This design comes from an exercise in tuning for small area, a short achievable clock period and few clock cycles on the open sky130 flow, not from production work. RTL that was checked went through simulation tests only; none was proved equivalent to the original. The series may have gaps, and a smaller design here may also do less where the tests do not look. No functional check of the RTL was part of runs 2 to 7.

### Port wiring, run 1

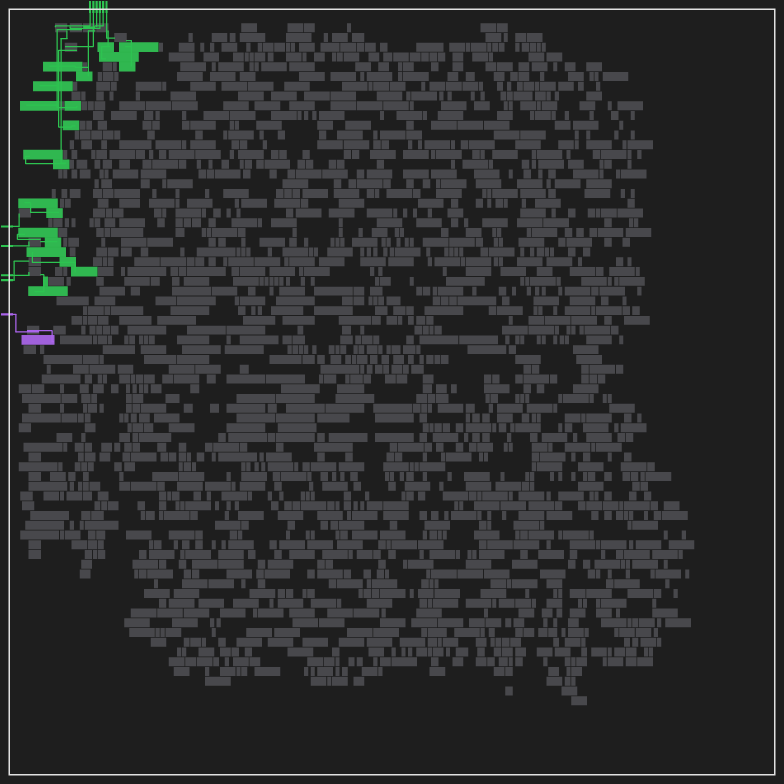
### M2 wires, run 1

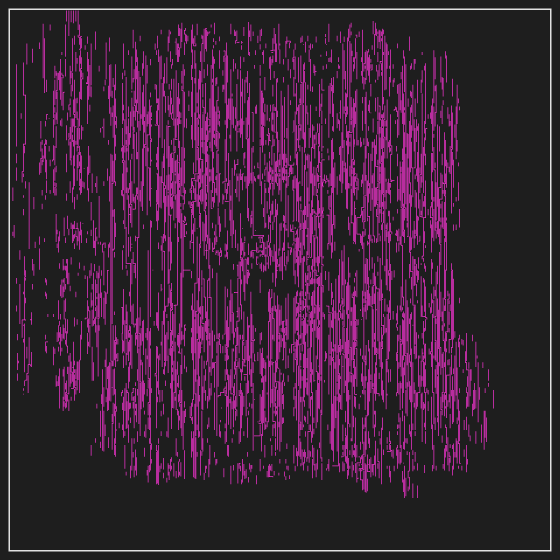
### Power grid, run 1

Scale bar: 50 µm. Pins as bars on the die edge.
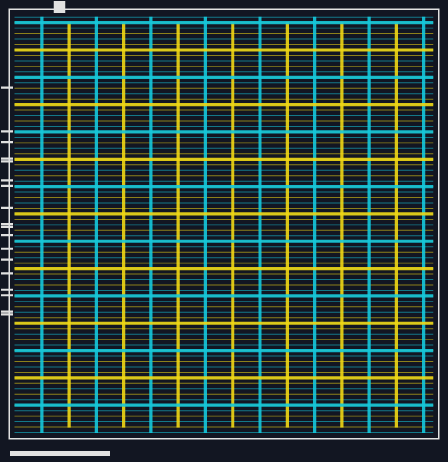
### Congestion heat map, run 1

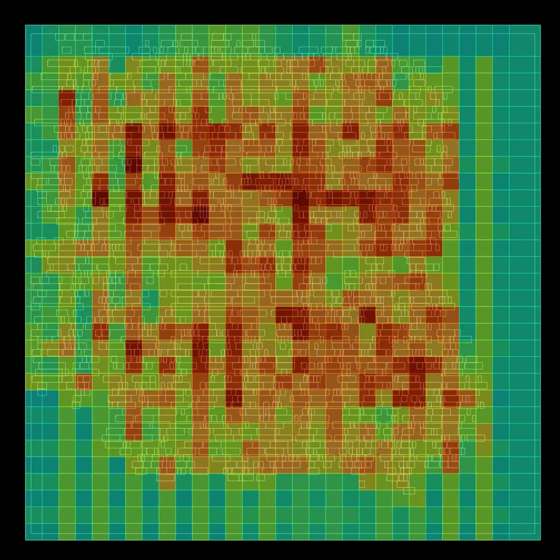
--- constraint.sdc ---
create_clock -name core_clock -period 13.0 [get_ports {clk}]
set_input_delay 2.6000 -clock core_clock [delete_from_list [all_inputs] [get_ports {clk}]]
set_output_delay 2.6000 -clock core_clock [all_outputs]
set_load 0.01 [all_outputs]
--- config.mk ---
export PLATFORM = sky130hd
export DESIGN_NAME = geofence
export DESIGN_NICKNAME = geofence
export VERILOG_FILES = /design/flow/design.v
export SDC_FILE = /design/flow/constraint.sdc
export NUM_CORES = 4
export LEC_CHECK = 0
export CAP_MARGIN = 20
export CORE_MARGIN = 2
export CORE_UTILIZATION = 40
export SETUP_SLACK_MARGIN = 5
export SLEW_MARGIN = 20
--- design.v ---
`timescale 1ns/10ps
module geofence (clk, reset, X, Y, valid, is_inside);
input clk;
input reset;
input [9:0] X;
input [9:0] Y;
output reg valid;
output reg is_inside;
localparam S0 = 3'd0, S1 = 3'd1, S2 = 3'd2, S3 = 3'd3, SF = 3'd4;
reg [3:0] cnt;           
reg [2:0] st;
reg [9:0] px, py;        
reg       wsx, wsy;      
reg [9:0] wmx, wmy;
reg       lsx, lsy, rsx, rsy;
reg [9:0] lmx, lmy, rmx, rmy;
wire [10:0] dx = {1'b0, X} - {1'b0, px};
wire [10:0] dy = {1'b0, Y} - {1'b0, py};
wire       dsx = dx[10];
wire       dsy = dy[10];
wire [9:0] dmx = (dx[9:0] ^ {10{dsx}}) + {9'd0, dsx};
wire [9:0] dmy = (dy[9:0] ^ {10{dsy}}) + {9'd0, dsy};
wire       a_n, a_z, b_n, b_z;
xsign ua (.a(lmx), .b(wmy), .c(lmy), .d(wmx), .neg(a_n), .zero(a_z));   
xsign ub (.a(wmx), .b(rmy), .c(wmy), .d(rmx), .neg(b_n), .zero(b_z));   
wire lzx = lmx == 0, lzy = lmy == 0, wzx = wmx == 0, wzy = wmy == 0;
wire rzx = rmx == 0, rzy = rmy == 0;
wire a_s1 = lsx ^ wsy, a_s2 = lsy ^ wsx;
wire b_s1 = wsx ^ rsy, b_s2 = wsy ^ rsx;
wire [1:0] ca = (a_s1 != a_s2) ? (((lzx || wzy) && (lzy || wzx)) ? 2'b01 : {a_s1, 1'b0})
                               : (a_z ? 2'b01 : {a_s1 ^ a_n, 1'b0});
wire [1:0] cb = (b_s1 != b_s2) ? (((wzx || rzy) && (wzy || rzx)) ? 2'b01 : {b_s1, 1'b0})
                               : (b_z ? 2'b01 : {b_s1 ^ b_n, 1'b0});
wire a_neg = ca[1], a_zero = ca[0], a_pos = !ca[1] && !ca[0];
wire b_neg = cb[1], b_zero = cb[0];
wire w_zero = wzx && wzy;
wire opp = (!lzx && (lsx != wsx)) || (!lzy && (lsy != wsy));
reg [2:0] st_n;
reg       set_l, set_r, neg_l;
always @(*) begin
    st_n  = st;
    set_l = 1'b0;
    set_r = 1'b0;
    neg_l = 1'b0;
    if (!w_zero) begin
        case (st)
        S0: begin st_n = S1; set_l = 1'b1; set_r = 1'b1; end
        S1: begin
            if (a_neg && b_neg) st_n = SF;
            else if (a_neg) begin set_l = 1'b1; if (b_zero) st_n = S2; end
            else if (b_neg) begin set_r = 1'b1; if (a_zero) st_n = S2; end
            else if (a_zero && b_zero && opp) st_n = S3;
        end
        S2: if (a_neg) st_n = SF;
        S3: if (a_pos) st_n = S2;
            else if (a_neg) begin st_n = S2; neg_l = 1'b1; end
        default: st_n = SF;
        endcase
    end
end
wire proc = (cnt >= 4'd2) && (cnt <= 4'd8);
always @(posedge clk or posedge reset) begin
    if (reset) begin
        cnt <= 4'd0;
        st <= S0;
        valid <= 1'b0;
        is_inside <= 1'b0;
    end else begin
        cnt <= (cnt == 4'd9) ? 4'd0 : cnt + 4'd1;
        valid <= (cnt == 4'd8);
        if (cnt == 4'd8) is_inside <= (st_n == SF);
        if (proc) st <= st_n;
        else st <= S0;
    end
end
always @(posedge clk) begin
    if (cnt == 4'd0) begin
        px <= X;
        py <= Y;
    end
    wsx <= dsx; wmx <= dmx;
    wsy <= dsy; wmy <= dmy;
    if (proc && set_l) begin
        lsx <= wsx; lmx <= wmx;
        lsy <= wsy; lmy <= wmy;
    end else if (proc && neg_l) begin
        lsx <= !lsx;
        lsy <= !lsy;
    end
    if (proc && set_r) begin
        rsx <= wsx; rmx <= wmx;
        rsy <= wsy; rmy <= wmy;
    end
end
endmodule
module xsign (input [9:0] a, input [9:0] b, input [9:0] c, input [9:0] d, output neg, output zero);
wire [9:0] cn = ~c, dn = ~d;
wire t1, t2, t3, t4, t5, t6, t7, t8, t9, t10, t11, t12, t13, t14, t15, t16, t17, t18, t19, t20, t21, t22, t23, t24, t25, t26, t27, t28, t29, t30, t31, t32, t33, t34, t35, t36, t37, t38, t39, t40, t41, t42, t43, t44, t45, t46, t47, t48, t49, t50, t51, t52, t53, t54, t55, t56, t57, t58, t59, t60, t61, t62, t63, t64, t65, t66, t67, t68, t69, t70, t71, t72, t73, t74, t75, t76, t77, t78, t79, t80, t81, t82, t83, t84, t85, t86, t87, t88, t89, t90, t91, t92, t93, t94, t95, t96, t97, t98, t99, t100, t101, t102, t103, t104, t105, t106, t107, t108, t109, t110, t111, t112, t113, t114, t115, t116, t117, t118, t119, t120, t121, t122, t123, t124, t125, t126, t127, t128, t129, t130, t131, t132, t133, t134, t135, t136, t137, t138, t139, t140, t141, t142, t143, t144, t145, t146, t147, t148, t149, t150, t151, t152, t153, t154, t155, t156, t157, t158, t159, t160, t161, t162, t163, t164, t165, t166, t167, t168, t169, t170, t171, t172, t173, t174, t175, t176, t177, t178, t179, t180, t181, t182, t183, t184, t185, t186, t187, t188, t189, t190, t191, t192, t193, t194, t195, t196, t197, t198, t199, t200, t201, t202, t203, t204, t205, t206, t207, t208, t209, t210, t211, t212, t213, t214, t215, t216, t217, t218, t219, t220, t221, t222, t223, t224, t225, t226, t227, t228, t229, t230, t231, t232, t233, t234, t235, t236, t237, t238, t239, t240, t241, t242, t243, t244, t245, t246, t247, t248, t249, t250, t251, t252, t253, t254, t255, t256, t257, t258, t259, t260, t261, t262, t263, t264, t265, t266, t267, t268, t269, t270, t271, t272, t273, t274, t275, t276, t277, t278, t279, t280, t281, t282, t283, t284, t285, t286, t287, t288, t289, t290, t291, t292, t293, t294, t295, t296, t297, t298, t299, t300, t301, t302, t303, t304, t305, t306, t307, t308, t309, t310, t311, t312, t313, t314, t315, t316, t317, t318, t319, t320, t321, t322, t323, t324, t325, t326, t327, t328, t329, t330, t331, t332, t333, t334, t335, t336, t337, t338, t339, t340, t341, t342, t343, t344, t345, t346, t347, t348, t349, t350, t351, t352, t353, t354, t355, t356, t357, t358, t359, t360, t361, t362, t363, t364, t365, t366, t367, t368, t369, t370, t371, t372, t373, t374, t375, t376, t377, t378, t379, t380, t381, t382, t383, t384, t385, t386, t387, t388, t389, t390, t391, t392, t393, t394, t395, t396, t397, t398, t399, t400, t401, t402, t403, t404, t405, t406, t407, t408, t409, t410, t411, t412, t413, t414, t415, t416, t417, t418, t419, t420, t421, t422, t423, t424, t425, t426, t427, t428, t429, t430, t431, t432, t433, t434, t435, t436, t437, t438, t439, t440, t441, t442, t443, t444, t445, t446, t447, t448, t449, t450, t451, t452, t453, t454, t455, t456, t457, t458, t459, t460, t461, t462, t463, t464, t465, t466, t467, t468, t469, t470, t471, t472, t473, t474, t475, t476, t477, t478, t479, t480, t481, t482, t483, t484, t485, t486, t487, t488, t489, t490, t491, t492, t493, t494, t495, t496, t497, t498, t499, t500, t501, t502, t503, t504, t505, t506, t507, t508, t509, t510, t511, t512, t513, t514, t515, t516, t517, t518, t519, t520, t521, t522, t523, t524, t525, t526, t527, t528, t529, t530, t531, t532, t533, t534, t535, t536, t537, t538, t539, t540, t541, t542, t543, t544, t545, t546, t547, t548, t549, t550, t551, t552, t553, t554, t555, t556, t557, t558, t559, t560, t561, t562, t563, t564, t565, t566, t567, t568, t569, t570, t571, t572, t573, t574, t575, t576, t577, t578, t579, t580, t581, t582, t583, t584, t585, t586, t587, t588, t589, t590, t591, t592, t593, t594, t595, t596, t597, t598, t599, t600, t601, t602, t603, t604;
assign t1 = (a[0] & b[0]);
assign t2 = (cn[0] & d[0]);
assign t3 = d[0];
assign t4 = (a[0] & b[1]);
assign t5 = (a[1] & b[0]);
assign t6 = (cn[1] & d[0]);
assign t7 = (cn[0] & d[1]);
assign t8 = d[1];
assign t9 = (a[0] & b[2]);
assign t10 = (a[1] & b[1]);
assign t11 = (a[2] & b[0]);
assign t12 = (cn[2] & d[0]);
assign t13 = (cn[1] & d[1]);
assign t14 = (cn[0] & d[2]);
assign t15 = d[2];
assign t16 = (a[0] & b[3]);
assign t17 = (a[1] & b[2]);
assign t18 = (a[2] & b[1]);
assign t19 = (a[3] & b[0]);
assign t20 = (cn[3] & d[0]);
assign t21 = (cn[2] & d[1]);
assign t22 = (cn[1] & d[2]);
assign t23 = (cn[0] & d[3]);
assign t24 = d[3];
assign t25 = (a[0] & b[4]);
assign t26 = (a[1] & b[3]);
assign t27 = (a[2] & b[2]);
assign t28 = (a[3] & b[1]);
assign t29 = (a[4] & b[0]);
assign t30 = (cn[4] & d[0]);
assign t31 = (cn[3] & d[1]);
assign t32 = (cn[2] & d[2]);
assign t33 = (cn[1] & d[3]);
assign t34 = (cn[0] & d[4]);
assign t35 = d[4];
assign t36 = (a[0] & b[5]);
assign t37 = (a[1] & b[4]);
assign t38 = (a[2] & b[3]);
assign t39 = (a[3] & b[2]);
assign t40 = (a[4] & b[1]);
assign t41 = (a[5] & b[0]);
assign t42 = (cn[5] & d[0]);
assign t43 = (cn[4] & d[1]);
assign t44 = (cn[3] & d[2]);
assign t45 = (cn[2] & d[3]);
assign t46 = (cn[1] & d[4]);
assign t47 = (cn[0] & d[5]);
assign t48 = d[5];
assign t49 = (a[0] & b[6]);
assign t50 = (a[1] & b[5]);
assign t51 = (a[2] & b[4]);
assign t52 = (a[3] & b[3]);
assign t53 = (a[4] & b[2]);
assign t54 = (a[5] & b[1]);
assign t55 = (a[6] & b[0]);
assign t56 = (cn[6] & d[0]);
assign t57 = (cn[5] & d[1]);
assign t58 = (cn[4] & d[2]);
assign t59 = (cn[3] & d[3]);
assign t60 = (cn[2] & d[4]);
assign t61 = (cn[1] & d[5]);
assign t62 = (cn[0] & d[6]);
assign t63 = d[6];
assign t64 = (a[0] & b[7]);
assign t65 = (a[1] & b[6]);
assign t66 = (a[2] & b[5]);
assign t67 = (a[3] & b[4]);
assign t68 = (a[4] & b[3]);
assign t69 = (a[5] & b[2]);
assign t70 = (a[6] & b[1]);
assign t71 = (a[7] & b[0]);
assign t72 = (cn[7] & d[0]);
assign t73 = (cn[6] & d[1]);
assign t74 = (cn[5] & d[2]);
assign t75 = (cn[4] & d[3]);
assign t76 = (cn[3] & d[4]);
assign t77 = (cn[2] & d[5]);
assign t78 = (cn[1] & d[6]);
assign t79 = (cn[0] & d[7]);
assign t80 = d[7];
assign t81 = (a[0] & b[8]);
assign t82 = (a[1] & b[7]);
assign t83 = (a[2] & b[6]);
assign t84 = (a[3] & b[5]);
assign t85 = (a[4] & b[4]);
assign t86 = (a[5] & b[3]);
assign t87 = (a[6] & b[2]);
assign t88 = (a[7] & b[1]);
assign t89 = (a[8] & b[0]);
assign t90 = (cn[8] & d[0]);
assign t91 = (cn[7] & d[1]);
assign t92 = (cn[6] & d[2]);
assign t93 = (cn[5] & d[3]);
assign t94 = (cn[4] & d[4]);
assign t95 = (cn[3] & d[5]);
assign t96 = (cn[2] & d[6]);
assign t97 = (cn[1] & d[7]);
assign t98 = (cn[0] & d[8]);
assign t99 = d[8];
assign t100 = (a[0] & b[9]);
assign t101 = (a[1] & b[8]);
assign t102 = (a[2] & b[7]);
assign t103 = (a[3] & b[6]);
assign t104 = (a[4] & b[5]);
assign t105 = (a[5] & b[4]);
assign t106 = (a[6] & b[3]);
assign t107 = (a[7] & b[2]);
assign t108 = (a[8] & b[1]);
assign t109 = (a[9] & b[0]);
assign t110 = (cn[9] & d[0]);
assign t111 = (cn[8] & d[1]);
assign t112 = (cn[7] & d[2]);
assign t113 = (cn[6] & d[3]);
assign t114 = (cn[5] & d[4]);
assign t115 = (cn[4] & d[5]);
assign t116 = (cn[3] & d[6]);
assign t117 = (cn[2] & d[7]);
assign t118 = (cn[1] & d[8]);
assign t119 = (cn[0] & d[9]);
assign t120 = d[9];
assign t121 = (a[1] & b[9]);
assign t122 = (a[2] & b[8]);
assign t123 = (a[3] & b[7]);
assign t124 = (a[4] & b[6]);
assign t125 = (a[5] & b[5]);
assign t126 = (a[6] & b[4]);
assign t127 = (a[7] & b[3]);
assign t128 = (a[8] & b[2]);
assign t129 = (a[9] & b[1]);
assign t130 = (cn[9] & d[1]);
assign t131 = (cn[8] & d[2]);
assign t132 = (cn[7] & d[3]);
assign t133 = (cn[6] & d[4]);
assign t134 = (cn[5] & d[5]);
assign t135 = (cn[4] & d[6]);
assign t136 = (cn[3] & d[7]);
assign t137 = (cn[2] & d[8]);
assign t138 = (cn[1] & d[9]);
assign t139 = dn[0];
assign t140 = (a[2] & b[9]);
assign t141 = (a[3] & b[8]);
assign t142 = (a[4] & b[7]);
assign t143 = (a[5] & b[6]);
assign t144 = (a[6] & b[5]);
assign t145 = (a[7] & b[4]);
assign t146 = (a[8] & b[3]);
assign t147 = (a[9] & b[2]);
assign t148 = (cn[9] & d[2]);
assign t149 = (cn[8] & d[3]);
assign t150 = (cn[7] & d[4]);
assign t151 = (cn[6] & d[5]);
assign t152 = (cn[5] & d[6]);
assign t153 = (cn[4] & d[7]);
assign t154 = (cn[3] & d[8]);
assign t155 = (cn[2] & d[9]);
assign t156 = dn[1];
assign t157 = (a[3] & b[9]);
assign t158 = (a[4] & b[8]);
assign t159 = (a[5] & b[7]);
assign t160 = (a[6] & b[6]);
assign t161 = (a[7] & b[5]);
assign t162 = (a[8] & b[4]);
assign t163 = (a[9] & b[3]);
assign t164 = (cn[9] & d[3]);
assign t165 = (cn[8] & d[4]);
assign t166 = (cn[7] & d[5]);
assign t167 = (cn[6] & d[6]);
assign t168 = (cn[5] & d[7]);
assign t169 = (cn[4] & d[8]);
assign t170 = (cn[3] & d[9]);
assign t171 = dn[2];
assign t172 = (a[4] & b[9]);
assign t173 = (a[5] & b[8]);
assign t174 = (a[6] & b[7]);
assign t175 = (a[7] & b[6]);
assign t176 = (a[8] & b[5]);
assign t177 = (a[9] & b[4]);
assign t178 = (cn[9] & d[4]);
assign t179 = (cn[8] & d[5]);
assign t180 = (cn[7] & d[6]);
assign t181 = (cn[6] & d[7]);
assign t182 = (cn[5] & d[8]);
assign t183 = (cn[4] & d[9]);
assign t184 = dn[3];
assign t185 = (a[5] & b[9]);
assign t186 = (a[6] & b[8]);
assign t187 = (a[7] & b[7]);
assign t188 = (a[8] & b[6]);
assign t189 = (a[9] & b[5]);
assign t190 = (cn[9] & d[5]);
assign t191 = (cn[8] & d[6]);
assign t192 = (cn[7] & d[7]);
assign t193 = (cn[6] & d[8]);
assign t194 = (cn[5] & d[9]);
assign t195 = dn[4];
assign t196 = (a[6] & b[9]);
assign t197 = (a[7] & b[8]);
assign t198 = (a[8] & b[7]);
assign t199 = (a[9] & b[6]);
assign t200 = (cn[9] & d[6]);
assign t201 = (cn[8] & d[7]);
assign t202 = (cn[7] & d[8]);
assign t203 = (cn[6] & d[9]);
assign t204 = dn[5];
assign t205 = (a[7] & b[9]);
assign t206 = (a[8] & b[8]);
assign t207 = (a[9] & b[7]);
assign t208 = (cn[9] & d[7]);
assign t209 = (cn[8] & d[8]);
assign t210 = (cn[7] & d[9]);
assign t211 = dn[6];
assign t212 = (a[8] & b[9]);
assign t213 = (a[9] & b[8]);
assign t214 = (cn[9] & d[8]);
assign t215 = (cn[8] & d[9]);
assign t216 = dn[7];
assign t217 = (a[9] & b[9]);
assign t218 = (cn[9] & d[9]);
assign t219 = dn[8];
assign t220 = dn[9];
assign {t222, t221} = {1'b0, t100} + {1'b0, t101} + {1'b0, t102};
assign {t224, t223} = {1'b0, t121} + {1'b0, t122} + {1'b0, t123};
assign {t226, t225} = {1'b0, t49} + {1'b0, t50} + {1'b0, t51};
assign {t228, t227} = {1'b0, t64} + {1'b0, t65} + {1'b0, t66};
assign {t230, t229} = {1'b0, t67} + {1'b0, t68} + {1'b0, t69};
assign t231 = t70 ^ t71;
assign t232 = t70 & t71;
assign {t234, t233} = {1'b0, t81} + {1'b0, t82} + {1'b0, t83};
assign {t236, t235} = {1'b0, t84} + {1'b0, t85} + {1'b0, t86};
assign {t238, t237} = {1'b0, t87} + {1'b0, t88} + {1'b0, t89};
assign {t240, t239} = {1'b0, t90} + {1'b0, t91} + {1'b0, t92};
assign t241 = t93 ^ t94;
assign t242 = t93 & t94;
assign {t244, t243} = {1'b0, t103} + {1'b0, t104} + {1'b0, t105};
assign {t246, t245} = {1'b0, t106} + {1'b0, t107} + {1'b0, t108};
assign {t248, t247} = {1'b0, t109} + {1'b0, t110} + {1'b0, t111};
assign {t250, t249} = {1'b0, t112} + {1'b0, t113} + {1'b0, t114};
assign {t252, t251} = {1'b0, t115} + {1'b0, t116} + {1'b0, t117};
assign t253 = t118 ^ t119;
assign t254 = t118 & t119;
assign {t256, t255} = {1'b0, t124} + {1'b0, t125} + {1'b0, t126};
assign {t258, t257} = {1'b0, t127} + {1'b0, t128} + {1'b0, t129};
assign {t260, t259} = {1'b0, t130} + {1'b0, t131} + {1'b0, t132};
assign {t262, t261} = {1'b0, t133} + {1'b0, t134} + {1'b0, t135};
assign {t264, t263} = {1'b0, t136} + {1'b0, t137} + {1'b0, t138};
assign t265 = ~(t139 ^ t223);
assign t266 = t139 | t223;
assign {t268, t267} = {1'b0, t140} + {1'b0, t141} + {1'b0, t142};
assign {t270, t269} = {1'b0, t143} + {1'b0, t144} + {1'b0, t145};
assign {t272, t271} = {1'b0, t146} + {1'b0, t147} + {1'b0, t148};
assign {t274, t273} = {1'b0, t149} + {1'b0, t150} + {1'b0, t151};
assign {t276, t275} = {1'b0, t152} + {1'b0, t153} + {1'b0, t154};
assign t277 = t155 ^ t156;
assign t278 = t155 & t156;
assign {t280, t279} = {1'b0, t157} + {1'b0, t158} + {1'b0, t159};
assign {t282, t281} = {1'b0, t160} + {1'b0, t161} + {1'b0, t162};
assign {t284, t283} = {1'b0, t163} + {1'b0, t164} + {1'b0, t165};
assign {t286, t285} = {1'b0, t166} + {1'b0, t167} + {1'b0, t168};
assign {t288, t287} = {1'b0, t172} + {1'b0, t173} + {1'b0, t174};
assign {t290, t289} = {1'b0, t175} + {1'b0, t176} + {1'b0, t177};
assign {t292, t291} = {1'b0, t25} + {1'b0, t26} + {1'b0, t27};
assign {t294, t293} = {1'b0, t36} + {1'b0, t37} + {1'b0, t38};
assign {t296, t295} = {1'b0, t39} + {1'b0, t40} + {1'b0, t41};
assign t297 = t42 ^ t43;
assign t298 = t42 & t43;
assign {t300, t299} = {1'b0, t52} + {1'b0, t53} + {1'b0, t54};
assign {t302, t301} = {1'b0, t55} + {1'b0, t56} + {1'b0, t57};
assign {t304, t303} = {1'b0, t58} + {1'b0, t59} + {1'b0, t60};
assign t305 = t61 ^ t62;
assign t306 = t61 & t62;
assign {t308, t307} = {1'b0, t72} + {1'b0, t73} + {1'b0, t74};
assign {t310, t309} = {1'b0, t75} + {1'b0, t76} + {1'b0, t77};
assign {t312, t311} = {1'b0, t78} + {1'b0, t79} + {1'b0, t80};
assign {t314, t313} = {1'b0, t227} + {1'b0, t229} + {1'b0, t231};
assign {t316, t315} = {1'b0, t95} + {1'b0, t96} + {1'b0, t97};
assign {t318, t317} = {1'b0, t98} + {1'b0, t99} + {1'b0, t233};
assign {t320, t319} = {1'b0, t235} + {1'b0, t237} + {1'b0, t239};
assign {t322, t321} = {1'b0, t241} + {1'b0, t228} + {1'b0, t230};
assign {t324, t323} = {1'b0, t120} + {1'b0, t221} + {1'b0, t243};
assign {t326, t325} = {1'b0, t245} + {1'b0, t247} + {1'b0, t249};
assign {t328, t327} = {1'b0, t251} + {1'b0, t253} + {1'b0, t234};
assign {t330, t329} = {1'b0, t236} + {1'b0, t238} + {1'b0, t240};
assign {t332, t331} = {1'b0, t222} + {1'b0, t255} + {1'b0, t257};
assign {t334, t333} = {1'b0, t259} + {1'b0, t261} + {1'b0, t263};
assign {t336, t335} = {1'b0, t265} + {1'b0, t244} + {1'b0, t246};
assign {t338, t337} = {1'b0, t248} + {1'b0, t250} + {1'b0, t252};
assign {t340, t339} = {1'b0, t224} + {1'b0, t267} + {1'b0, t269};
assign {t342, t341} = {1'b0, t271} + {1'b0, t273} + {1'b0, t275};
assign {t344, t343} = {1'b0, t277} + {1'b0, t256} + {1'b0, t258};
assign {t346, t345} = {1'b0, t260} + {1'b0, t262} + {1'b0, t264};
assign {t348, t347} = {1'b0, t169} + {1'b0, t170} + {1'b0, t171};
assign {t350, t349} = {1'b0, t279} + {1'b0, t281} + {1'b0, t283};
assign {t352, t351} = {1'b0, t285} + {1'b0, t268} + {1'b0, t270};
assign {t354, t353} = {1'b0, t272} + {1'b0, t274} + {1'b0, t276};
assign {t356, t355} = {1'b0, t178} + {1'b0, t179} + {1'b0, t180};
assign {t358, t357} = {1'b0, t181} + {1'b0, t182} + {1'b0, t183};
assign {t360, t359} = {1'b0, t184} + {1'b0, t287} + {1'b0, t289};
assign {t362, t361} = {1'b0, t280} + {1'b0, t282} + {1'b0, t284};
assign {t364, t363} = {1'b0, t185} + {1'b0, t186} + {1'b0, t187};
assign {t366, t365} = {1'b0, t188} + {1'b0, t189} + {1'b0, t190};
assign {t368, t367} = {1'b0, t191} + {1'b0, t192} + {1'b0, t193};
assign {t370, t369} = {1'b0, t194} + {1'b0, t195} + {1'b0, t288};
assign {t372, t371} = {1'b0, t196} + {1'b0, t197} + {1'b0, t198};
assign {t374, t373} = {1'b0, t199} + {1'b0, t200} + {1'b0, t201};
assign t375 = t9 ^ t10;
assign t376 = t9 & t10;
assign {t378, t377} = {1'b0, t16} + {1'b0, t17} + {1'b0, t18};
assign {t380, t379} = {1'b0, t19} + {1'b0, t20} + {1'b0, t21};
assign {t382, t381} = {1'b0, t28} + {1'b0, t29} + {1'b0, t30};
assign {t384, t383} = {1'b0, t31} + {1'b0, t32} + {1'b0, t33};
assign t385 = t34 ^ t35;
assign t386 = t34 & t35;
assign {t388, t387} = {1'b0, t44} + {1'b0, t45} + {1'b0, t46};
assign {t390, t389} = {1'b0, t47} + {1'b0, t48} + {1'b0, t293};
assign {t392, t391} = {1'b0, t295} + {1'b0, t297} + {1'b0, t292};
assign {t394, t393} = {1'b0, t63} + {1'b0, t225} + {1'b0, t299};
assign {t396, t395} = {1'b0, t301} + {1'b0, t303} + {1'b0, t305};
assign {t398, t397} = {1'b0, t294} + {1'b0, t296} + {1'b0, t298};
assign {t400, t399} = {1'b0, t226} + {1'b0, t307} + {1'b0, t309};
assign {t402, t401} = {1'b0, t311} + {1'b0, t313} + {1'b0, t300};
assign {t404, t403} = {1'b0, t302} + {1'b0, t304} + {1'b0, t306};
assign {t406, t405} = {1'b0, t232} + {1'b0, t315} + {1'b0, t317};
assign {t408, t407} = {1'b0, t319} + {1'b0, t321} + {1'b0, t308};
assign {t410, t409} = {1'b0, t310} + {1'b0, t312} + {1'b0, t314};
assign {t412, t411} = {1'b0, t242} + {1'b0, t323} + {1'b0, t325};
assign {t414, t413} = {1'b0, t327} + {1'b0, t329} + {1'b0, t316};
assign {t416, t415} = {1'b0, t318} + {1'b0, t320} + {1'b0, t322};
assign {t418, t417} = {1'b0, t254} + {1'b0, t331} + {1'b0, t333};
assign {t420, t419} = {1'b0, t335} + {1'b0, t337} + {1'b0, t324};
assign {t422, t421} = {1'b0, t326} + {1'b0, t328} + {1'b0, t330};
assign {t424, t423} = {1'b0, t266} + {1'b0, t339} + {1'b0, t341};
assign {t426, t425} = {1'b0, t343} + {1'b0, t345} + {1'b0, t332};
assign {t428, t427} = {1'b0, t334} + {1'b0, t336} + {1'b0, t338};
assign {t430, t429} = {1'b0, t278} + {1'b0, t347} + {1'b0, t349};
assign {t432, t431} = {1'b0, t351} + {1'b0, t353} + {1'b0, t340};
assign {t434, t433} = {1'b0, t342} + {1'b0, t344} + {1'b0, t346};
assign {t436, t435} = {1'b0, t286} + {1'b0, t355} + {1'b0, t357};
assign {t438, t437} = {1'b0, t359} + {1'b0, t361} + {1'b0, t348};
assign {t440, t439} = {1'b0, t350} + {1'b0, t352} + {1'b0, t354};
assign {t442, t441} = {1'b0, t290} + {1'b0, t363} + {1'b0, t365};
assign {t444, t443} = {1'b0, t367} + {1'b0, t369} + {1'b0, t356};
assign {t446, t445} = {1'b0, t358} + {1'b0, t360} + {1'b0, t362};
assign {t448, t447} = {1'b0, t202} + {1'b0, t203} + {1'b0, t204};
assign {t450, t449} = {1'b0, t371} + {1'b0, t373} + {1'b0, t364};
assign {t452, t451} = {1'b0, t366} + {1'b0, t368} + {1'b0, t370};
assign {t454, t453} = {1'b0, t205} + {1'b0, t206} + {1'b0, t207};
assign {t456, t455} = {1'b0, t208} + {1'b0, t209} + {1'b0, t210};
assign {t458, t457} = {1'b0, t211} + {1'b0, t372} + {1'b0, t374};
assign {t460, t459} = {1'b0, t212} + {1'b0, t213} + {1'b0, t214};
assign t461 = t4 ^ t5;
assign t462 = t4 & t5;
assign {t464, t463} = {1'b0, t11} + {1'b0, t12} + {1'b0, t13};
assign t465 = t14 ^ t15;
assign t466 = t14 & t15;
assign {t468, t467} = {1'b0, t22} + {1'b0, t23} + {1'b0, t24};
assign {t470, t469} = {1'b0, t377} + {1'b0, t379} + {1'b0, t376};
assign {t472, t471} = {1'b0, t291} + {1'b0, t381} + {1'b0, t383};
assign {t474, t473} = {1'b0, t385} + {1'b0, t378} + {1'b0, t380};
assign {t476, t475} = {1'b0, t387} + {1'b0, t389} + {1'b0, t391};
assign {t478, t477} = {1'b0, t382} + {1'b0, t384} + {1'b0, t386};
assign {t480, t479} = {1'b0, t393} + {1'b0, t395} + {1'b0, t397};
assign {t482, t481} = {1'b0, t388} + {1'b0, t390} + {1'b0, t392};
assign {t484, t483} = {1'b0, t399} + {1'b0, t401} + {1'b0, t403};
assign {t486, t485} = {1'b0, t394} + {1'b0, t396} + {1'b0, t398};
assign {t488, t487} = {1'b0, t405} + {1'b0, t407} + {1'b0, t409};
assign {t490, t489} = {1'b0, t400} + {1'b0, t402} + {1'b0, t404};
assign {t492, t491} = {1'b0, t411} + {1'b0, t413} + {1'b0, t415};
assign {t494, t493} = {1'b0, t406} + {1'b0, t408} + {1'b0, t410};
assign {t496, t495} = {1'b0, t417} + {1'b0, t419} + {1'b0, t421};
assign {t498, t497} = {1'b0, t412} + {1'b0, t414} + {1'b0, t416};
assign {t500, t499} = {1'b0, t423} + {1'b0, t425} + {1'b0, t427};
assign {t502, t501} = {1'b0, t418} + {1'b0, t420} + {1'b0, t422};
assign {t504, t503} = {1'b0, t429} + {1'b0, t431} + {1'b0, t433};
assign {t506, t505} = {1'b0, t424} + {1'b0, t426} + {1'b0, t428};
assign {t508, t507} = {1'b0, t435} + {1'b0, t437} + {1'b0, t439};
assign {t510, t509} = {1'b0, t430} + {1'b0, t432} + {1'b0, t434};
assign {t512, t511} = {1'b0, t441} + {1'b0, t443} + {1'b0, t445};
assign {t514, t513} = {1'b0, t436} + {1'b0, t438} + {1'b0, t440};
assign {t516, t515} = {1'b0, t447} + {1'b0, t449} + {1'b0, t451};
assign {t518, t517} = {1'b0, t442} + {1'b0, t444} + {1'b0, t446};
assign {t520, t519} = {1'b0, t453} + {1'b0, t455} + {1'b0, t457};
assign {t522, t521} = {1'b0, t448} + {1'b0, t450} + {1'b0, t452};
assign {t524, t523} = {1'b0, t215} + {1'b0, t216} + {1'b0, t459};
assign {t526, t525} = {1'b0, t454} + {1'b0, t456} + {1'b0, t458};
assign {t528, t527} = {1'b0, t217} + {1'b0, t218} + {1'b0, t219};
assign t529 = t6 ^ t7;
assign t530 = t6 & t7;
assign {t532, t531} = {1'b0, t375} + {1'b0, t463} + {1'b0, t465};
assign {t534, t533} = {1'b0, t467} + {1'b0, t469} + {1'b0, t464};
assign {t536, t535} = {1'b0, t471} + {1'b0, t473} + {1'b0, t468};
assign {t538, t537} = {1'b0, t475} + {1'b0, t477} + {1'b0, t472};
assign {t540, t539} = {1'b0, t479} + {1'b0, t481} + {1'b0, t476};
assign {t542, t541} = {1'b0, t483} + {1'b0, t485} + {1'b0, t480};
assign {t544, t543} = {1'b0, t487} + {1'b0, t489} + {1'b0, t484};
assign {t546, t545} = {1'b0, t491} + {1'b0, t493} + {1'b0, t488};
assign {t548, t547} = {1'b0, t495} + {1'b0, t497} + {1'b0, t492};
assign {t550, t549} = {1'b0, t499} + {1'b0, t501} + {1'b0, t496};
assign {t552, t551} = {1'b0, t503} + {1'b0, t505} + {1'b0, t500};
assign {t554, t553} = {1'b0, t507} + {1'b0, t509} + {1'b0, t504};
assign {t556, t555} = {1'b0, t511} + {1'b0, t513} + {1'b0, t508};
assign {t558, t557} = {1'b0, t515} + {1'b0, t517} + {1'b0, t512};
assign {t560, t559} = {1'b0, t519} + {1'b0, t521} + {1'b0, t516};
assign {t562, t561} = {1'b0, t523} + {1'b0, t525} + {1'b0, t520};
assign {t564, t563} = {1'b0, t460} + {1'b0, t527} + {1'b0, t524};
assign t565 = t1 ^ t2;
assign t566 = t1 & t2;
assign {t568, t567} = {1'b0, t8} + {1'b0, t461} + {1'b0, t529};
assign {t570, t569} = {1'b0, t462} + {1'b0, t531} + {1'b0, t530};
assign {t572, t571} = {1'b0, t466} + {1'b0, t533} + {1'b0, t532};
assign {t574, t573} = {1'b0, t470} + {1'b0, t535} + {1'b0, t534};
assign {t576, t575} = {1'b0, t474} + {1'b0, t537} + {1'b0, t536};
assign {t578, t577} = {1'b0, t478} + {1'b0, t539} + {1'b0, t538};
assign {t580, t579} = {1'b0, t482} + {1'b0, t541} + {1'b0, t540};
assign {t582, t581} = {1'b0, t486} + {1'b0, t543} + {1'b0, t542};
assign {t584, t583} = {1'b0, t490} + {1'b0, t545} + {1'b0, t544};
assign {t586, t585} = {1'b0, t494} + {1'b0, t547} + {1'b0, t546};
assign {t588, t587} = {1'b0, t498} + {1'b0, t549} + {1'b0, t548};
assign {t590, t589} = {1'b0, t502} + {1'b0, t551} + {1'b0, t550};
assign {t592, t591} = {1'b0, t506} + {1'b0, t553} + {1'b0, t552};
assign {t594, t593} = {1'b0, t510} + {1'b0, t555} + {1'b0, t554};
assign {t596, t595} = {1'b0, t514} + {1'b0, t557} + {1'b0, t556};
assign {t598, t597} = {1'b0, t518} + {1'b0, t559} + {1'b0, t558};
assign {t600, t599} = {1'b0, t522} + {1'b0, t561} + {1'b0, t560};
assign {t602, t601} = {1'b0, t526} + {1'b0, t563} + {1'b0, t562};
assign {t604, t603} = {1'b0, t220} + {1'b0, t528} + {1'b0, t564};
wire [20:0] r1 = {1'b1, t603, t601, t599, t597, t595, t593, t591, t589, t587, t585, t583, t581, t579, t577, t575, t573, t571, t569, t567, t3};
wire [20:0] r2 = {t604, t602, t600, t598, t596, t594, t592, t590, t588, t586, t584, t582, t580, t578, t576, t574, t572, t570, t568, t566, t565};
wire [20:0] s = r1 + r2;
assign neg = s[20];
wire [20:0] zc = {r1[19:0] | r2[19:0], 1'b0};
assign zero = ((r1 ^ r2) == zc);
endmodule
--- run.sh ---
#!/bin/bash
# synth_recipe.tcl (not shown) runs the flow's synth.tcl, then flattens the netlist and writes it again
# the make line also repeats each setting of config.mk as NAME=value (left out here)
make -C /OpenROAD-flow-scripts/flow DESIGN_CONFIG=/design/flow/config.mk WORK_HOME=/design/flow/orfs CLKGATE_MAP_FILE= SYNTH_SCRIPT=/design/flow/synth_recipe.tcl finish
==> results.py, run 1 <==
metrics = {
    "layout": {
        "antenna_cells": 0,
        "final_util_pct": 43.25,
        "drive_gt1_share_pct": 3.105,
        "area_delta_synth_final_pct": 6.601,
    },
    "global_routing": {
        "grt_pass1_wl_um": 71280,
        "antenna_found_initial": 0,
    },
    "critical_path": {
        "r2r-start": "wmx[6]$_DFF_P_",
        "cp_data_arrival_time_ns": 7.63,
        "worstPathCellList": "buf_4, nand2_1, fa_1, inv_1, fa_1, inv_1, fa_1, fa_1, fa_1, fa_1, inv_1, ha_1, a21o_1, a221o_1, a221oi_2, o21ai_2, nor4bb_1, nor3_2, nand4_1, a211o_1, inv_2, mux2i_1",
    },
    "run_status": {
        "outcome": "no timing/DRC/antenna violations",
    },
    "sta": {
        "period_share_pct": 57.98,
        "finalHoldViolations": 0,
    },
    "drt": {
        "wl_met2_um": 22170,
        "routedWlPerCell_um": 18.85,
        "first_pass_iters": 5,
        "drt-met1-wl_um": 18150,
    },
    "placement": {
        "dp_hpwl_um": 33040,
        "place_congestion": 0.8593,
    },
    "clock_network": {
        "cts_num_sinks": 95,
        "clk-insertion-delay-late_ns": 0.35,
        "post-cts-setup-buffers": 0,
        "clk_path_buf_depth": 2,
    },
    "synthesis": {
        "synth-edff-count": 64,
        "syn_inst": 1757,
    },
    "die": {
        "dieArea_um2": 45380,
    },
    "worst_hold_path": {
        "holdCritStartpoint": "is_inside$_DFFE_PP0P_",
    },
}
Testbench counts for the RTL of run 1, summed over its fixed seeds: cycles 12,800.
-- 'Port wiring' (at the start) --
Y: drawn in green, direction input, edge 6 top, 4 left, end cells 21, wire 331 µm. valid: drawn in purple, direction output, edge left, end cells 1, wire 22.9 µm.
number of I/O pins: 24
port buffer count: 23

-- 'M2 wires' (at the start) --
The layer holds 51% of the routed length. The wires run mostly vertical. 1914 nets have wire on it.

-- 'Power grid' (at the start) --
VSS: drawn in cyan. VDD: drawn in yellow.
24 signal pins sit on the boundary. 15 straps on met5. 15 straps on met4. 77 met1 rails follow the rows. The core has 76 rows.
Die W: 213.0 µm
Die H: 213.0 µm

-- 'Congestion heat map' (at the start) --
met1 Use GR: 27.49%
met2 global-route usage: 35.59%

run 1: per-stage QoR:
stage / setup slack (ns) / hold slack [ns] / instance area [µm²] / cells
after floorplan: 5.089 / 0.4659 / 17480 / 1757
after global placement: 5.564 / 0.5260 / 18320 / 2308
after detailed placement: 5.425 / 0.5248 / 18320 / 2308
after CTS: 5.425 / 0.5503 / 18630 / 2324
after global routing: 5.007 / 0.5694 / 18630 / 2324
final: 5.463 / 0.5482 / 18630 / 2324
run 1: cell families after synthesis:
family,Yosys count,share of synthesized area [%]
AO/OA/AOI/OAI,106,4.067
XOR/XNOR,85,4.260
adder cells (fa/ha/maj),484,50.12
buffers and inverters,415,8.914
AND/OR/NAND/NOR,567,17.55
flip-flops,95,14.81
multiplexers,5,0.2864
run 1: timing repair:
action | 4_1_cts | 5_1_grt
resized for setup | 0 | 1
hold buffers | 0 | 0
endpoints found under the setup margin | 0 | 21
run 1: area by class of cell:
cell class                      instances  area (µm²)
Clock buffer                            9       225.2
Clock inverter                          7       85.08
Fill cell                            4067       24450
Inverter                              336        1261
Multi-Input combinational cell       1247       13340
Sequential cell                        95        2589
Tap cell                              585       732.0
Timing Repair Buffer                   45       395.4
### Ports around the boundary, run 1

Pins as bars across the die edge, other pins in gray.
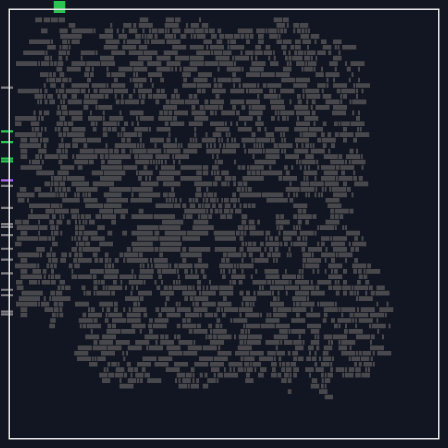

## Run 2: what changed since run 1
--- a/design.v
+++ b/design.v
@@ -523,8 +523,45 @@
 assign {t604, t603} = {1'b0, t220} + {1'b0, t528} + {1'b0, t564};
 wire [20:0] r1 = {1'b1, t603, t601, t599, t597, t595, t593, t591, t589, t587, t585, t583, t581, t579, t577, t575, t573, t571, t569, t567, t3};
 wire [20:0] r2 = {t604, t602, t600, t598, t596, t594, t592, t590, t588, t586, t584, t582, t580, t578, t576, t574, t572, t570, t568, t566, t565};
-wire [20:0] s = r1 + r2;
-assign neg = s[20];
+wire cg0_0 = (r1[1] & r2[1]) | ((r1[1] | r2[1]) & (r1[0] & r2[0]));
+wire cp0_0 = (r1[1] | r2[1]) & (r1[0] | r2[0]);
+wire cg0_2 = (r1[3] & r2[3]) | ((r1[3] | r2[3]) & (r1[2] & r2[2]));
+wire cp0_2 = (r1[3] | r2[3]) & (r1[2] | r2[2]);
+wire cg0_4 = (r1[5] & r2[5]) | ((r1[5] | r2[5]) & (r1[4] & r2[4]));
+wire cp0_4 = (r1[5] | r2[5]) & (r1[4] | r2[4]);
+wire cg0_6 = (r1[7] & r2[7]) | ((r1[7] | r2[7]) & (r1[6] & r2[6]));
+wire cp0_6 = (r1[7] | r2[7]) & (r1[6] | r2[6]);
+wire cg0_8 = (r1[9] & r2[9]) | ((r1[9] | r2[9]) & (r1[8] & r2[8]));
+wire cp0_8 = (r1[9] | r2[9]) & (r1[8] | r2[8]);
+wire cg0_10 = (r1[11] & r2[11]) | ((r1[11] | r2[11]) & (r1[10] & r2[10]));
+wire cp0_10 = (r1[11] | r2[11]) & (r1[10] | r2[10]);
+wire cg0_12 = (r1[13] & r2[13]) | ((r1[13] | r2[13]) & (r1[12] & r2[12]));
+wire cp0_12 = (r1[13] | r2[13]) & (r1[12] | r2[12]);
+wire cg0_14 = (r1[15] & r2[15]) | ((r1[15] | r2[15]) & (r1[14] & r2[14]));
+wire cp0_14 = (r1[15] | r2[15]) & (r1[14] | r2[14]);
+wire cg0_16 = (r1[17] & r2[17]) | ((r1[17] | r2[17]) & (r1[16] & r2[16]));
+wire cp0_16 = (r1[17] | r2[17]) & (r1[16] | r2[16]);
+wire cg0_18 = (r1[19] & r2[19]) | ((r1[19] | r2[19]) & (r1[18] & r2[18]));
+wire cp0_18 = (r1[19] | r2[19]) & (r1[18] | r2[18]);
+wire cg1_0 = cg0_2 | (cp0_2 & cg0_0);
+wire cp1_0 = cp0_2 & cp0_0;
+wire cg1_2 = cg0_6 | (cp0_6 & cg0_4);
+wire cp1_2 = cp0_6 & cp0_4;
+wire cg1_4 = cg0_10 | (cp0_10 & cg0_8);
+wire cp1_4 = cp0_10 & cp0_8;
+wire cg1_6 = cg0_14 | (cp0_14 & cg0_12);
+wire cp1_6 = cp0_14 & cp0_12;
+wire cg1_8 = cg0_18 | (cp0_18 & cg0_16);
+wire cp1_8 = cp0_18 & cp0_16;
+wire cg2_0 = cg1_2 | (cp1_2 & cg1_0);
+wire cp2_0 = cp1_2 & cp1_0;
+wire cg2_2 = cg1_6 | (cp1_6 & cg1_4);
+wire cp2_2 = cp1_6 & cp1_4;
+wire cg3_0 = cg2_2 | (cp2_2 & cg2_0);
+wire cp3_0 = cp2_2 & cp2_0;
+wire cg4_0 = cg1_8 | (cp1_8 & cg3_0);
+wire cp4_0 = cp1_8 & cp3_0;
+assign neg = r1[20] ^ r2[20] ^ cg4_0;
 wire [20:0] zc = {r1[19:0] | r2[19:0], 1'b0};
 assign zero = ((r1 ^ r2) == zc);
 endmodule
==> flow/run.sh (new file) <==
#!/bin/bash
# Standard ORFS layout, with timing repair aimed at a setup slack of 6.5 ns
# (the clock period and constraints are the design's).
set -euo pipefail
bash standard.sh SETUP_SLACK_MARGIN=6.5 finish > standard_flow.log 2>&1
==> standard.sh (new file) <==
#!/bin/bash
# synth_recipe.tcl (not shown) runs the flow's synth.tcl, then flattens the netlist and writes it again
# the make line also repeats each setting of config.mk as NAME=value (left out here)
make -C /OpenROAD-flow-scripts/flow DESIGN_CONFIG=/design/flow/config.mk WORK_HOME=/design/flow/orfs CLKGATE_MAP_FILE= SYNTH_SCRIPT=/design/flow/synth_recipe.tcl "${@:-finish}"
--- a/config.mk
+++ b/config.mk
@@ -8,5 +8,4 @@
 export CAP_MARGIN = 20
 export CORE_MARGIN = 2
 export CORE_UTILIZATION = 40
-export SETUP_SLACK_MARGIN = 5
 export SLEW_MARGIN = 20
removed: run.sh
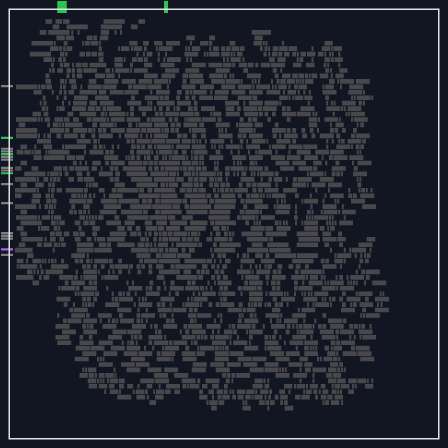
*Ports around the boundary, run 2*
Pins as bars across the die edge, other pins in gray.
valid: drawn in purple, pins 1, direction output, edge left. Y: drawn in green, pins 10, direction input, edge 7 top, 3 left.
All pins by edge: 17 left, 7 top.

==> results.py, run 2 <==
metrics = {
    "run_status": {
        "outcome": "no timing/DRC/antenna violations",
    },
    "placement": {
        "portBuffers": 23,
        "dp_worst_setup_slack_ns": 5.072,
        "dp_hpwl_um": 32890,
        "dp_cells": 2329,
        "placed_cell_area_um2": 18440,
    },
    "clock_network": {
        "clk-insertion-delay-late_ns": 0.35,
        "cts_hold_buf": 0,
    },
    "sta": {
        "period_share_pct": 55.08,
        "hold_ws_ns": 0.5504,
    },
    "layout": {
        "drive_gt1_share_pct": 10.04,
        "area_delta_synth_final_pct": 13.42,
    },
    "global_routing": {
        "grt_pass1_wl_um": 76060,
        "antenna_found_initial": 1,
        "grt_use_met1_pct": 29.30,
    },
    "critical_path": {
        "r2r-start": "rmy[6]$_DFFE_PP_",
        "cp_data_arrival_time_ns": 7.22,
    },
    "drt": {
        "first_pass_iters": 5,
        "wl_met2_um": 22820,
        "drt-met1-wl_um": 19170,
        "routedWlPerCell_um": 19.20,
    },
    "worst_hold_path": {
        "holdCritStartpoint": "px[0]$_DFFE_PN_",
    },
    "die": {
        "pin_count": 24,
        "dieArea_um2": 45710,
    },
    "synthesis": {
        "syn_inst": 1790,
        "synth-edff-count": 64,
    },
}
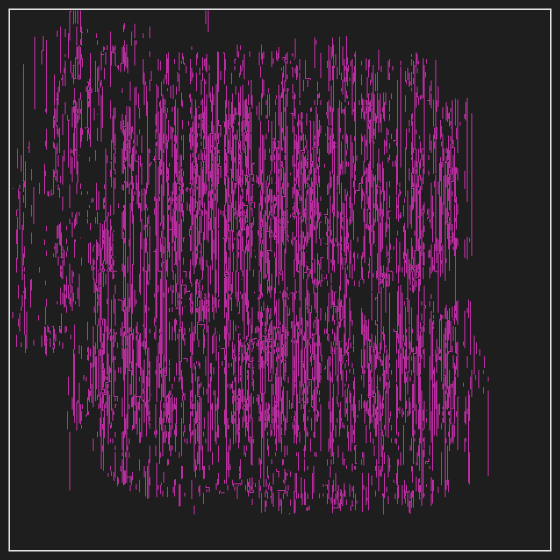
*M2 wires, run 2*
The wires run mostly vertical. The layer carries 22.8 mm of wire. The layer holds 48% of the routed length. The longest straight run is 103 µm.
met2 global-route usage: 37.34%
routed vias: 12610
routed wire length: 47220 µm

run 2: cell families (layout without fill, tap and decap cells):
family | after synthesis | after routing | synth area share [%]
AO/OA/AOI/OAI | 109 | 111 | 4.178
flip-flops | 95 | 95 | 14.69
adder cells (fa/ha/maj) | 484 | 484 | 49.74
buffers and inverters | 448 | 529 | 9.550
XOR/XNOR | 85 | 85 | 4.228
AND/OR/NAND/NOR | 561 | 561 | 17.14
multiplexers | 8 | 8 | 0.4690
other | 0 | 1 | 0
run 2: cell type report:
class | count | area (µm²)
Clock buffer | 13 | 282.8
Sequential cell | 95 | 2630
Clock inverter | 3 | 22.52
Multi-Input combinational cell | 1249 | 13540
Timing Repair Buffer | 145 | 1376
Tap cell | 585 | 732.0
Fill cell | 4060 | 23300
Antenna cell | 1 | 2.502
Inverter | 368 | 1385
run 2: repair_timing:
item / 4_1_cts / 5_1_grt
pin swaps: 6 / 6
setup buffers: 99 / 10
gates resized for setup: 47 / 13
setup endpoints to repair: 50 / 50
gates cloned: 4 / 0
### Port wiring, run 2

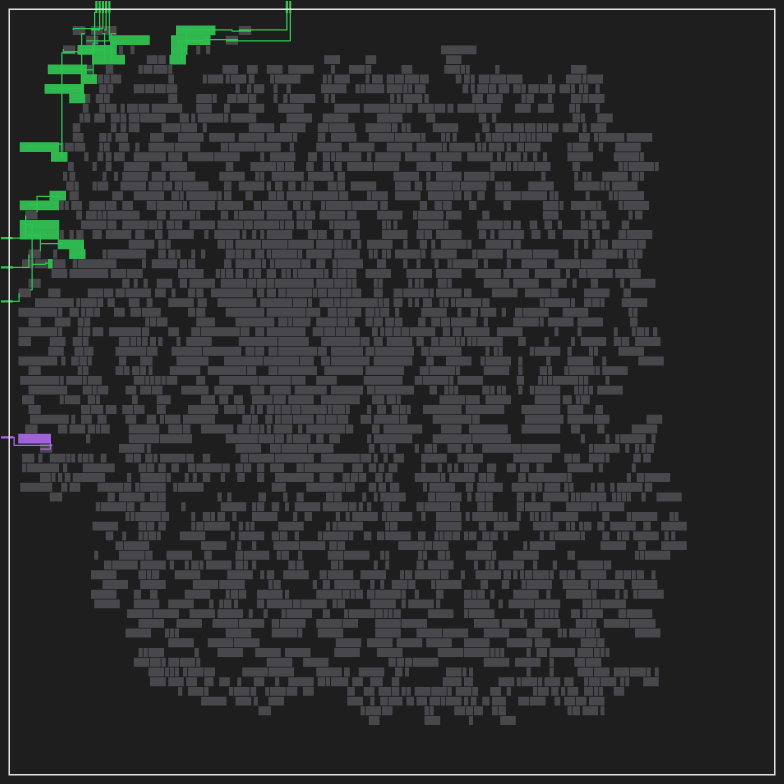

## Run 3: what changed since run 2
==> flow/run.sh (replaced) <==
#!/bin/bash
# Standard ORFS layout, with timing repair aimed at a setup slack of 7.5 ns
# (the clock period and constraints are the design's).
set -euo pipefail
bash standard.sh SETUP_SLACK_MARGIN=7.5 finish > standard_flow.log 2>&1
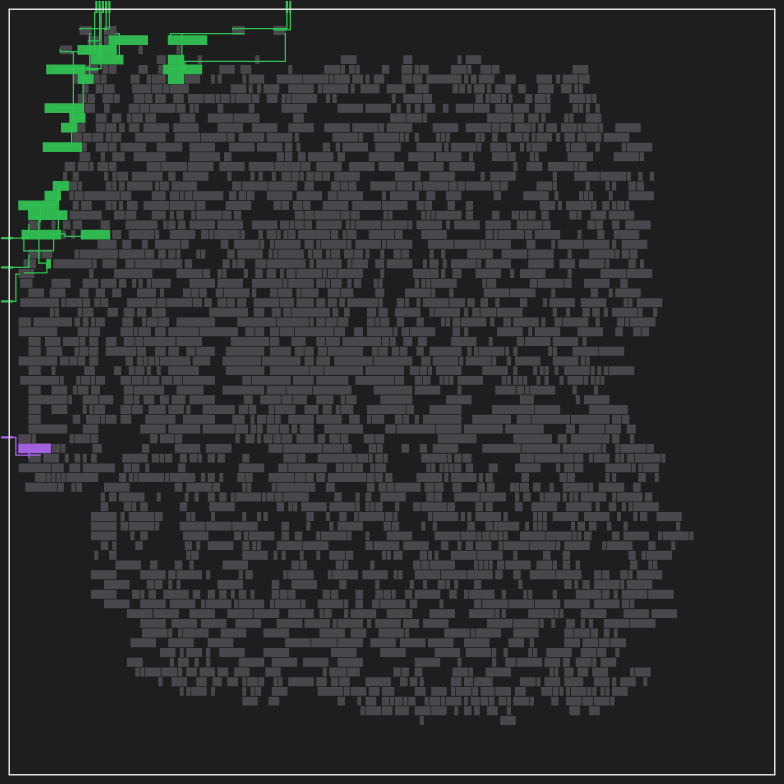
*Port wiring, run 3*
Y: drawn in green, direction input, edge 7 top, 3 left, end cells 21, wire 402 µm. valid: drawn in purple, direction output, edge left, end cells 1, wire 20.7 µm.

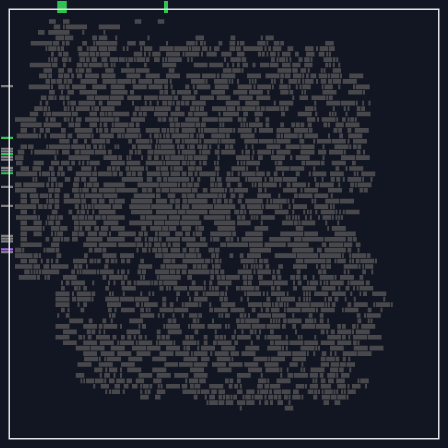
*Ports around the boundary, run 3*
Pins as bars across the die edge, other pins in gray.
Y: drawn in green, pins 10, direction input, edge 7 top, 3 left. valid: drawn in purple, pins 1, direction output, edge left.
All pins by edge: 17 left, 7 top.

==> results.py, run 3 <==
metrics = {
    "placement": {
        "dp_hpwl_um": 33050,
        "dp_cells": 2329,
        "placed_cell_area_um2": 18460,
        "portBuffers": 23,
        "dp_worst_setup_slack_ns": 5.044,
    },
    "drt": {
        "drt-met1-wl_um": 19720,
        "routedWlPerCell_um": 19.62,
        "detail_route.wirelength_um": 48630,
        "via_count": 12800,
        "first_pass_iters": 6,
    },
    "clock_network": {
        "post-cts-setup-buffers": 110,
        "clk-insertion-delay-late_ns": 0.36,
        "postCtsResizedCells": 65,
        "cts_hold_buf": 0,
    },
    "sta": {
        "hold_ws_ns": 0.5718,
        "setup_ws_ns": 5.823,
        "period_share_pct": 55.21,
    },
    "layout": {
        "area_delta_synth_final_pct": 15.33,
        "seqCellArea_um2": 2634,
        "multi_input_area_um2": 13690,
        "drive_gt1_share_pct": 13.05,
        "nFillCells": 4036,
    },
    "die": {
        "pin_count": 24,
        "dieWidth_um": 213.8,
        "dieArea_um2": 45710,
    },
    "global_routing": {
        "grt_pass1_wl_um": 77520,
        "met2_usage_pct": 37.72,
        "grt_use_met1_pct": 29.84,
    },
    "run_status": {
        "outcome": "no timing/DRC/antenna violations",
    },
    "synthesis": {
        "synth_xor_area_share_pct": 4.228,
        "synthSimpleGateAreaFrac_pct": 17.14,
        "muxShareOfSynthArea_pct": 0.4690,
        "synth_top_family_by_area": "adder cells",
        "synth-edff-count": 64,
        "synth-adder-area-share_pct": 49.74,
    },
    "critical_path": {
        "r2r-start": "wmx[4]$_DFF_P_",
        "end_kind": "register",
    },
    "worst_hold_path": {
        "holdCritStartpoint": "cnt[2]$_DFF_PP0_",
    },
}
==> run 3: cell count changes in the layout (fill, tap and decap cells not counted), sizes merged, moves of 2 or more <==
cell,change
dlymetal6s2s,+2
clkdlybuf4s50,-3
buf,+19
clkbuf,-2
==> run 3: worst max path at each step <==
| stage | endpoint | from | cells past startpoint |
|---|---|---|---|
| 2_1_floorplan | rmx[0]$_DFFE_PP_ | rmx[3]$_DFFE_PP_ | 22 |
| 3_3_place_gp | rmx[7]$_DFFE_PP_ | wmx[2]$_DFF_P_ | 20 |
| 3_5_place_dp | lsx$_DFFE_PP_ | wmy[4]$_DFF_P_ | 22 |
| 4_1_cts | rmx[7]$_DFFE_PP_ | wmy[9]$_DFF_P_ | 24 |
| 5_1_grt | rmx[9]$_DFFE_PP_ | rmy[7]$_DFFE_PP_ | 23 |
| 6_report | rmx[9]$_DFFE_PP_ | wmx[4]$_DFF_P_ | 23 |
==> run 3: area by class of cell <==
cell class,count,area share (%)
multi-input combinational,1249,67.40
timing repair buffer,165,7.683
antenna,1,0.01232
clock inverter,5,0.1787
clock buffer,11,1.300
inverter,368,6.857
sequential,95,12.97
tap,585,3.604
### Congestion heat map, run 3

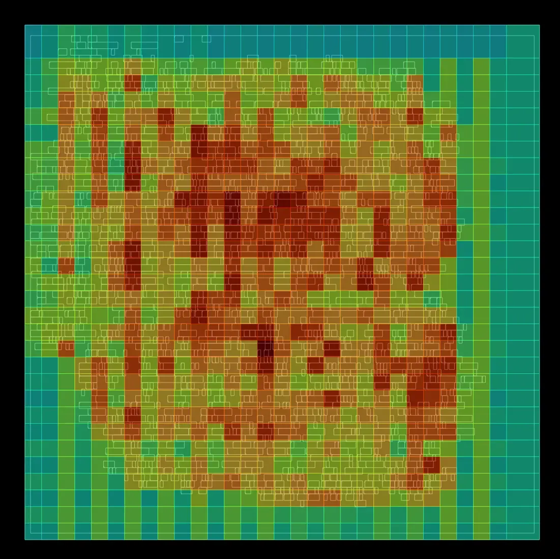

## Run 4: what changed since run 3
--- a/design.v
+++ b/design.v
@@ -11,9 +11,11 @@
 reg [2:0] st;
 reg [9:0] px, py;        
 reg       wsx, wsy;      
-reg [9:0] wmx, wmy;
+reg [9:0] wmx_n, wmy_n;      
+wire [9:0] wmx = ~wmx_n, wmy = ~wmy_n;
 reg       lsx, lsy, rsx, rsy;
-reg [9:0] lmx, lmy, rmx, rmy;
+reg [9:0] lmx_n, lmy, rmx, rmy_n;   
+wire [9:0] lmx = ~lmx_n, rmy = ~rmy_n;
 wire [10:0] dx = {1'b0, X} - {1'b0, px};
 wire [10:0] dy = {1'b0, Y} - {1'b0, py};
 wire       dsx = dx[10];
@@ -22,7 +24,7 @@
 wire [9:0] dmy = (dy[9:0] ^ {10{dsy}}) + {9'd0, dsy};
 wire       a_n, a_z, b_n, b_z;
 xsign ua (.a(lmx), .b(wmy), .c(lmy), .d(wmx), .neg(a_n), .zero(a_z));   
-xsign ub (.a(wmx), .b(rmy), .c(wmy), .d(rmx), .neg(b_n), .zero(b_z));   
+xsign ub (.a(wmx), .b(rmy), .c(rmx), .d(wmy), .neg(b_n), .zero(b_z));   
 wire lzx = lmx == 0, lzy = lmy == 0, wzx = wmx == 0, wzy = wmy == 0;
 wire rzx = rmx == 0, rzy = rmy == 0;
 wire a_s1 = lsx ^ wsy, a_s2 = lsy ^ wsx;
@@ -78,10 +80,10 @@
         px <= X;
         py <= Y;
     end
-    wsx <= dsx; wmx <= dmx;
-    wsy <= dsy; wmy <= dmy;
+    wsx <= dsx; wmx_n <= ~dmx;
+    wsy <= dsy; wmy_n <= ~dmy;
     if (proc && set_l) begin
-        lsx <= wsx; lmx <= wmx;
+        lsx <= wsx; lmx_n <= wmx_n;
         lsy <= wsy; lmy <= wmy;
     end else if (proc && neg_l) begin
         lsx <= !lsx;
@@ -89,7 +91,7 @@
     end
     if (proc && set_r) begin
         rsx <= wsx; rmx <= wmx;
-        rsy <= wsy; rmy <= wmy;
+        rsy <= wsy; rmy_n <= wmy_n;
     end
 end
 endmodule
==> flow/run.sh (replaced) <==
#!/bin/bash
# Standard ORFS layout with two additions (same clock period and constraints):
#  1. after the standard synthesis, flow/polarity.py removes the inverters that
#     Yosys's full-adder extraction leaves between adders (logic unchanged);
#  2. timing repair aims at a larger setup slack than the default.
set -euo pipefail
RES="$PWD/orfs/results/$FLOW_PLATFORM/geofence/base"
LIB="$FLOW_HOME/platforms/$FLOW_PLATFORM/lib/sky130_fd_sc_hd__tt_025C_1v80.lib"
bash standard.sh "$RES/1_2_yosys.v" > synth.log 2>&1
cp "$RES/1_2_yosys.v" 1_2_yosys.before_polarity.v
python3 flow/polarity.py "$RES/1_2_yosys.v" "$LIB" > polarity.log 2>&1
bash standard.sh SETUP_SLACK_6.5=MARGIN finish > layout.log 2>&1
==> flow/polarity.py (new file) <==
#!/usr/bin/env python3
"""Inverter clean-up for a Yosys-mapped sky130hd netlist (flat, one module).

A full adder is self-dual: FA(~a, ~b, ~c) = (~sum, ~cout).  Simple gates have
an output-complemented twin with the same pins (and2/nand2, or2/nor2, ...).
This pass removes every inverter, then picks for each full adder and each such
gate whether it works in complemented polarity, so that as few signals as
possible need an inverter, re-adding one inverter per signal that still needs
its complement.  The logic function of the netlist is unchanged.

usage: polarity.py netlist.v liberty.lib [out.v]
"""
import re, sys, random

src, libf = sys.argv[1], sys.argv[2]
dst = sys.argv[3] if len(sys.argv) > 3 else src
P = "sky130_fd_sc_hd__"
OUTPINS = {"X", "Y", "Q", "Q_N", "SUM", "COUT", "HI", "LO"}
PAIRS = [("and2", "nand2"), ("or2", "nor2"), ("xor2", "xnor2"), ("a21o", "a21oi"),
         ("o21a", "o21ai"), ("a22o", "a22oi"), ("o22a", "o22ai"), ("and3", "nand3"),
         ("or3", "nor3"), ("and4", "nand4"), ("or4", "nor4"), ("a211o", "a211oi"),
         ("o211a", "o211ai"), ("a31o", "a31oi"), ("o31a", "o31ai"), ("and2b", "nand2b"),
         ("or2b", "nor2b"), ("mux2", "mux2i")]
COMP = {}
for a, b in PAIRS:
    COMP[a] = b
    COMP[b] = a

lib = open(libf).read()
area = {}
cpos = [(m.start(), m.group(1)) for m in re.finditer(r'cell \("(' + P + r'\w+)"\)', lib)]
for i, (pos, name) in enumerate(cpos):
    end = cpos[i + 1][0] if i + 1 < len(cpos) else len(lib)
    m = re.search(r'\n\s*area : ([0-9.]+);', lib[pos:end])
    if m:
        area[name] = float(m.group(1))
dont_use = {"sky130_fd_sc_hd__probe_p_8", "sky130_fd_sc_hd__probec_p_8"}

def family(t):
    m = re.match(P + r'(\w+?)_(\d+)$', t)
    return (m.group(1), int(m.group(2))) if m else (None, None)

def comp_type(t):
    fam, _ = family(t)
    c = COMP.get(fam)
    if not c:
        return None
    for size in (1, 2, 0, 4):
        name = f"{P}{c}_{size}"
        if name in area:
            return name
    return None

text = open(src).read()
mstart = text.index("module ")
hdr_end = text.index(";", mstart) + 1
endm = text.rindex("endmodule")
body = text[hdr_end:endm]
inst_re = re.compile(r'\n(\s*)(' + P + r'\w+)\s+(\S+)\s*\((.*?)\);', re.S)
pin_re = re.compile(r'\.(\w+)\(\s*((?:\\\S+\s)|[^()\s]*)\s*\)')
cells = []
for m in inst_re.finditer(body):
    pins = [(p, n.strip()) for p, n in pin_re.findall(m.group(4))]
    cells.append({"type": m.group(2), "name": m.group(3), "pins": pins, "span": m.span()})
ports = set()
for m in re.finditer(r'\n\s*(?:input|output|inout)\s+(?:\[[^\]]*\]\s*)?([^;]+);', body):
    for n in m.group(1).split(","):
        ports.add(n.strip())
def netbase(n):
    return n.split("[")[0].strip() if not n.startswith("\\") else n

drv = {}
for i, c in enumerate(cells):
    for p, n in c["pins"]:
        if p in OUTPINS and n:
            drv[n] = (i, p)

def is_inv(c):
    fam, _ = family(c["type"])
    return fam in ("inv", "clkinv")

removable = set()
for i, c in enumerate(cells):
    if is_inv(c):
        y = dict(c["pins"]).get("Y")
        a = dict(c["pins"]).get("A")
        if y and a and netbase(y) not in ports and not y.startswith("1'") and not a.startswith("1'"):
            removable.add(i)

memo = {}
def base(n):
    if n in memo:
        return memo[n]
    d = drv.get(n)
    if d and d[0] in removable:
        a = dict(cells[d[0]]["pins"])["A"]
        b, q = base(a)
        r = (b, q ^ 1)
    else:
        r = (n, 0)
    memo[n] = r
    return r

flip_kind = {}
for i, c in enumerate(cells):
    if i in removable:
        continue
    fam, _ = family(c["type"])
    if fam == "fa":
        flip_kind[i] = "fa"
    elif fam in COMP and comp_type(c["type"]):
        flip_kind[i] = "gate"
flip = {i: 0 for i in flip_kind}

# consumer pins
cons = {}      # base -> list of (cell, pin index, q)
for i, c in enumerate(cells):
    if i in removable:
        continue
    for k, (p, n) in enumerate(c["pins"]):
        if p in OUTPINS or not n or n.startswith("1'"):
            continue
        b, q = base(n)
        cons.setdefault(b, []).append((i, k, q))
cell_in_bases = {}
for b, lst in cons.items():
    for i, k, q in lst:
        cell_in_bases.setdefault(i, set()).add(b)
cell_out_bases = {}
for n, (i, p) in drv.items():
    if i not in removable:
        cell_out_bases.setdefault(i, set()).add(n)

def fdrv(b):
    d = drv.get(b)
    return flip.get(d[0], 0) if d else 0

def needs(b):
    fd = fdrv(b)
    for i, k, q in cons.get(b, ()):
        fc = flip[i] if flip_kind.get(i) == "fa" else 0
        if q ^ fc ^ fd:
            return 1
    return 0

INV = area[P + "inv_1"]
def gate_cost(i):
    if flip_kind.get(i) == "gate" and flip[i]:
        return area[comp_type(cells[i]["type"])] - area[cells[i]["type"]]
    return 0.0

def affected(i):
    s = set(cell_out_bases.get(i, ()))
    if flip_kind[i] == "fa":
        s |= cell_in_bases.get(i, set())
    return s

def total():
    return INV * sum(needs(b) for b in cons) + sum(gate_cost(i) for i in flip_kind)

start = total()
before_inv = len(removable)
rng = random.Random(1)
order = list(flip_kind)

def local_cost(i):
    aff = affected(i)
    return INV * sum(needs(b) for b in aff) + gate_cost(i)

def greedy():
    improved = True
    passes = 0
    while improved and passes < 50:
        improved = False
        passes += 1
        rng.shuffle(order)
        for i in order:
            c0 = local_cost(i)
            flip[i] ^= 1
            c1 = local_cost(i)
            if c1 < c0 - 1e-9:
                improved = True
            else:
                flip[i] ^= 1

# simulated annealing over single flips, then greedy polish
import math
cur = total()
best, bestflip = cur, dict(flip)
T0, T1 = 4.0, 0.05
steps = 400 * len(order) if order else 0
for s_ in range(steps):
    T = T0 * (T1 / T0) ** (s_ / max(1, steps - 1))
    i = order[rng.randrange(len(order))]
    c0 = local_cost(i)
    flip[i] ^= 1
    c1 = local_cost(i)
    d = c1 - c0
    if d <= 0 or rng.random() < math.exp(-d / T):
        cur += d
        if cur < best - 1e-9:
            best, bestflip = cur, dict(flip)
    else:
        flip[i] ^= 1
flip.update(bestflip)
greedy()
end = total()

# rewrite
newpins = {i: list(c["pins"]) for i, c in enumerate(cells)}
newtype = {i: c["type"] for i, c in enumerate(cells)}
for i, k in flip_kind.items():
    if k == "gate" and flip[i]:
        t = comp_type(cells[i]["type"])
        newtype[i] = t
        outp = "Y" if family(t)[0] in [b for a, b in PAIRS] and family(t)[0] != "mux2" or family(t)[0] == "mux2i" else "X"
        # inverting families use Y, non-inverting use X
        fam = family(t)[0]
        outp = "Y" if fam in ("nand2", "nor2", "xnor2", "a21oi", "o21ai", "a22oi", "o22ai", "nand3", "nor3", "nand4", "nor4", "a211oi", "o211ai", "a31oi", "o31ai", "nand2b", "nor2b", "mux2i") else "X"
        newpins[i] = [((outp if p in ("X", "Y") else p), n) for p, n in newpins[i]]
newinv = []
newwires = []
cnt = 0
for b, lst in cons.items():
    fd = fdrv(b)
    invnet = None
    for i, k, q in lst:
        fc = flip[i] if flip_kind.get(i) == "fa" else 0
        if q ^ fc ^ fd:
            if invnet is None:
                cnt += 1
                invnet = f"_pol{cnt}_"
                newwires.append(invnet)
                newinv.append((f"_polinv{cnt}_", b, invnet))
            n = invnet
        else:
            n = b
        p, _ = newpins[i][k]
        newpins[i][k] = (p, n)

def fmt(n):
    return n + " " if n.startswith("\\") else n
out = []
pos = 0
for i, c in enumerate(cells):
    s, e = c["span"]
    out.append(body[pos:s])
    pos = e
    if i in removable:
        continue
    ind = "\n  "
    pins = ",\n".join(f"    .{p}({fmt(n)})" for p, n in newpins[i])
    out.append(f"{ind}{newtype[i]} {c['name']} (\n{pins}\n  );")
out.append(body[pos:])
for name, a, y in newinv:
    out.append(f"  {P}inv_1 {name} (\n    .A({fmt(a)}),\n    .Y({y})\n  );\n")
nb = "".join(out)
decl = "".join(f"\n  wire {w};" for w in newwires)
res = text[:hdr_end] + decl + nb + text[endm:]
open(dst, "w").write(res)
nflip = sum(1 for i in flip if flip[i])
print(f"polarity: removed {before_inv} inverters, added {len(newinv)}; flipped {nflip} cells; cost {start:.1f} -> {end:.1f} (um2, inverters + gate swaps)")
--- a/config.mk
+++ b/config.mk
@@ -5,6 +5,7 @@
 export SDC_FILE = /design/flow/constraint.sdc
 export NUM_CORES = 4
 export LEC_CHECK = 0
+export ABC_CLOCK_PERIOD_IN_PS = 4000
 export CAP_MARGIN = 20
 export CORE_MARGIN = 2
 export CORE_UTILIZATION = 40
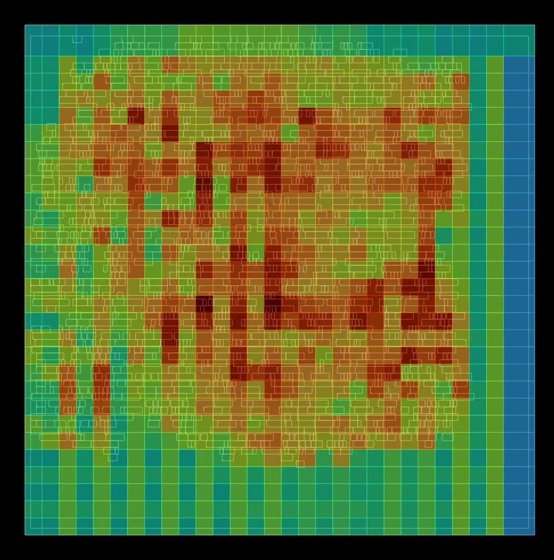
*Congestion heat map, run 4*
met2 global-route usage: 34.51%
GRT Overall Usage: 21.30%
GR peak layer: met2

==> results.py, run 4 <==
metrics = {
    "critical_path": {
        "startpoint": "wmy_n[5]$_DFF_P_",
        "endpoint": "rmx[2]$_DFFE_PP_",
        "path_class": "reg2reg",
        "cp-start-kind": "register",
        "end_kind": "register",
        "r2r-start": "wmy_n[5]$_DFF_P_",
        "cp.required_ns": 12.98,
        "crit_fanout": 22,
        "worstPathCellList": "buf_4, nor2_1, fa_1, fa_1, fa_1, fa_1, fa_1, fa_1, inv_1, ha_1, nor4_1, nand3_1, a211o_1, a31oi_2, xnor2_1, inv_1, a221o_1, o21a_1, nor2_4",
        "cp.depth": 19,
    },
    "placement": {
        "dp_cells": 2086,
        "place_congestion": 0.8364,
        "dp_hpwl_um": 31600,
        "portBuffers": 23,
    },
    "clock_network": {
        "cts_tree": "built",
        "postCtsResizedCells": 0,
        "cts_hold_buf": 0,
        "cts.clk_slew.worst_paths_ns": 0.07,
        "clk-insertion-delay-late_ns": 0.35,
        "post-cts-setup-buffers": 0,
    },
    "drt": {
        "via_count": 11430,
        "first_pass_iters": 5,
        "routedWlPerCell_um": 19.75,
        "detail_route.wirelength_um": 41510,
    },
    "layout": {
        "drive_gt1_share_pct": 3.044,
        "final_common_cell": "nor2_1",
        "antenna_cells": 0,
        "multi_input_area_um2": 12740,
        "fin_cells": 2102,
        "nFillCells": 3809,
        "seqCellArea_um2": 2587,
        "area_delta_synth_final_pct": 6.112,
    },
    "flow_run": {
        "drv_cap": 0,
    },
    "sta": {
        "max_clock_freq_mhz": 132.4,
        "finalSetupTns_ns": 0,
        "period_share_pct": 58.09,
    },
    "run_status": {
        "outcome": "no timing/DRC/antenna violations",
    },
    "global_routing": {
        "antenna_found_initial": 0,
        "grt_pass1_wl_um": 68740,
        "grt-ovfl-total": 0,
    },
    "die": {
        "dieArea_um2": 42320,
        "pin_count": 24,
        "dieWidth_um": 205.7,
    },
    "synthesis": {
        "ys_warn_count": 1,
    },
    "worst_hold_path": {
        "min_to": "wmx_n[0]$_DFF_P_",
        "holdCritStartpoint": "px[0]$_DFFE_PN_",
    },
}
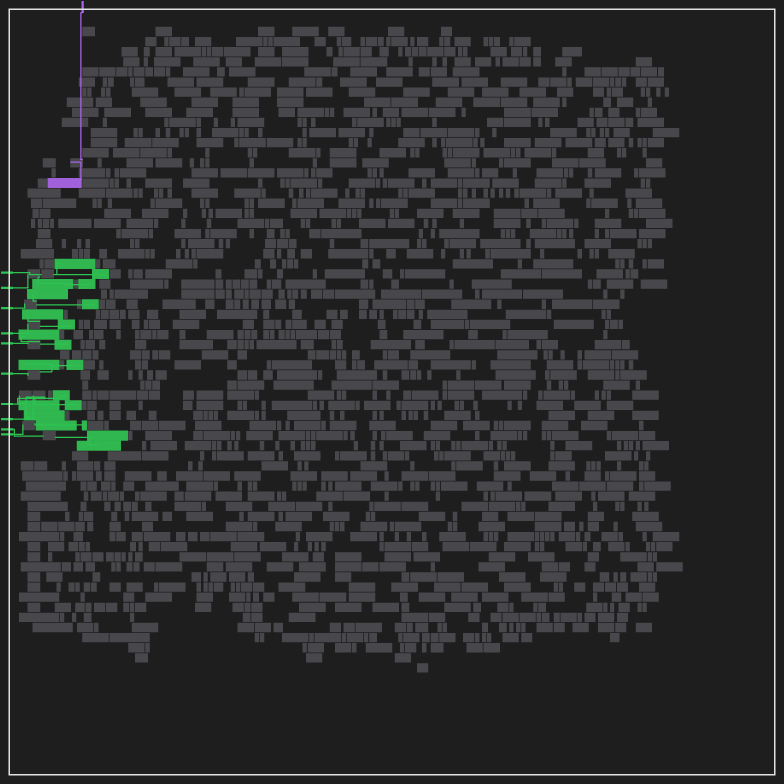
*Port wiring, run 4*
Y: drawn in green, direction input, edge left, end cells 21, wire 242 µm. valid: drawn in purple, direction output, edge top, end cells 1, wire 48.5 µm.

[run 4: area by class of cell]
cell class / instances / share of cell area (%)
well taps: 525 / 3.804
flip-flops and latches: 95 / 14.98
clock buffers: 11 / 1.348
clock inverters: 5 / 0.1956
multi-input cells: 1253 / 73.75
repair buffers: 44 / 2.246
inverters: 169 / 3.673
[run 4: layer usage]
| metal | global-route usage, % | routed length (µm) |
|---|---|---|
| met1 | 29.08 | 17160 |
| met2 | 34.51 | 19800 |
| met3 | 3.263 | 3146 |
| met4 | 7.631 | 1407 |
| met5 | 0 | 0 |
[run 4: through the flow]
stage | hold WS, ns | instance area (µm²) | worst slack, ns | utilization, %
floorplan | 0.4095 | 16280 | 5.669 | -
global placement | 0.4719 | 16990 | 5.330 | 42.57
detailed placement | 0.4837 | 16990 | 5.179 | 42.57
CTS | 0.5100 | 17260 | 5.159 | 43.24
global route | 0.5431 | 17270 | 5.123 | 43.27
finish | 0.4984 | 17270 | 5.448 | 43.27
## Run 5: what changed since run 4
--- a/config.mk
+++ b/config.mk
@@ -5,7 +5,6 @@
 export SDC_FILE = /design/flow/constraint.sdc
 export NUM_CORES = 4
 export LEC_CHECK = 0
-export ABC_CLOCK_PERIOD_IN_PS = 4000
 export CAP_MARGIN = 20
 export CORE_MARGIN = 2
 export CORE_UTILIZATION = 40
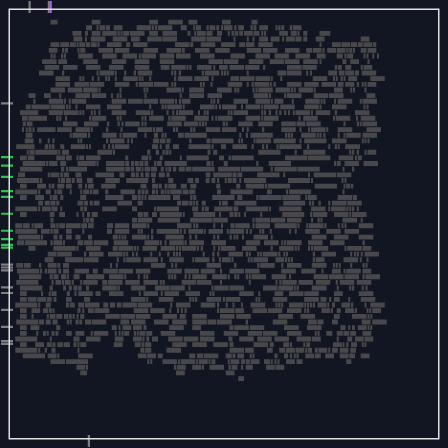
*Ports around the boundary, run 5*
Pins as bars across the die edge, other pins in gray.
valid: drawn in purple, pins 1, direction output, edge top. Y: drawn in green, pins 10, direction input, edge left.
All pins by edge: 20 left, 3 top, 1 bottom.

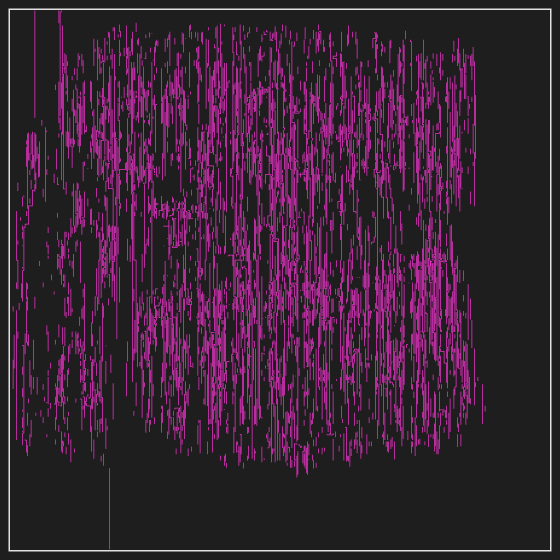
*M2 wires, run 5*
The layer carries 19800 µm of wire. The longest straight run is 75.6 µm. The wires run mostly vertical.

==> results.py, run 5 <==
metrics = {
    "sta": {
        "period_share_pct": 58.09,
        "hold_ws_ns": 0.4984,
        "setup_ws_ns": 5.448,
        "finalSetupTns_ns": 0,
    },
    "layout": {
        "area_delta_synth_final_pct": 6.112,
        "antenna_cells": 0,
        "final_area_um2": 17270,
        "fin_cells": 2102,
        "final_common_cell": "nor2_1",
        "drive_gt1_share_pct": 3.044,
    },
    "critical_path": {
        "r2r-start": "wmy_n[5]$_DFF_P_",
        "cp.required_ns": 12.98,
        "worstPathCellList": "buf_4, nor2_1, fa_1, fa_1, fa_1, fa_1, fa_1, fa_1, inv_1, ha_1, nor4_1, nand3_1, a211o_1, a31oi_2, xnor2_1, inv_1, a221o_1, o21a_1, nor2_4",
        "path_class": "reg2reg",
        "end_kind": "register",
    },
    "drt": {
        "first_pass_iters": 5,
        "detail_route.wirelength_um": 41510,
        "routedWlPerCell_um": 19.75,
    },
    "global_routing": {
        "grt_pass1_wl_um": 68740,
        "grt-ovfl-total": 0,
        "antenna_found_initial": 0,
    },
    "die": {
        "pin_count": 24,
        "dieWidth_um": 205.7,
        "dieArea_um2": 42320,
    },
    "run_status": {
        "outcome": "no timing/DRC/antenna violations",
    },
    "synthesis": {
        "ys_warn_count": 1,
    },
    "clock_network": {
        "cts.clk_slew.worst_paths_ns": 0.07,
        "postCtsResizedCells": 0,
        "post-cts-setup-buffers": 0,
        "clk-insertion-delay-late_ns": 0.35,
    },
    "placement": {
        "place_congestion": 0.8364,
        "dp_worst_setup_slack_ns": 5.179,
        "portBuffers": 23,
    },
    "flow_run": {
        "drv_cap": 0,
    },
}
-- run 5: cell counts in the layout (fill, tap and decap cells not counted) --
No cell type changed its count.
-- run 5: per-layer routing --
metal / share of wire (%) / GRT usage [%]
met5: 0 / 0
met4: 3.4 / 7.631
met3: 7.6 / 3.263
met2: 48 / 34.51
met1: 41 / 29.08
-- run 5: how the worst min path moves through the flow --
stage                     from                to  cells past startpoint
5_1_grt        py[0]$_DFFE_PN_  wmy_n[0]$_DFF_P_                      1
3_5_place_dp   px[0]$_DFFE_PN_  wmx_n[0]$_DFF_P_                      1
3_3_place_gp   px[0]$_DFFE_PN_  wmx_n[0]$_DFF_P_                      1
6_report       px[0]$_DFFE_PN_  wmx_n[0]$_DFF_P_                      1
4_1_cts        px[0]$_DFFE_PN_  wmx_n[0]$_DFF_P_                      1
2_1_floorplan      wsx$_DFF_P_     rsx$_DFFE_PP_                      0
-- run 5: area by class of cell --
type	count	area [µm²]
clock buffer	11	232.7
clock inverter	5	33.78
fill	3809	22640
inverter	169	634.4
multi-input combinational	1253	12740
sequential	95	2587
tap	525	656.9
timing repair buffer	44	387.9
### Power grid, run 5

Scale bar: 50 µm. Pins as bars on the die edge.
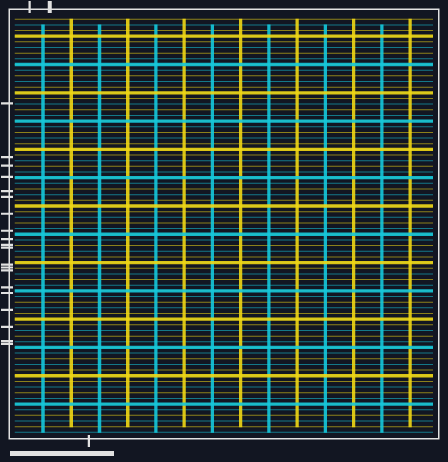

## Run 6: what changed since run 5
--- a/flow/run.sh
+++ b/flow/run.sh
@@ -9,4 +9,4 @@
 bash standard.sh "$RES/1_2_yosys.v" > synth.log 2>&1
 cp "$RES/1_2_yosys.v" 1_2_yosys.before_polarity.v
 python3 flow/polarity.py "$RES/1_2_yosys.v" "$LIB" > polarity.log 2>&1
-bash standard.sh SETUP_SLACK_6.5=MARGIN finish > layout.log 2>&1
+bash standard.sh SETUP_SLACK_MARGIN=6.5 finish > layout.log 2>&1
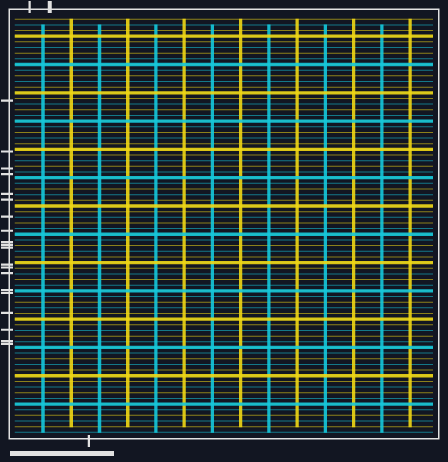
*Power grid, run 6*
Scale bar: 50 µm. Pins as bars on the die edge.
VSS: drawn in cyan. VDD: drawn in yellow.
24 signal pins sit on the boundary. The core has 73 rows. 74 met1 rails follow the rows.
Die W: 205.7 µm
core area: 39910 µm²
Die H: 205.7 µm

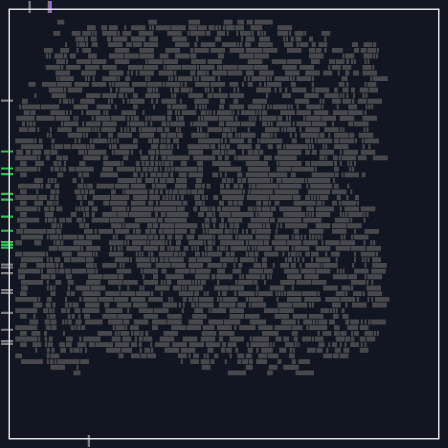
*Ports around the boundary, run 6*
Pins as bars across the die edge, other pins in gray.
valid: drawn in purple, pins 1, direction output, edge top. Y: drawn in green, pins 10, direction input, edge left.
All pins by edge: 20 left, 3 top, 1 bottom.

==> results.py, run 6 <==
metrics = {
    "run_status": {
        "outcome": "no timing/DRC/antenna violations",
    },
    "layout": {
        "inverters": 169,
        "nFillCells": 3613,
        "drive_gt1_share_pct": 17.02,
        "dominant_cells": "multi-input gates",
        "multi_input_area_um2": 13160,
        "area_delta_synth_final_pct": 18.49,
        "antenna_cells": 0,
        "seq-cell-share_pct": 13.65,
        "seqCellArea_um2": 2633,
        "flops_and_latches": 95,
        "fin_cells": 2247,
        "clk_share_pct": 1.551,
        "multi_input_area_share_pct": 68.26,
        "final_area_um2": 19280,
        "nMultiInputCombCells": 1255,
        "num-clock-buffers": 10,
        "nonClkBufAreaFrac_pct": 9.842,
        "final_common_cell": "nor2_1",
    },
    "global_routing": {
        "grt_pass1_wl_um": 71310,
        "busiest_layer": "met2",
        "met2_usage_pct": 36.30,
        "grt-ovfl-total": 0,
        "use_met3_pct": 5.337,
        "grt_use_met1_pct": 28.75,
        "antenna_found_initial": 0,
    },
    "flow_run": {
        "drv_cap": 0,
    },
    "die": {
        "dieArea_um2": 42320,
        "pin_count": 24,
        "tapCellCount": 525,
    },
    "sta": {
        "slew_violations": 0,
        "period_share_pct": 49.29,
        "finalSetupTns_ns": 0,
        "setup_ws_ns": 6.593,
    },
    "drt": {
        "detail_route.wirelength_um": 45610,
        "routedWlPerCell_um": 20.30,
        "first_pass_iters": 5,
    },
    "critical_path": {
        "end_kind": "register",
        "cp.required_ns": 13.08,
        "worstPathCellList": "buf_6, nor2_4, fa_1, fa_1, fa_1, fa_1, fa_2, fa_1, inv_2, ha_4, nor4_4, nand3_2, a211o_1, a31oi_4, xnor2_2, inv_2, a221o_2, o21a_4, nor2_4, buf_12",
    },
    "placement": {
        "portBuffers": 23,
        "place_congestion": 0.8346,
    },
    "clock_network": {
        "clk_path_buf_depth": 2,
        "cts.clk_slew.worst_paths_ns": 0.07,
    },
}
[run 6: metal layers]
layer	up-vias	part of all wire, %
met5	-	0
met4	0	3.5
met3	118	9.8
met2	602	48
met1	6173	39
li1	5279	-
[run 6: final timing paths]
check / end / slack [ns] / depth (start not counted) / startpoint
worst min-delay path: wmx_n[0]$_DFF_P_ / 0.51 / 1 / px[0]$_DFFE_PN_
min in group asynchronous: is_inside$_DFFE_PP0P_ / 2.52 / 2 / reset
worst max-delay path: rmy_n[0]$_DFFE_PP_ / 6.59 / 20 / lmy[7]$_DFFE_PP_
worst min register to register: wmx_n[0]$_DFF_P_ / 0.51 / 1 / px[0]$_DFFE_PN_
worst max register to register: rmy_n[0]$_DFFE_PP_ / 6.59 / 20 / lmy[7]$_DFFE_PP_
max in group asynchronous: cnt[0]$_DFF_PP0_ / 10.20 / 2 / reset
[run 6: timing repair]
action,4_1_cts,5_1_grt
pin swaps,20,73
gates cloned,6,3
endpoints found under the setup margin,50,51
resized for setup,77,103
buffers inserted,77,60
### Congestion heat map, run 6

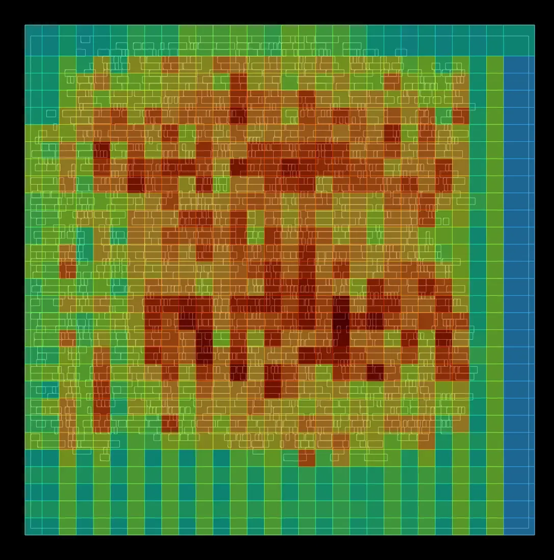

## Run 7: what changed since run 6
--- a/flow/run.sh
+++ b/flow/run.sh
@@ -9,4 +9,4 @@
 bash standard.sh "$RES/1_2_yosys.v" > synth.log 2>&1
 cp "$RES/1_2_yosys.v" 1_2_yosys.before_polarity.v
 python3 flow/polarity.py "$RES/1_2_yosys.v" "$LIB" > polarity.log 2>&1
-bash standard.sh SETUP_SLACK_MARGIN=6.5 finish > layout.log 2>&1
+bash standard.sh SETUP_SLACK_MARGIN=3 finish > layout.log 2>&1
--- a/config.mk
+++ b/config.mk
@@ -7,5 +7,6 @@
 export LEC_CHECK = 0
 export CAP_MARGIN = 20
 export CORE_MARGIN = 2
-export CORE_UTILIZATION = 40
+export CORE_UTILIZATION = 65
+export PLACE_DENSITY = 0.75
 export SLEW_MARGIN = 20
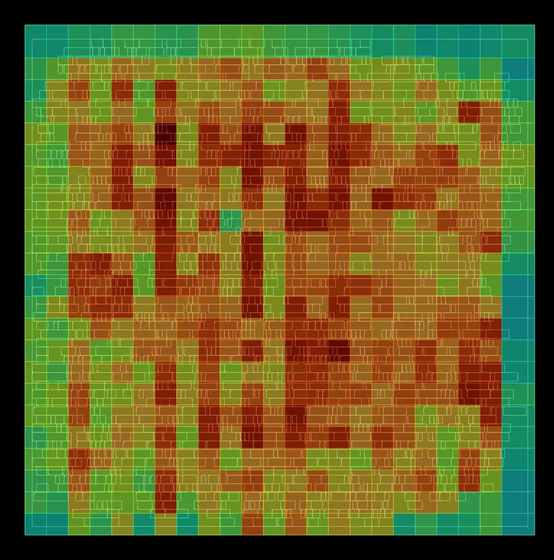
*Congestion heat map, run 7*
met2 global-route usage: 53.17%
Final Core Density: 69.72%

==> results.py, run 7 <==
metrics = {
    "clock_network": {
        "post-cts-setup-buffers": 0,
        "postCtsResizedCells": 0,
        "cts_tree": "built",
        "cts.clk_slew.worst_paths_ns": 0.07,
        "cts_hold_buf": 0,
        "clk_path_buf_depth": 2,
    },
    "worst_hold_path": {
        "min_to": "wmx_n[0]$_DFF_P_",
        "holdCritStartpoint": "px[0]$_DFFE_PN_",
        "hold_depth": 1,
    },
    "critical_path": {
        "end_kind": "register",
        "startpoint": "wmy_n[5]$_DFF_P_",
        "r2r_cells": 18,
        "endpoint": "rmy_n[2]$_DFFE_PP_",
        "crit_fanout": 22,
        "r2r-start": "wmy_n[5]$_DFF_P_",
        "rrSetupSlack_ns": 5.18,
        "r2r-end": "rmy_n[2]$_DFFE_PP_",
        "cp.required_ns": 12.97,
    },
    "layout": {
        "final_area_um2": 17060,
        "area_delta_synth_final_pct": 4.789,
        "fin_cells": 1901,
        "final_common_cell": "nor2_1",
        "fin_nets": 2078,
        "antenna_cells": 0,
        "drive_gt1_share_pct": 3.107,
    },
    "drt": {
        "wl_met2_um": 18970,
        "routed-wl-met3_um": 3882,
        "routedWlPerCell_um": 20.60,
        "drt-met1-wl_um": 14960,
        "topRoutingLayerUsed": "met4",
        "detail_route.wirelength_um": 39170,
        "first_pass_iters": 5,
    },
    "global_routing": {
        "grt_pass1_wl_um": 65290,
        "antenna_found_initial": 0,
        "grt-ovfl-total": 0,
        "use_met3_pct": 6.307,
        "busiest_layer": "met2",
        "grt_use_met1_pct": 44.89,
    },
    "flow_run": {
        "drv_cap": 0,
    },
    "placement": {
        "dp_cells": 1885,
        "portBuffers": 23,
        "dp_hpwl_um": 29950,
        "place_congestion": 0.8854,
    },
    "synthesis": {
        "avgSynthCellArea_um2": 10.15,
        "ys_warn_count": 1,
    },
    "sta": {
        "post-route-min-period_ns": 7.817,
        "timing.slew.headroom_pct": 27.80,
        "max_clock_freq_mhz": 127.9,
        "tightest_slew_ns": 1.082,
        "period_share_pct": 60.13,
        "setup_ws_ns": 5.183,
        "finalSetupTns_ns": 0,
        "finalHoldViolations": 0,
        "slew_violations": 0,
    },
    "run_status": {
        "outcome": "no timing/DRC/antenna violations",
    },
    "die": {
        "pin_count": 24,
        "dieArea_um2": 26320,
    },
}
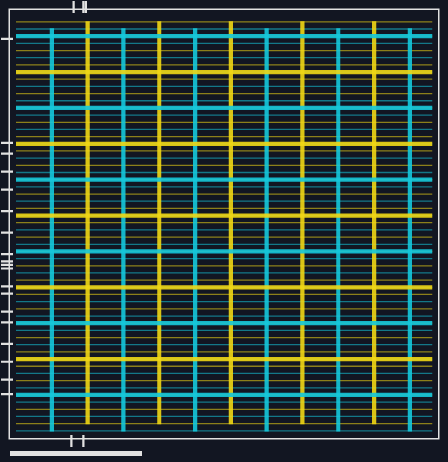
*Power grid, run 7*
Scale bar: 50 µm. Pins as bars on the die edge.
VSS: drawn in cyan. VDD: drawn in yellow.
11 straps on met4. The core has 57 rows. 11 straps on met5. 58 met1 rails follow the rows.
Die W: 162.2 µm
Die H: 162.2 µm
core area: 24460 µm²

==> run 7: cell type report <==
| class | instances | area [µm²] |
|---|---|---|
| Fill cell | 1843 | 7407 |
| Inverter | 169 | 634.4 |
| Multi-Input combinational cell | 1253 | 12730 |
| Sequential cell | 95 | 2587 |
| Clock inverter | 5 | 65.06 |
| Clock buffer | 11 | 242.7 |
| Tap cell | 324 | 405.4 |
| Timing Repair Buffer | 44 | 387.9 |
==> run 7: worst max-delay path: stages, from the launching register on <==
cell	delay, ns
dfxtp_1	0.77
buf_4	0.34
nor2_1	0.09
fa_1	0.58
fa_1	0.44
fa_1	0.51
fa_1	0.44
fa_1	0.56
fa_1	0.45
ha_1	0.23
or2_1	0.20
a2111oi_0	0.47
a211o_1	0.26
a31oi_2	0.10
xnor2_1	0.34
inv_1	0.14
a221o_1	0.44
o21a_1	0.23
nor2_2	0.82
### Ports around the boundary, run 7

Pins as bars across the die edge, other pins in gray.
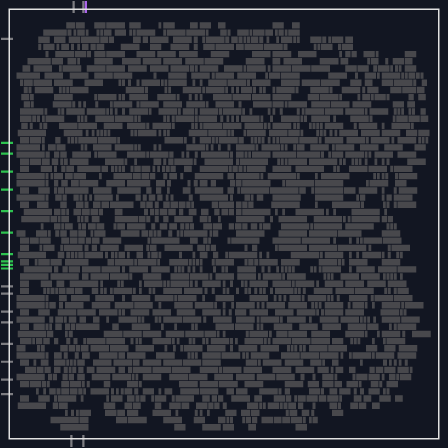

## Run 8: large edit since run 7, in outline
design.v: 569 -> 552 lines; modules unchanged: 0
  geofence: edited, 96 -> 99 lines
  xsign: edited, 472 -> 452 lines
==> module geofence as of run 8 <==
module geofence (clk, reset, X, Y, valid, is_inside);
input clk;
input reset;
input [9:0] X;
input [9:0] Y;
output reg valid;
output reg is_inside;
localparam S0 = 2'd0, S1 = 2'd1, S3 = 2'd3;
reg [3:0] cnt;           
reg [1:0] st;
reg       sf;
reg [9:0] px, py;        
reg       wsx, wsy;      
reg [9:0] wmx, wmy_n;        
wire [9:0] wmy = ~wmy_n;
reg       lsx, lsy, rsx, rsy;
reg [9:0] lmx_n, lmy, rmx_n, rmy;       
wire [9:0] lmx = ~lmx_n, rmx = ~rmx_n;
wire [10:0] dx = {1'b0, X} - {1'b0, px};
wire [10:0] dy = {1'b0, Y} - {1'b0, py};
wire       dsx = dx[10];
wire       dsy = dy[10];
wire [9:0] dmx = (dx[9:0] ^ {10{dsx}}) + {9'd0, dsx};
wire [9:0] dmy = (dy[9:0] ^ {10{dsy}}) + {9'd0, dsy};
wire lzx = lmx == 0, lzy = lmy == 0, wzx = wmx == 0, wzy = wmy == 0;
wire rzx = rmx == 0, rzy = rmy == 0;
wire a_s1 = lsx ^ wsy, a_s2 = lsy ^ wsx;      
wire b_s1 = wsy ^ rsx, b_s2 = wsx ^ rsy;      
wire a_n, a_z, b_n, b_z;
xsign ua (.a(lmx), .b(wmy), .c(lmy), .d(wmx), .inj(a_s1),  .neg(a_n), .zero(a_z));
xsign ub (.a(wmy), .b(rmx), .c(wmx), .d(rmy), .inj(!b_s1), .neg(b_n), .zero(b_z));
wire a_fz = (lzx || wzy) && (lzy || wzx);     
wire b_fz = (wzy || rzx) && (wzx || rzy);
wire a_neg  = (a_s1 != a_s2) ? (a_s1 && !a_fz) : (a_s1 ^ a_n);
wire a_zero = (a_s1 != a_s2) ? a_fz : a_z;
wire b_neg  = (b_s1 != b_s2) ? (!b_s1 && !b_fz) : !(b_s1 ^ b_n);
wire b_zero = (b_s1 != b_s2) ? b_fz : b_z;
wire w_zero = wzx && wzy;
wire opp = ((!lzx && (lsx != wsx)) || (!lzy && (lsy != wsy))) &&
           ((!rzx && (rsx != wsx)) || (!rzy && (rsy != wsy)));
wire set_l  = ((st == S0) && !w_zero) || ((st == S1) && a_neg);
wire set_r  = ((st == S0) && !w_zero) || ((st == S1) && b_neg);
wire flip_l = (st == S3) && a_neg;
wire flip_r = (st == S3) && b_neg;
wire sf_n   = sf || ((st == S1) && a_neg && b_neg);
reg [1:0] st_n;
always @(*) begin
    st_n = st;
    case (st)
    S0: if (!w_zero) st_n = S1;
    S1: if (!w_zero && a_zero && b_zero && opp) st_n = S3;
    S3: if (a_neg || b_neg) st_n = S1;
    default: st_n = st;
    endcase
end
wire proc = (cnt >= 4'd2) && (cnt <= 4'd8);
always @(posedge clk or posedge reset) begin
    if (reset) begin
        cnt <= 4'd0;
        st <= S0;
        sf <= 1'b0;
        valid <= 1'b0;
        is_inside <= 1'b0;
    end else begin
        cnt <= (cnt == 4'd9) ? 4'd0 : cnt + 4'd1;
        valid <= (cnt == 4'd8);
        if (cnt == 4'd8) is_inside <= sf_n;
        if (proc) begin
            st <= st_n;
            sf <= sf_n;
        end else begin
            st <= S0;
            sf <= 1'b0;
        end
    end
end
always @(posedge clk) begin
    if (cnt == 4'd0) begin
        px <= X;
        py <= Y;
    end
    wsx <= dsx; wmx <= dmx;
    wsy <= dsy; wmy_n <= ~dmy;
    if (proc && set_l) begin
        lsx <= wsx; lmx_n <= ~wmx;
        lsy <= wsy; lmy <= wmy;
    end else if (proc && flip_l) begin
        lsx <= !lsx;
        lsy <= !lsy;
    end
    if (proc && set_r) begin
        rsx <= wsx; rmx_n <= ~wmx;
        rsy <= wsy; rmy <= wmy;
    end else if (proc && flip_r) begin
        rsx <= !rsx;
        rsy <= !rsy;
    end
end
endmodule
--- a/flow/run.sh
+++ b/flow/run.sh
@@ -10,3 +10,3 @@
 cp "$RES/1_2_yosys.v" 1_2_yosys.before_polarity.v
 python3 flow/polarity.py "$RES/1_2_yosys.v" "$LIB" > polarity.log 2>&1
-bash standard.sh SETUP_SLACK_MARGIN=3 finish > layout.log 2>&1
+bash standard.sh SETUP_SLACK_MARGIN=6.5 finish > layout.log 2>&1
--- a/flow/polarity.py
+++ b/flow/polarity.py
@@ -184,16 +184,38 @@
                 flip[i] ^= 1
 
-# simulated annealing over single flips, then greedy polish
+# simulated annealing over flips of single cells and of a full adder together
+# with the simple gates that drive its inputs
+groups = [[i] for i in order]
+for i in order:
+    if flip_kind[i] != "fa":
+        continue
+    g = [i]
+    for p, n in cells[i]["pins"]:
+        if p in OUTPINS:
+            continue
+        d = drv.get(base(n)[0]) if n else None
+        if d and flip_kind.get(d[0]) == "gate" and d[0] not in g:
+            g.append(d[0])
+    if len(g) > 1:
+        groups.append(g)
+
+def group_cost(g):
+    aff = set()
+    for i in g:
+        aff |= affected(i)
+    return INV * sum(needs(b) for b in aff) + sum(gate_cost(i) for i in g)
+
 import math
 cur = total()
 best, bestflip = cur, dict(flip)
 T0, T1 = 4.0, 0.05
-steps = 400 * len(order) if order else 0
+steps = 400 * len(groups) if groups else 0
 for s_ in range(steps):
     T = T0 * (T1 / T0) ** (s_ / max(1, steps - 1))
-    i = order[rng.randrange(len(order))]
-    c0 = local_cost(i)
-    flip[i] ^= 1
-    c1 = local_cost(i)
+    g = groups[rng.randrange(len(groups))]
+    c0 = group_cost(g)
+    for i in g:
+        flip[i] ^= 1
+    c1 = group_cost(g)
     d = c1 - c0
     if d <= 0 or rng.random() < math.exp(-d / T):
@@ -202,5 +224,6 @@
             best, bestflip = cur, dict(flip)
     else:
-        flip[i] ^= 1
+        for i in g:
+            flip[i] ^= 1
 flip.update(bestflip)
 greedy()
--- a/config.mk
+++ b/config.mk
@@ -8,5 +8,4 @@
 export CAP_MARGIN = 20
 export CORE_MARGIN = 2
-export CORE_UTILIZATION = 65
-export PLACE_DENSITY = 0.75
+export CORE_UTILIZATION = 40
 export SLEW_MARGIN = 20
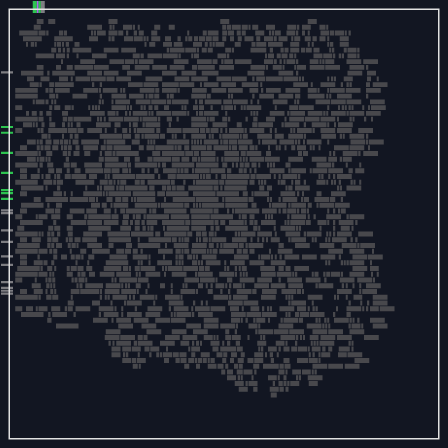
*Ports around the boundary, run 8*
Pins as bars across the die edge, other pins in gray.
Y: drawn in green, pins 10, direction input, edge 7 left, 3 top. valid: drawn in purple, pins 1, direction output, edge top.
All pins by edge: 18 left, 6 top.

==> results.py, run 8 <==
metrics = {
    "critical_path": {
        "cp.required_ns": 13.05,
        "slowest_delay_ns": 0.57,
        "end_kind": "register",
        "critPathMostFrequentCell": "fa_1",
    },
    "global_routing": {
        "grt_pass1_wl_um": 71800,
        "busiest_layer": "met2",
        "use_met3_pct": 4.896,
        "met2_usage_pct": 38.23,
        "grt-ovfl-total": 0,
    },
    "synthesis": {
        "avgSynthCellArea_um2": 9.843,
        "ys_warn_count": 1,
    },
    "layout": {
        "antenna_cells": 0,
        "final_util_pct": 46.98,
        "final_common_cell": "fa_1",
        "nFillCells": 3552,
        "multi_input_area_um2": 12370,
        "fin_cells": 2217,
        "drive_gt1_share_pct": 12.89,
        "fin_nets": 2181,
    },
    "placement": {
        "dp_cells": 2077,
        "portBuffers": 23,
        "place_congestion": 0.8873,
        "dp_hpwl_um": 31700,
    },
    "sta": {
        "tightest_slew_ns": 0.6077,
        "timing.slew.headroom_pct": 59.48,
        "finalHoldViolations": 0,
        "post-route-min-period_ns": 6.595,
        "max_clock_freq_mhz": 151.6,
        "setup_ws_ns": 6.405,
    },
    "clock_network": {
        "cts_tree": "built",
        "cts_hold_buf": 0,
        "post-cts-setup-buffers": 92,
        "cts.clk_slew.worst_paths_ns": 0.07,
        "clk_path_buf_depth": 2,
        "postCtsResizedCells": 52,
    },
    "drt": {
        "drt-met1-wl_um": 17650,
        "first_pass_iters": 7,
        "detail_route.wirelength_um": 44990,
        "routed-wl-met3_um": 4237,
    },
    "flow_run": {
        "drv_cap": 0,
    },
    "run_status": {
        "outcome": "no timing/DRC/antenna violations",
    },
    "die": {
        "dieArea_um2": 41050,
    },
}
Testbench counts for the RTL of run 8, summed over its fixed seeds: cycles 12,800.
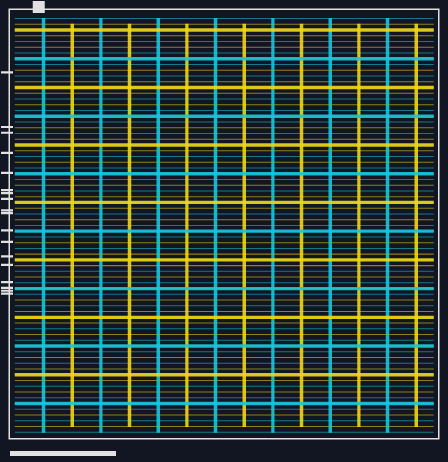
*Power grid, run 8*
Scale bar: 50 µm. Pins as bars on the die edge.
VDD: drawn in yellow. VSS: drawn in cyan.
The core has 72 rows. 14 straps on met4.
Die W: 202.6 µm
core area: 38830 µm²
Die H: 202.6 µm

run 8: final timing paths:
kind | cells past startpoint | start | to | slack (ns)
max in group asynchronous | 2 | reset | st[1]$_DFFE_PP0P_ | 10.18
max | 18 | rmx_n[9]$_DFFE_PP_ | rmx_n[0]$_DFFE_PP_ | 6.40
min | 2 | is_inside$_DFFE_PP0P_ | is_inside$_DFFE_PP0P_ | 0.49
min reg2reg | 2 | is_inside$_DFFE_PP0P_ | is_inside$_DFFE_PP0P_ | 0.49
min in group asynchronous | 2 | reset | valid$_DFF_PP0_ | 2.53
max reg2reg | 18 | rmx_n[9]$_DFFE_PP_ | rmx_n[0]$_DFFE_PP_ | 6.40
run 8: cell type report:
class	count	share of cell area (%)
inverters	203	4.177
flip-flops and latches	95	14.44
well taps	518	3.553
repair buffers	161	8.422
clock inverters	6	0.3704
multi-input cells	1224	67.78
clock buffers	10	1.255
run 8: critical path, delay by kind of cell, from the launching register on:
family	cells	cell delay (ns)
compound gates	4	1.24
simple gates	4	1.05
fa+ha+maj	7	3.14
flops	1	0.52
buf+inv	3	0.33
### Port wiring, run 8

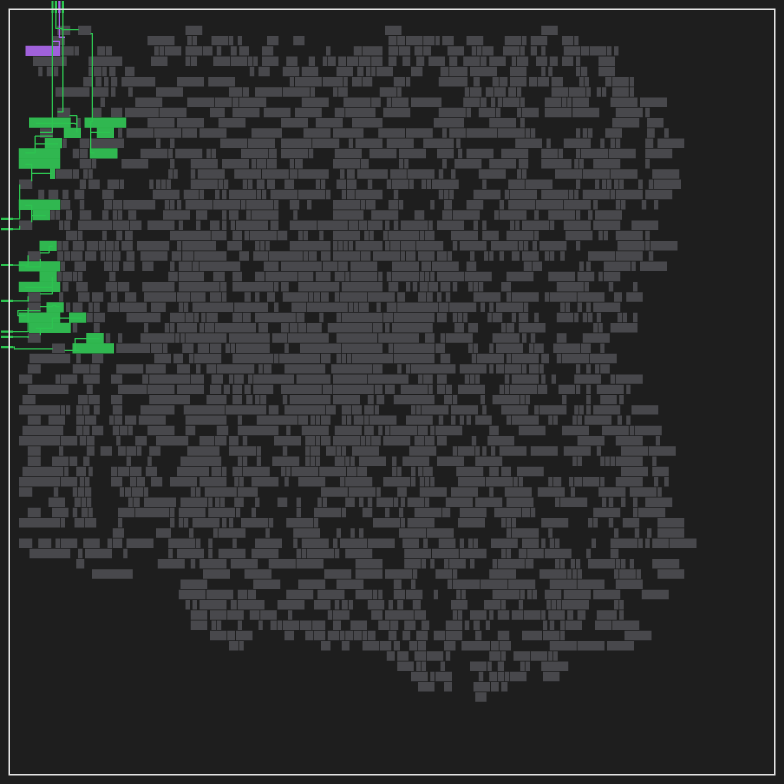

## Run 9: what changed since run 8
--- a/flow/run.sh
+++ b/flow/run.sh
@@ -9,4 +9,4 @@
 bash standard.sh "$RES/1_2_yosys.v" > synth.log 2>&1
 cp "$RES/1_2_yosys.v" 1_2_yosys.before_polarity.v
 python3 flow/polarity.py "$RES/1_2_yosys.v" "$LIB" > polarity.log 2>&1
-bash standard.sh SETUP_SLACK_MARGIN=6.5 finish > layout.log 2>&1
+bash standard.sh SETUP_SLACK_MARGIN=6 finish > layout.log 2>&1
--- a/config.mk
+++ b/config.mk
@@ -9,3 +9,4 @@
 export CORE_MARGIN = 2
 export CORE_UTILIZATION = 40
 export SLEW_MARGIN = 20
+export TNS_END_PERCENT = 5
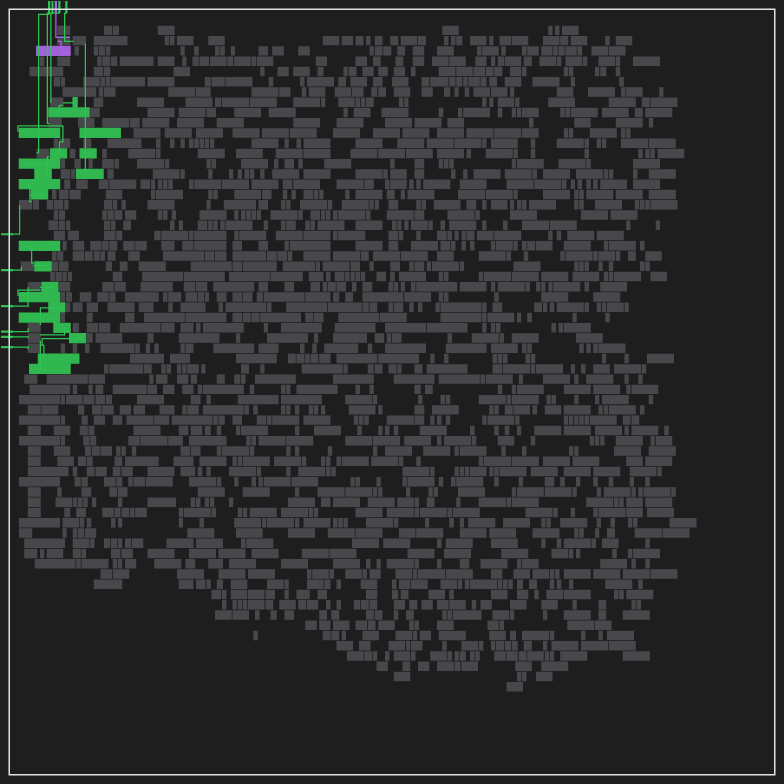
*Port wiring, run 9*
valid: drawn in purple, direction output, edge top, end cells 1, wire 16.9 µm. Y: drawn in green, direction input, edge 6 left, 4 top, end cells 21, wire 306 µm.

==> results.py, run 9 <==
metrics = {
    "layout": {
        "final_common_cell": "fa_1",
        "flops_and_latches": 95,
        "clk_share_pct": 1.587,
        "antenna_cells": 0,
        "multi_input_area_um2": 12210,
        "inverters": 203,
        "drive_gt1_share_pct": 6.146,
        "fin_cells": 2145,
        "nMultiInputCombCells": 1224,
    },
    "sta": {
        "timing.slew.headroom_pct": 46.36,
        "finalHoldViolations": 0,
    },
    "critical_path": {
        "end_kind": "register",
        "r2r-start": "wmx[6]$_DFF_P_",
        "cp.required_ns": 13.06,
    },
    "global_routing": {
        "grt_pass1_wl_um": 68990,
    },
    "synthesis": {
        "avgSynthCellArea_um2": 9.843,
        "ys_warn_count": 1,
    },
    "die": {
        "die_h_um": 202.6,
    },
    "flow_run": {
        "drv_cap": 0,
    },
    "run_status": {
        "outcome": "no timing/DRC/antenna violations",
    },
    "placement": {
        "place_congestion": 0.9012,
    },
}
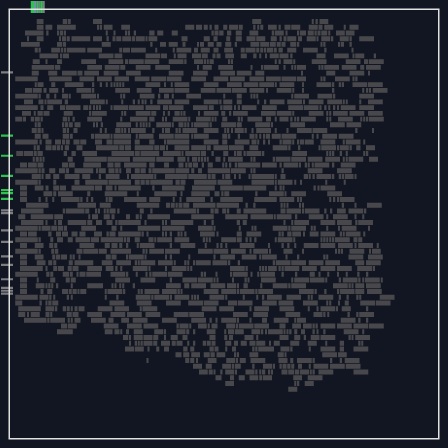
*Ports around the boundary, run 9*
Pins as bars across the die edge, other pins in gray.
valid: drawn in purple, pins 1, direction output, edge top. Y: drawn in green, pins 10, direction input, edge 6 left, 4 top.
All pins by edge: 17 left, 7 top.

run 9: through the flow:
stage               utilization, %  area (µm²)  setup WS (ns)
global route                 44.47       17270          5.899
global placement             42.44       16480          4.678
CTS                          43.41       16850          5.931
detailed placement           42.44       16480          4.546
floorplan                        -       15780          6.240
finish                       44.47       17270          6.080
run 9: worst paths after layout:
path	endpoint	slack, ns	cells after the start
setup / recovery	rmx_n[2]$_DFFE_PP_	6.08	19
hold / removal	is_inside$_DFFE_PP0P_	0.50	2
setup reg to reg	rmx_n[2]$_DFFE_PP_	6.08	19
hold reg to reg	is_inside$_DFFE_PP0P_	0.50	2
max in group asynchronous	st[0]$_DFFE_PP0P_	10.16	2
min in group asynchronous	valid$_DFF_PP0_	2.54	2
run 9: metal layers:
layer / track usage (%) / vias up / share of wire, %
met2: 35.95 / 538 / 47
met5: 0 / - / 0
met1: 29.39 / 5916 / 41
li1: - / 5033 / -
met3: 3.868 / 106 / 8.2
met4: 6.569 / 0 / 3.3
run 9: repair_timing:
item / in CTS / in global routing
buffers inserted: 5 / 44
hold endpoints to repair: 0 / 0
pin swaps: 2 / 3
gates resized for setup: 16 / 18
gates cloned: 1 / 1
endpoints found under the setup margin: 51 / 50
### M2 wires, run 9

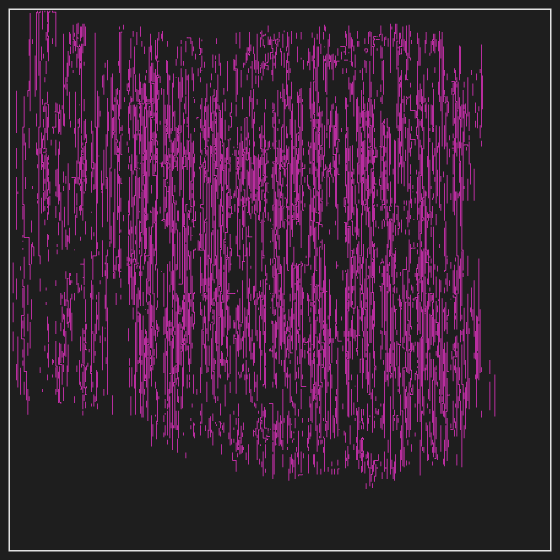

## Run 10: what changed since run 9
--- a/config.mk
+++ b/config.mk
@@ -9,4 +9,4 @@
 export CORE_MARGIN = 2
 export CORE_UTILIZATION = 40
 export SLEW_MARGIN = 20
-export TNS_END_PERCENT = 5
+export SYNTH_HIERARCHICAL = 1
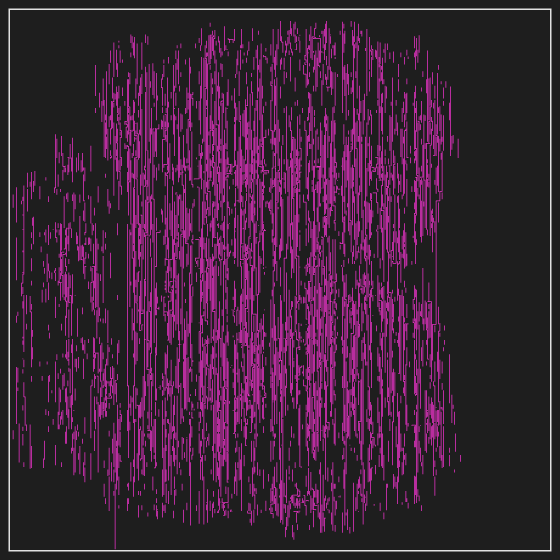
*M2 wires, run 10*
The layer carries 21.4 mm of wire. The wires run mostly vertical. The longest straight run is 74.4 µm.
routed vias: 11480
met2 global-route usage: 37.06%
routed wire length: 43730 µm

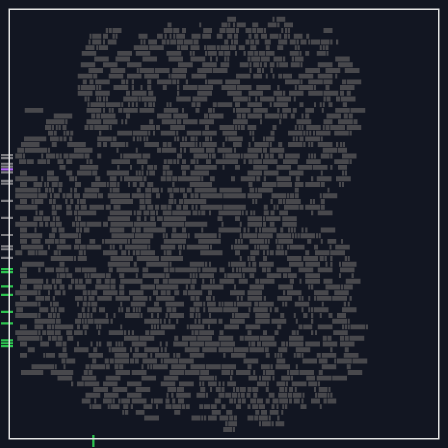
*Ports around the boundary, run 10*
Pins as bars across the die edge, other pins in gray.
Y: drawn in green, pins 10, direction input, edge 9 left, 1 bottom. valid: drawn in purple, pins 1, direction output, edge left.
All pins by edge: 23 left, 1 bottom.

==> results.py, run 10 <==
metrics = {
    "critical_path": {
        "r2r-start": "wmy_n[1]$_DFF_P_",
        "rrSetupSlack_ns": 6.23,
        "endpoint": "rmy[6]$_DFFE_PP_",
        "r2r-end": "rmy[6]$_DFFE_PP_",
        "end_kind": "register",
        "cp.depth": 19,
        "slowest_delay_ns": 0.51,
        "cp.required_ns": 13.02,
    },
    "synthesis": {
        "avgSynthCellArea_um2": 10.28,
        "ys_warn_count": 7,
    },
    "layout": {
        "final_common_cell": "fa_1",
        "multi_input_area_um2": 12530,
        "antenna_cells": 0,
        "final_util_pct": 44.30,
        "final_area_um2": 17560,
        "drive_gt1_share_pct": 5.655,
    },
    "global_routing": {
        "grt_pass1_wl_um": 69370,
        "use_met3_pct": 3.141,
        "busiest_layer": "met2",
        "grt_use_met1_pct": 28.42,
    },
    "drt": {
        "routed-wl-met3_um": 3408,
        "drt-met1-wl_um": 17720,
        "topRoutingLayerUsed": "met4",
    },
    "run_status": {
        "outcome": "no timing/DRC/antenna violations",
    },
    "worst_hold_path": {
        "min_to": "wmy_n[0]$_DFF_P_",
        "hold_depth": 1,
    },
    "flow_run": {
        "drv_cap": 0,
    },
    "sta": {
        "finalHoldViolations": 0,
        "setup_ws_ns": 6.233,
        "tightest_slew_ns": 0.8196,
    },
    "placement": {
        "placed_cell_area_um2": 16960,
        "dp_worst_setup_slack_ns": 5.312,
    },
    "clock_network": {
        "postCtsResizedCells": 13,
        "root_buffer": "clkbuf_16",
        "post-cts-setup-buffers": 0,
    },
    "die": {
        "coreArea_um2": 39640,
        "die_h_um": 204.3,
    },
}
## run 10: cell count changes in the layout (fill, tap and decap cells not counted), moves of 10 or more
cell	change
xor2_1	-12
and2_1	+134
o21ai_0	-10
or4_1	+10
nand4_1	-11
nor2_1	-210
buf_4	-22
xnor2_1	+13
inv_1	+23
nand2_1	+66
clkinvlp_4	+17
## run 10: worst register-to-register path: stages, from the launching register on
cell and delay (ns):
dfxtp_1 0.51, clkinvlp_4 0.34, and2_1 0.23, ha_1 0.27, inv_1 0.04, ha_1 0.29, fa_1 0.43, fa_1 0.47
fa_1 0.43, fa_1 0.45, fa_1 0.48, ha_1 0.25, or4_1 0.48, inv_1 0.08, nand2_1 0.06, a211oi_1 0.34
a2111oi_0 0.13, a41o_1 0.35, a211oi_4 0.39, a31o_2 0.41
## run 10: area by class of cell
type,count,share of cell area (%)
multi-input combinational,1210,71.38
timing repair inverter,8,0.2850
inverter,239,5.387
clock buffer,11,1.446
tap,525,3.741
timing repair buffer,59,2.850
clock inverter,5,0.1710
sequential,95,14.74

-- afterwards: timing with drivers on the ports --
The results above use ideal ports. As a check the final layouts listed here were re-extracted and re-timed, cells and wires unchanged.
Step 1 assumes that a clkbuf_16 drives the clock port and a buf_2 every other input.
Step 2, shift: input delay + t, output delay - t, t = (earliest + latest rising clock arrival at the registers) / 2. This alone moves slack from input paths to output paths.
Slacks: ideal ports / drivers / drivers and shift; pairs: ideal ports / drivers.
| run | shift t [ns] | slack for setup (ns) | worst setup path after step 2 |
|---|---|---|---|
| run 1 | 0.392 | 5.463 / 5.463 / 5.463 | register to register |
| run 2 | 0.381 | 5.840 / 5.840 / 5.840 | register to register |
| run 3 | 0.390 | 5.823 / 5.823 / 5.823 | register to register |
| run 4 | 0.395 | 5.448 / 5.448 / 5.448 | register to register |
| run 5 | 0.395 | 5.448 / 5.448 / 5.448 | register to register |
| run 6 | 0.413 | 6.593 / 6.593 / 6.522 | input to register |
| run 7 | 0.403 | 5.183 / 5.183 / 5.183 | register to register |
| run 8 | 0.384 | 6.405 / 6.405 / 6.405 | register to register |
| run 9 | 0.381 | 6.080 / 6.080 / 6.080 | register to register |
| run 10 | 0.388 | 6.233 / 6.233 / 6.233 | register to register |
After both steps every run listed still meets setup and hold. For run 6, which loses most, drivers alone change the setup slack by 0.000 ns; drivers and shift together by -0.071 ns.
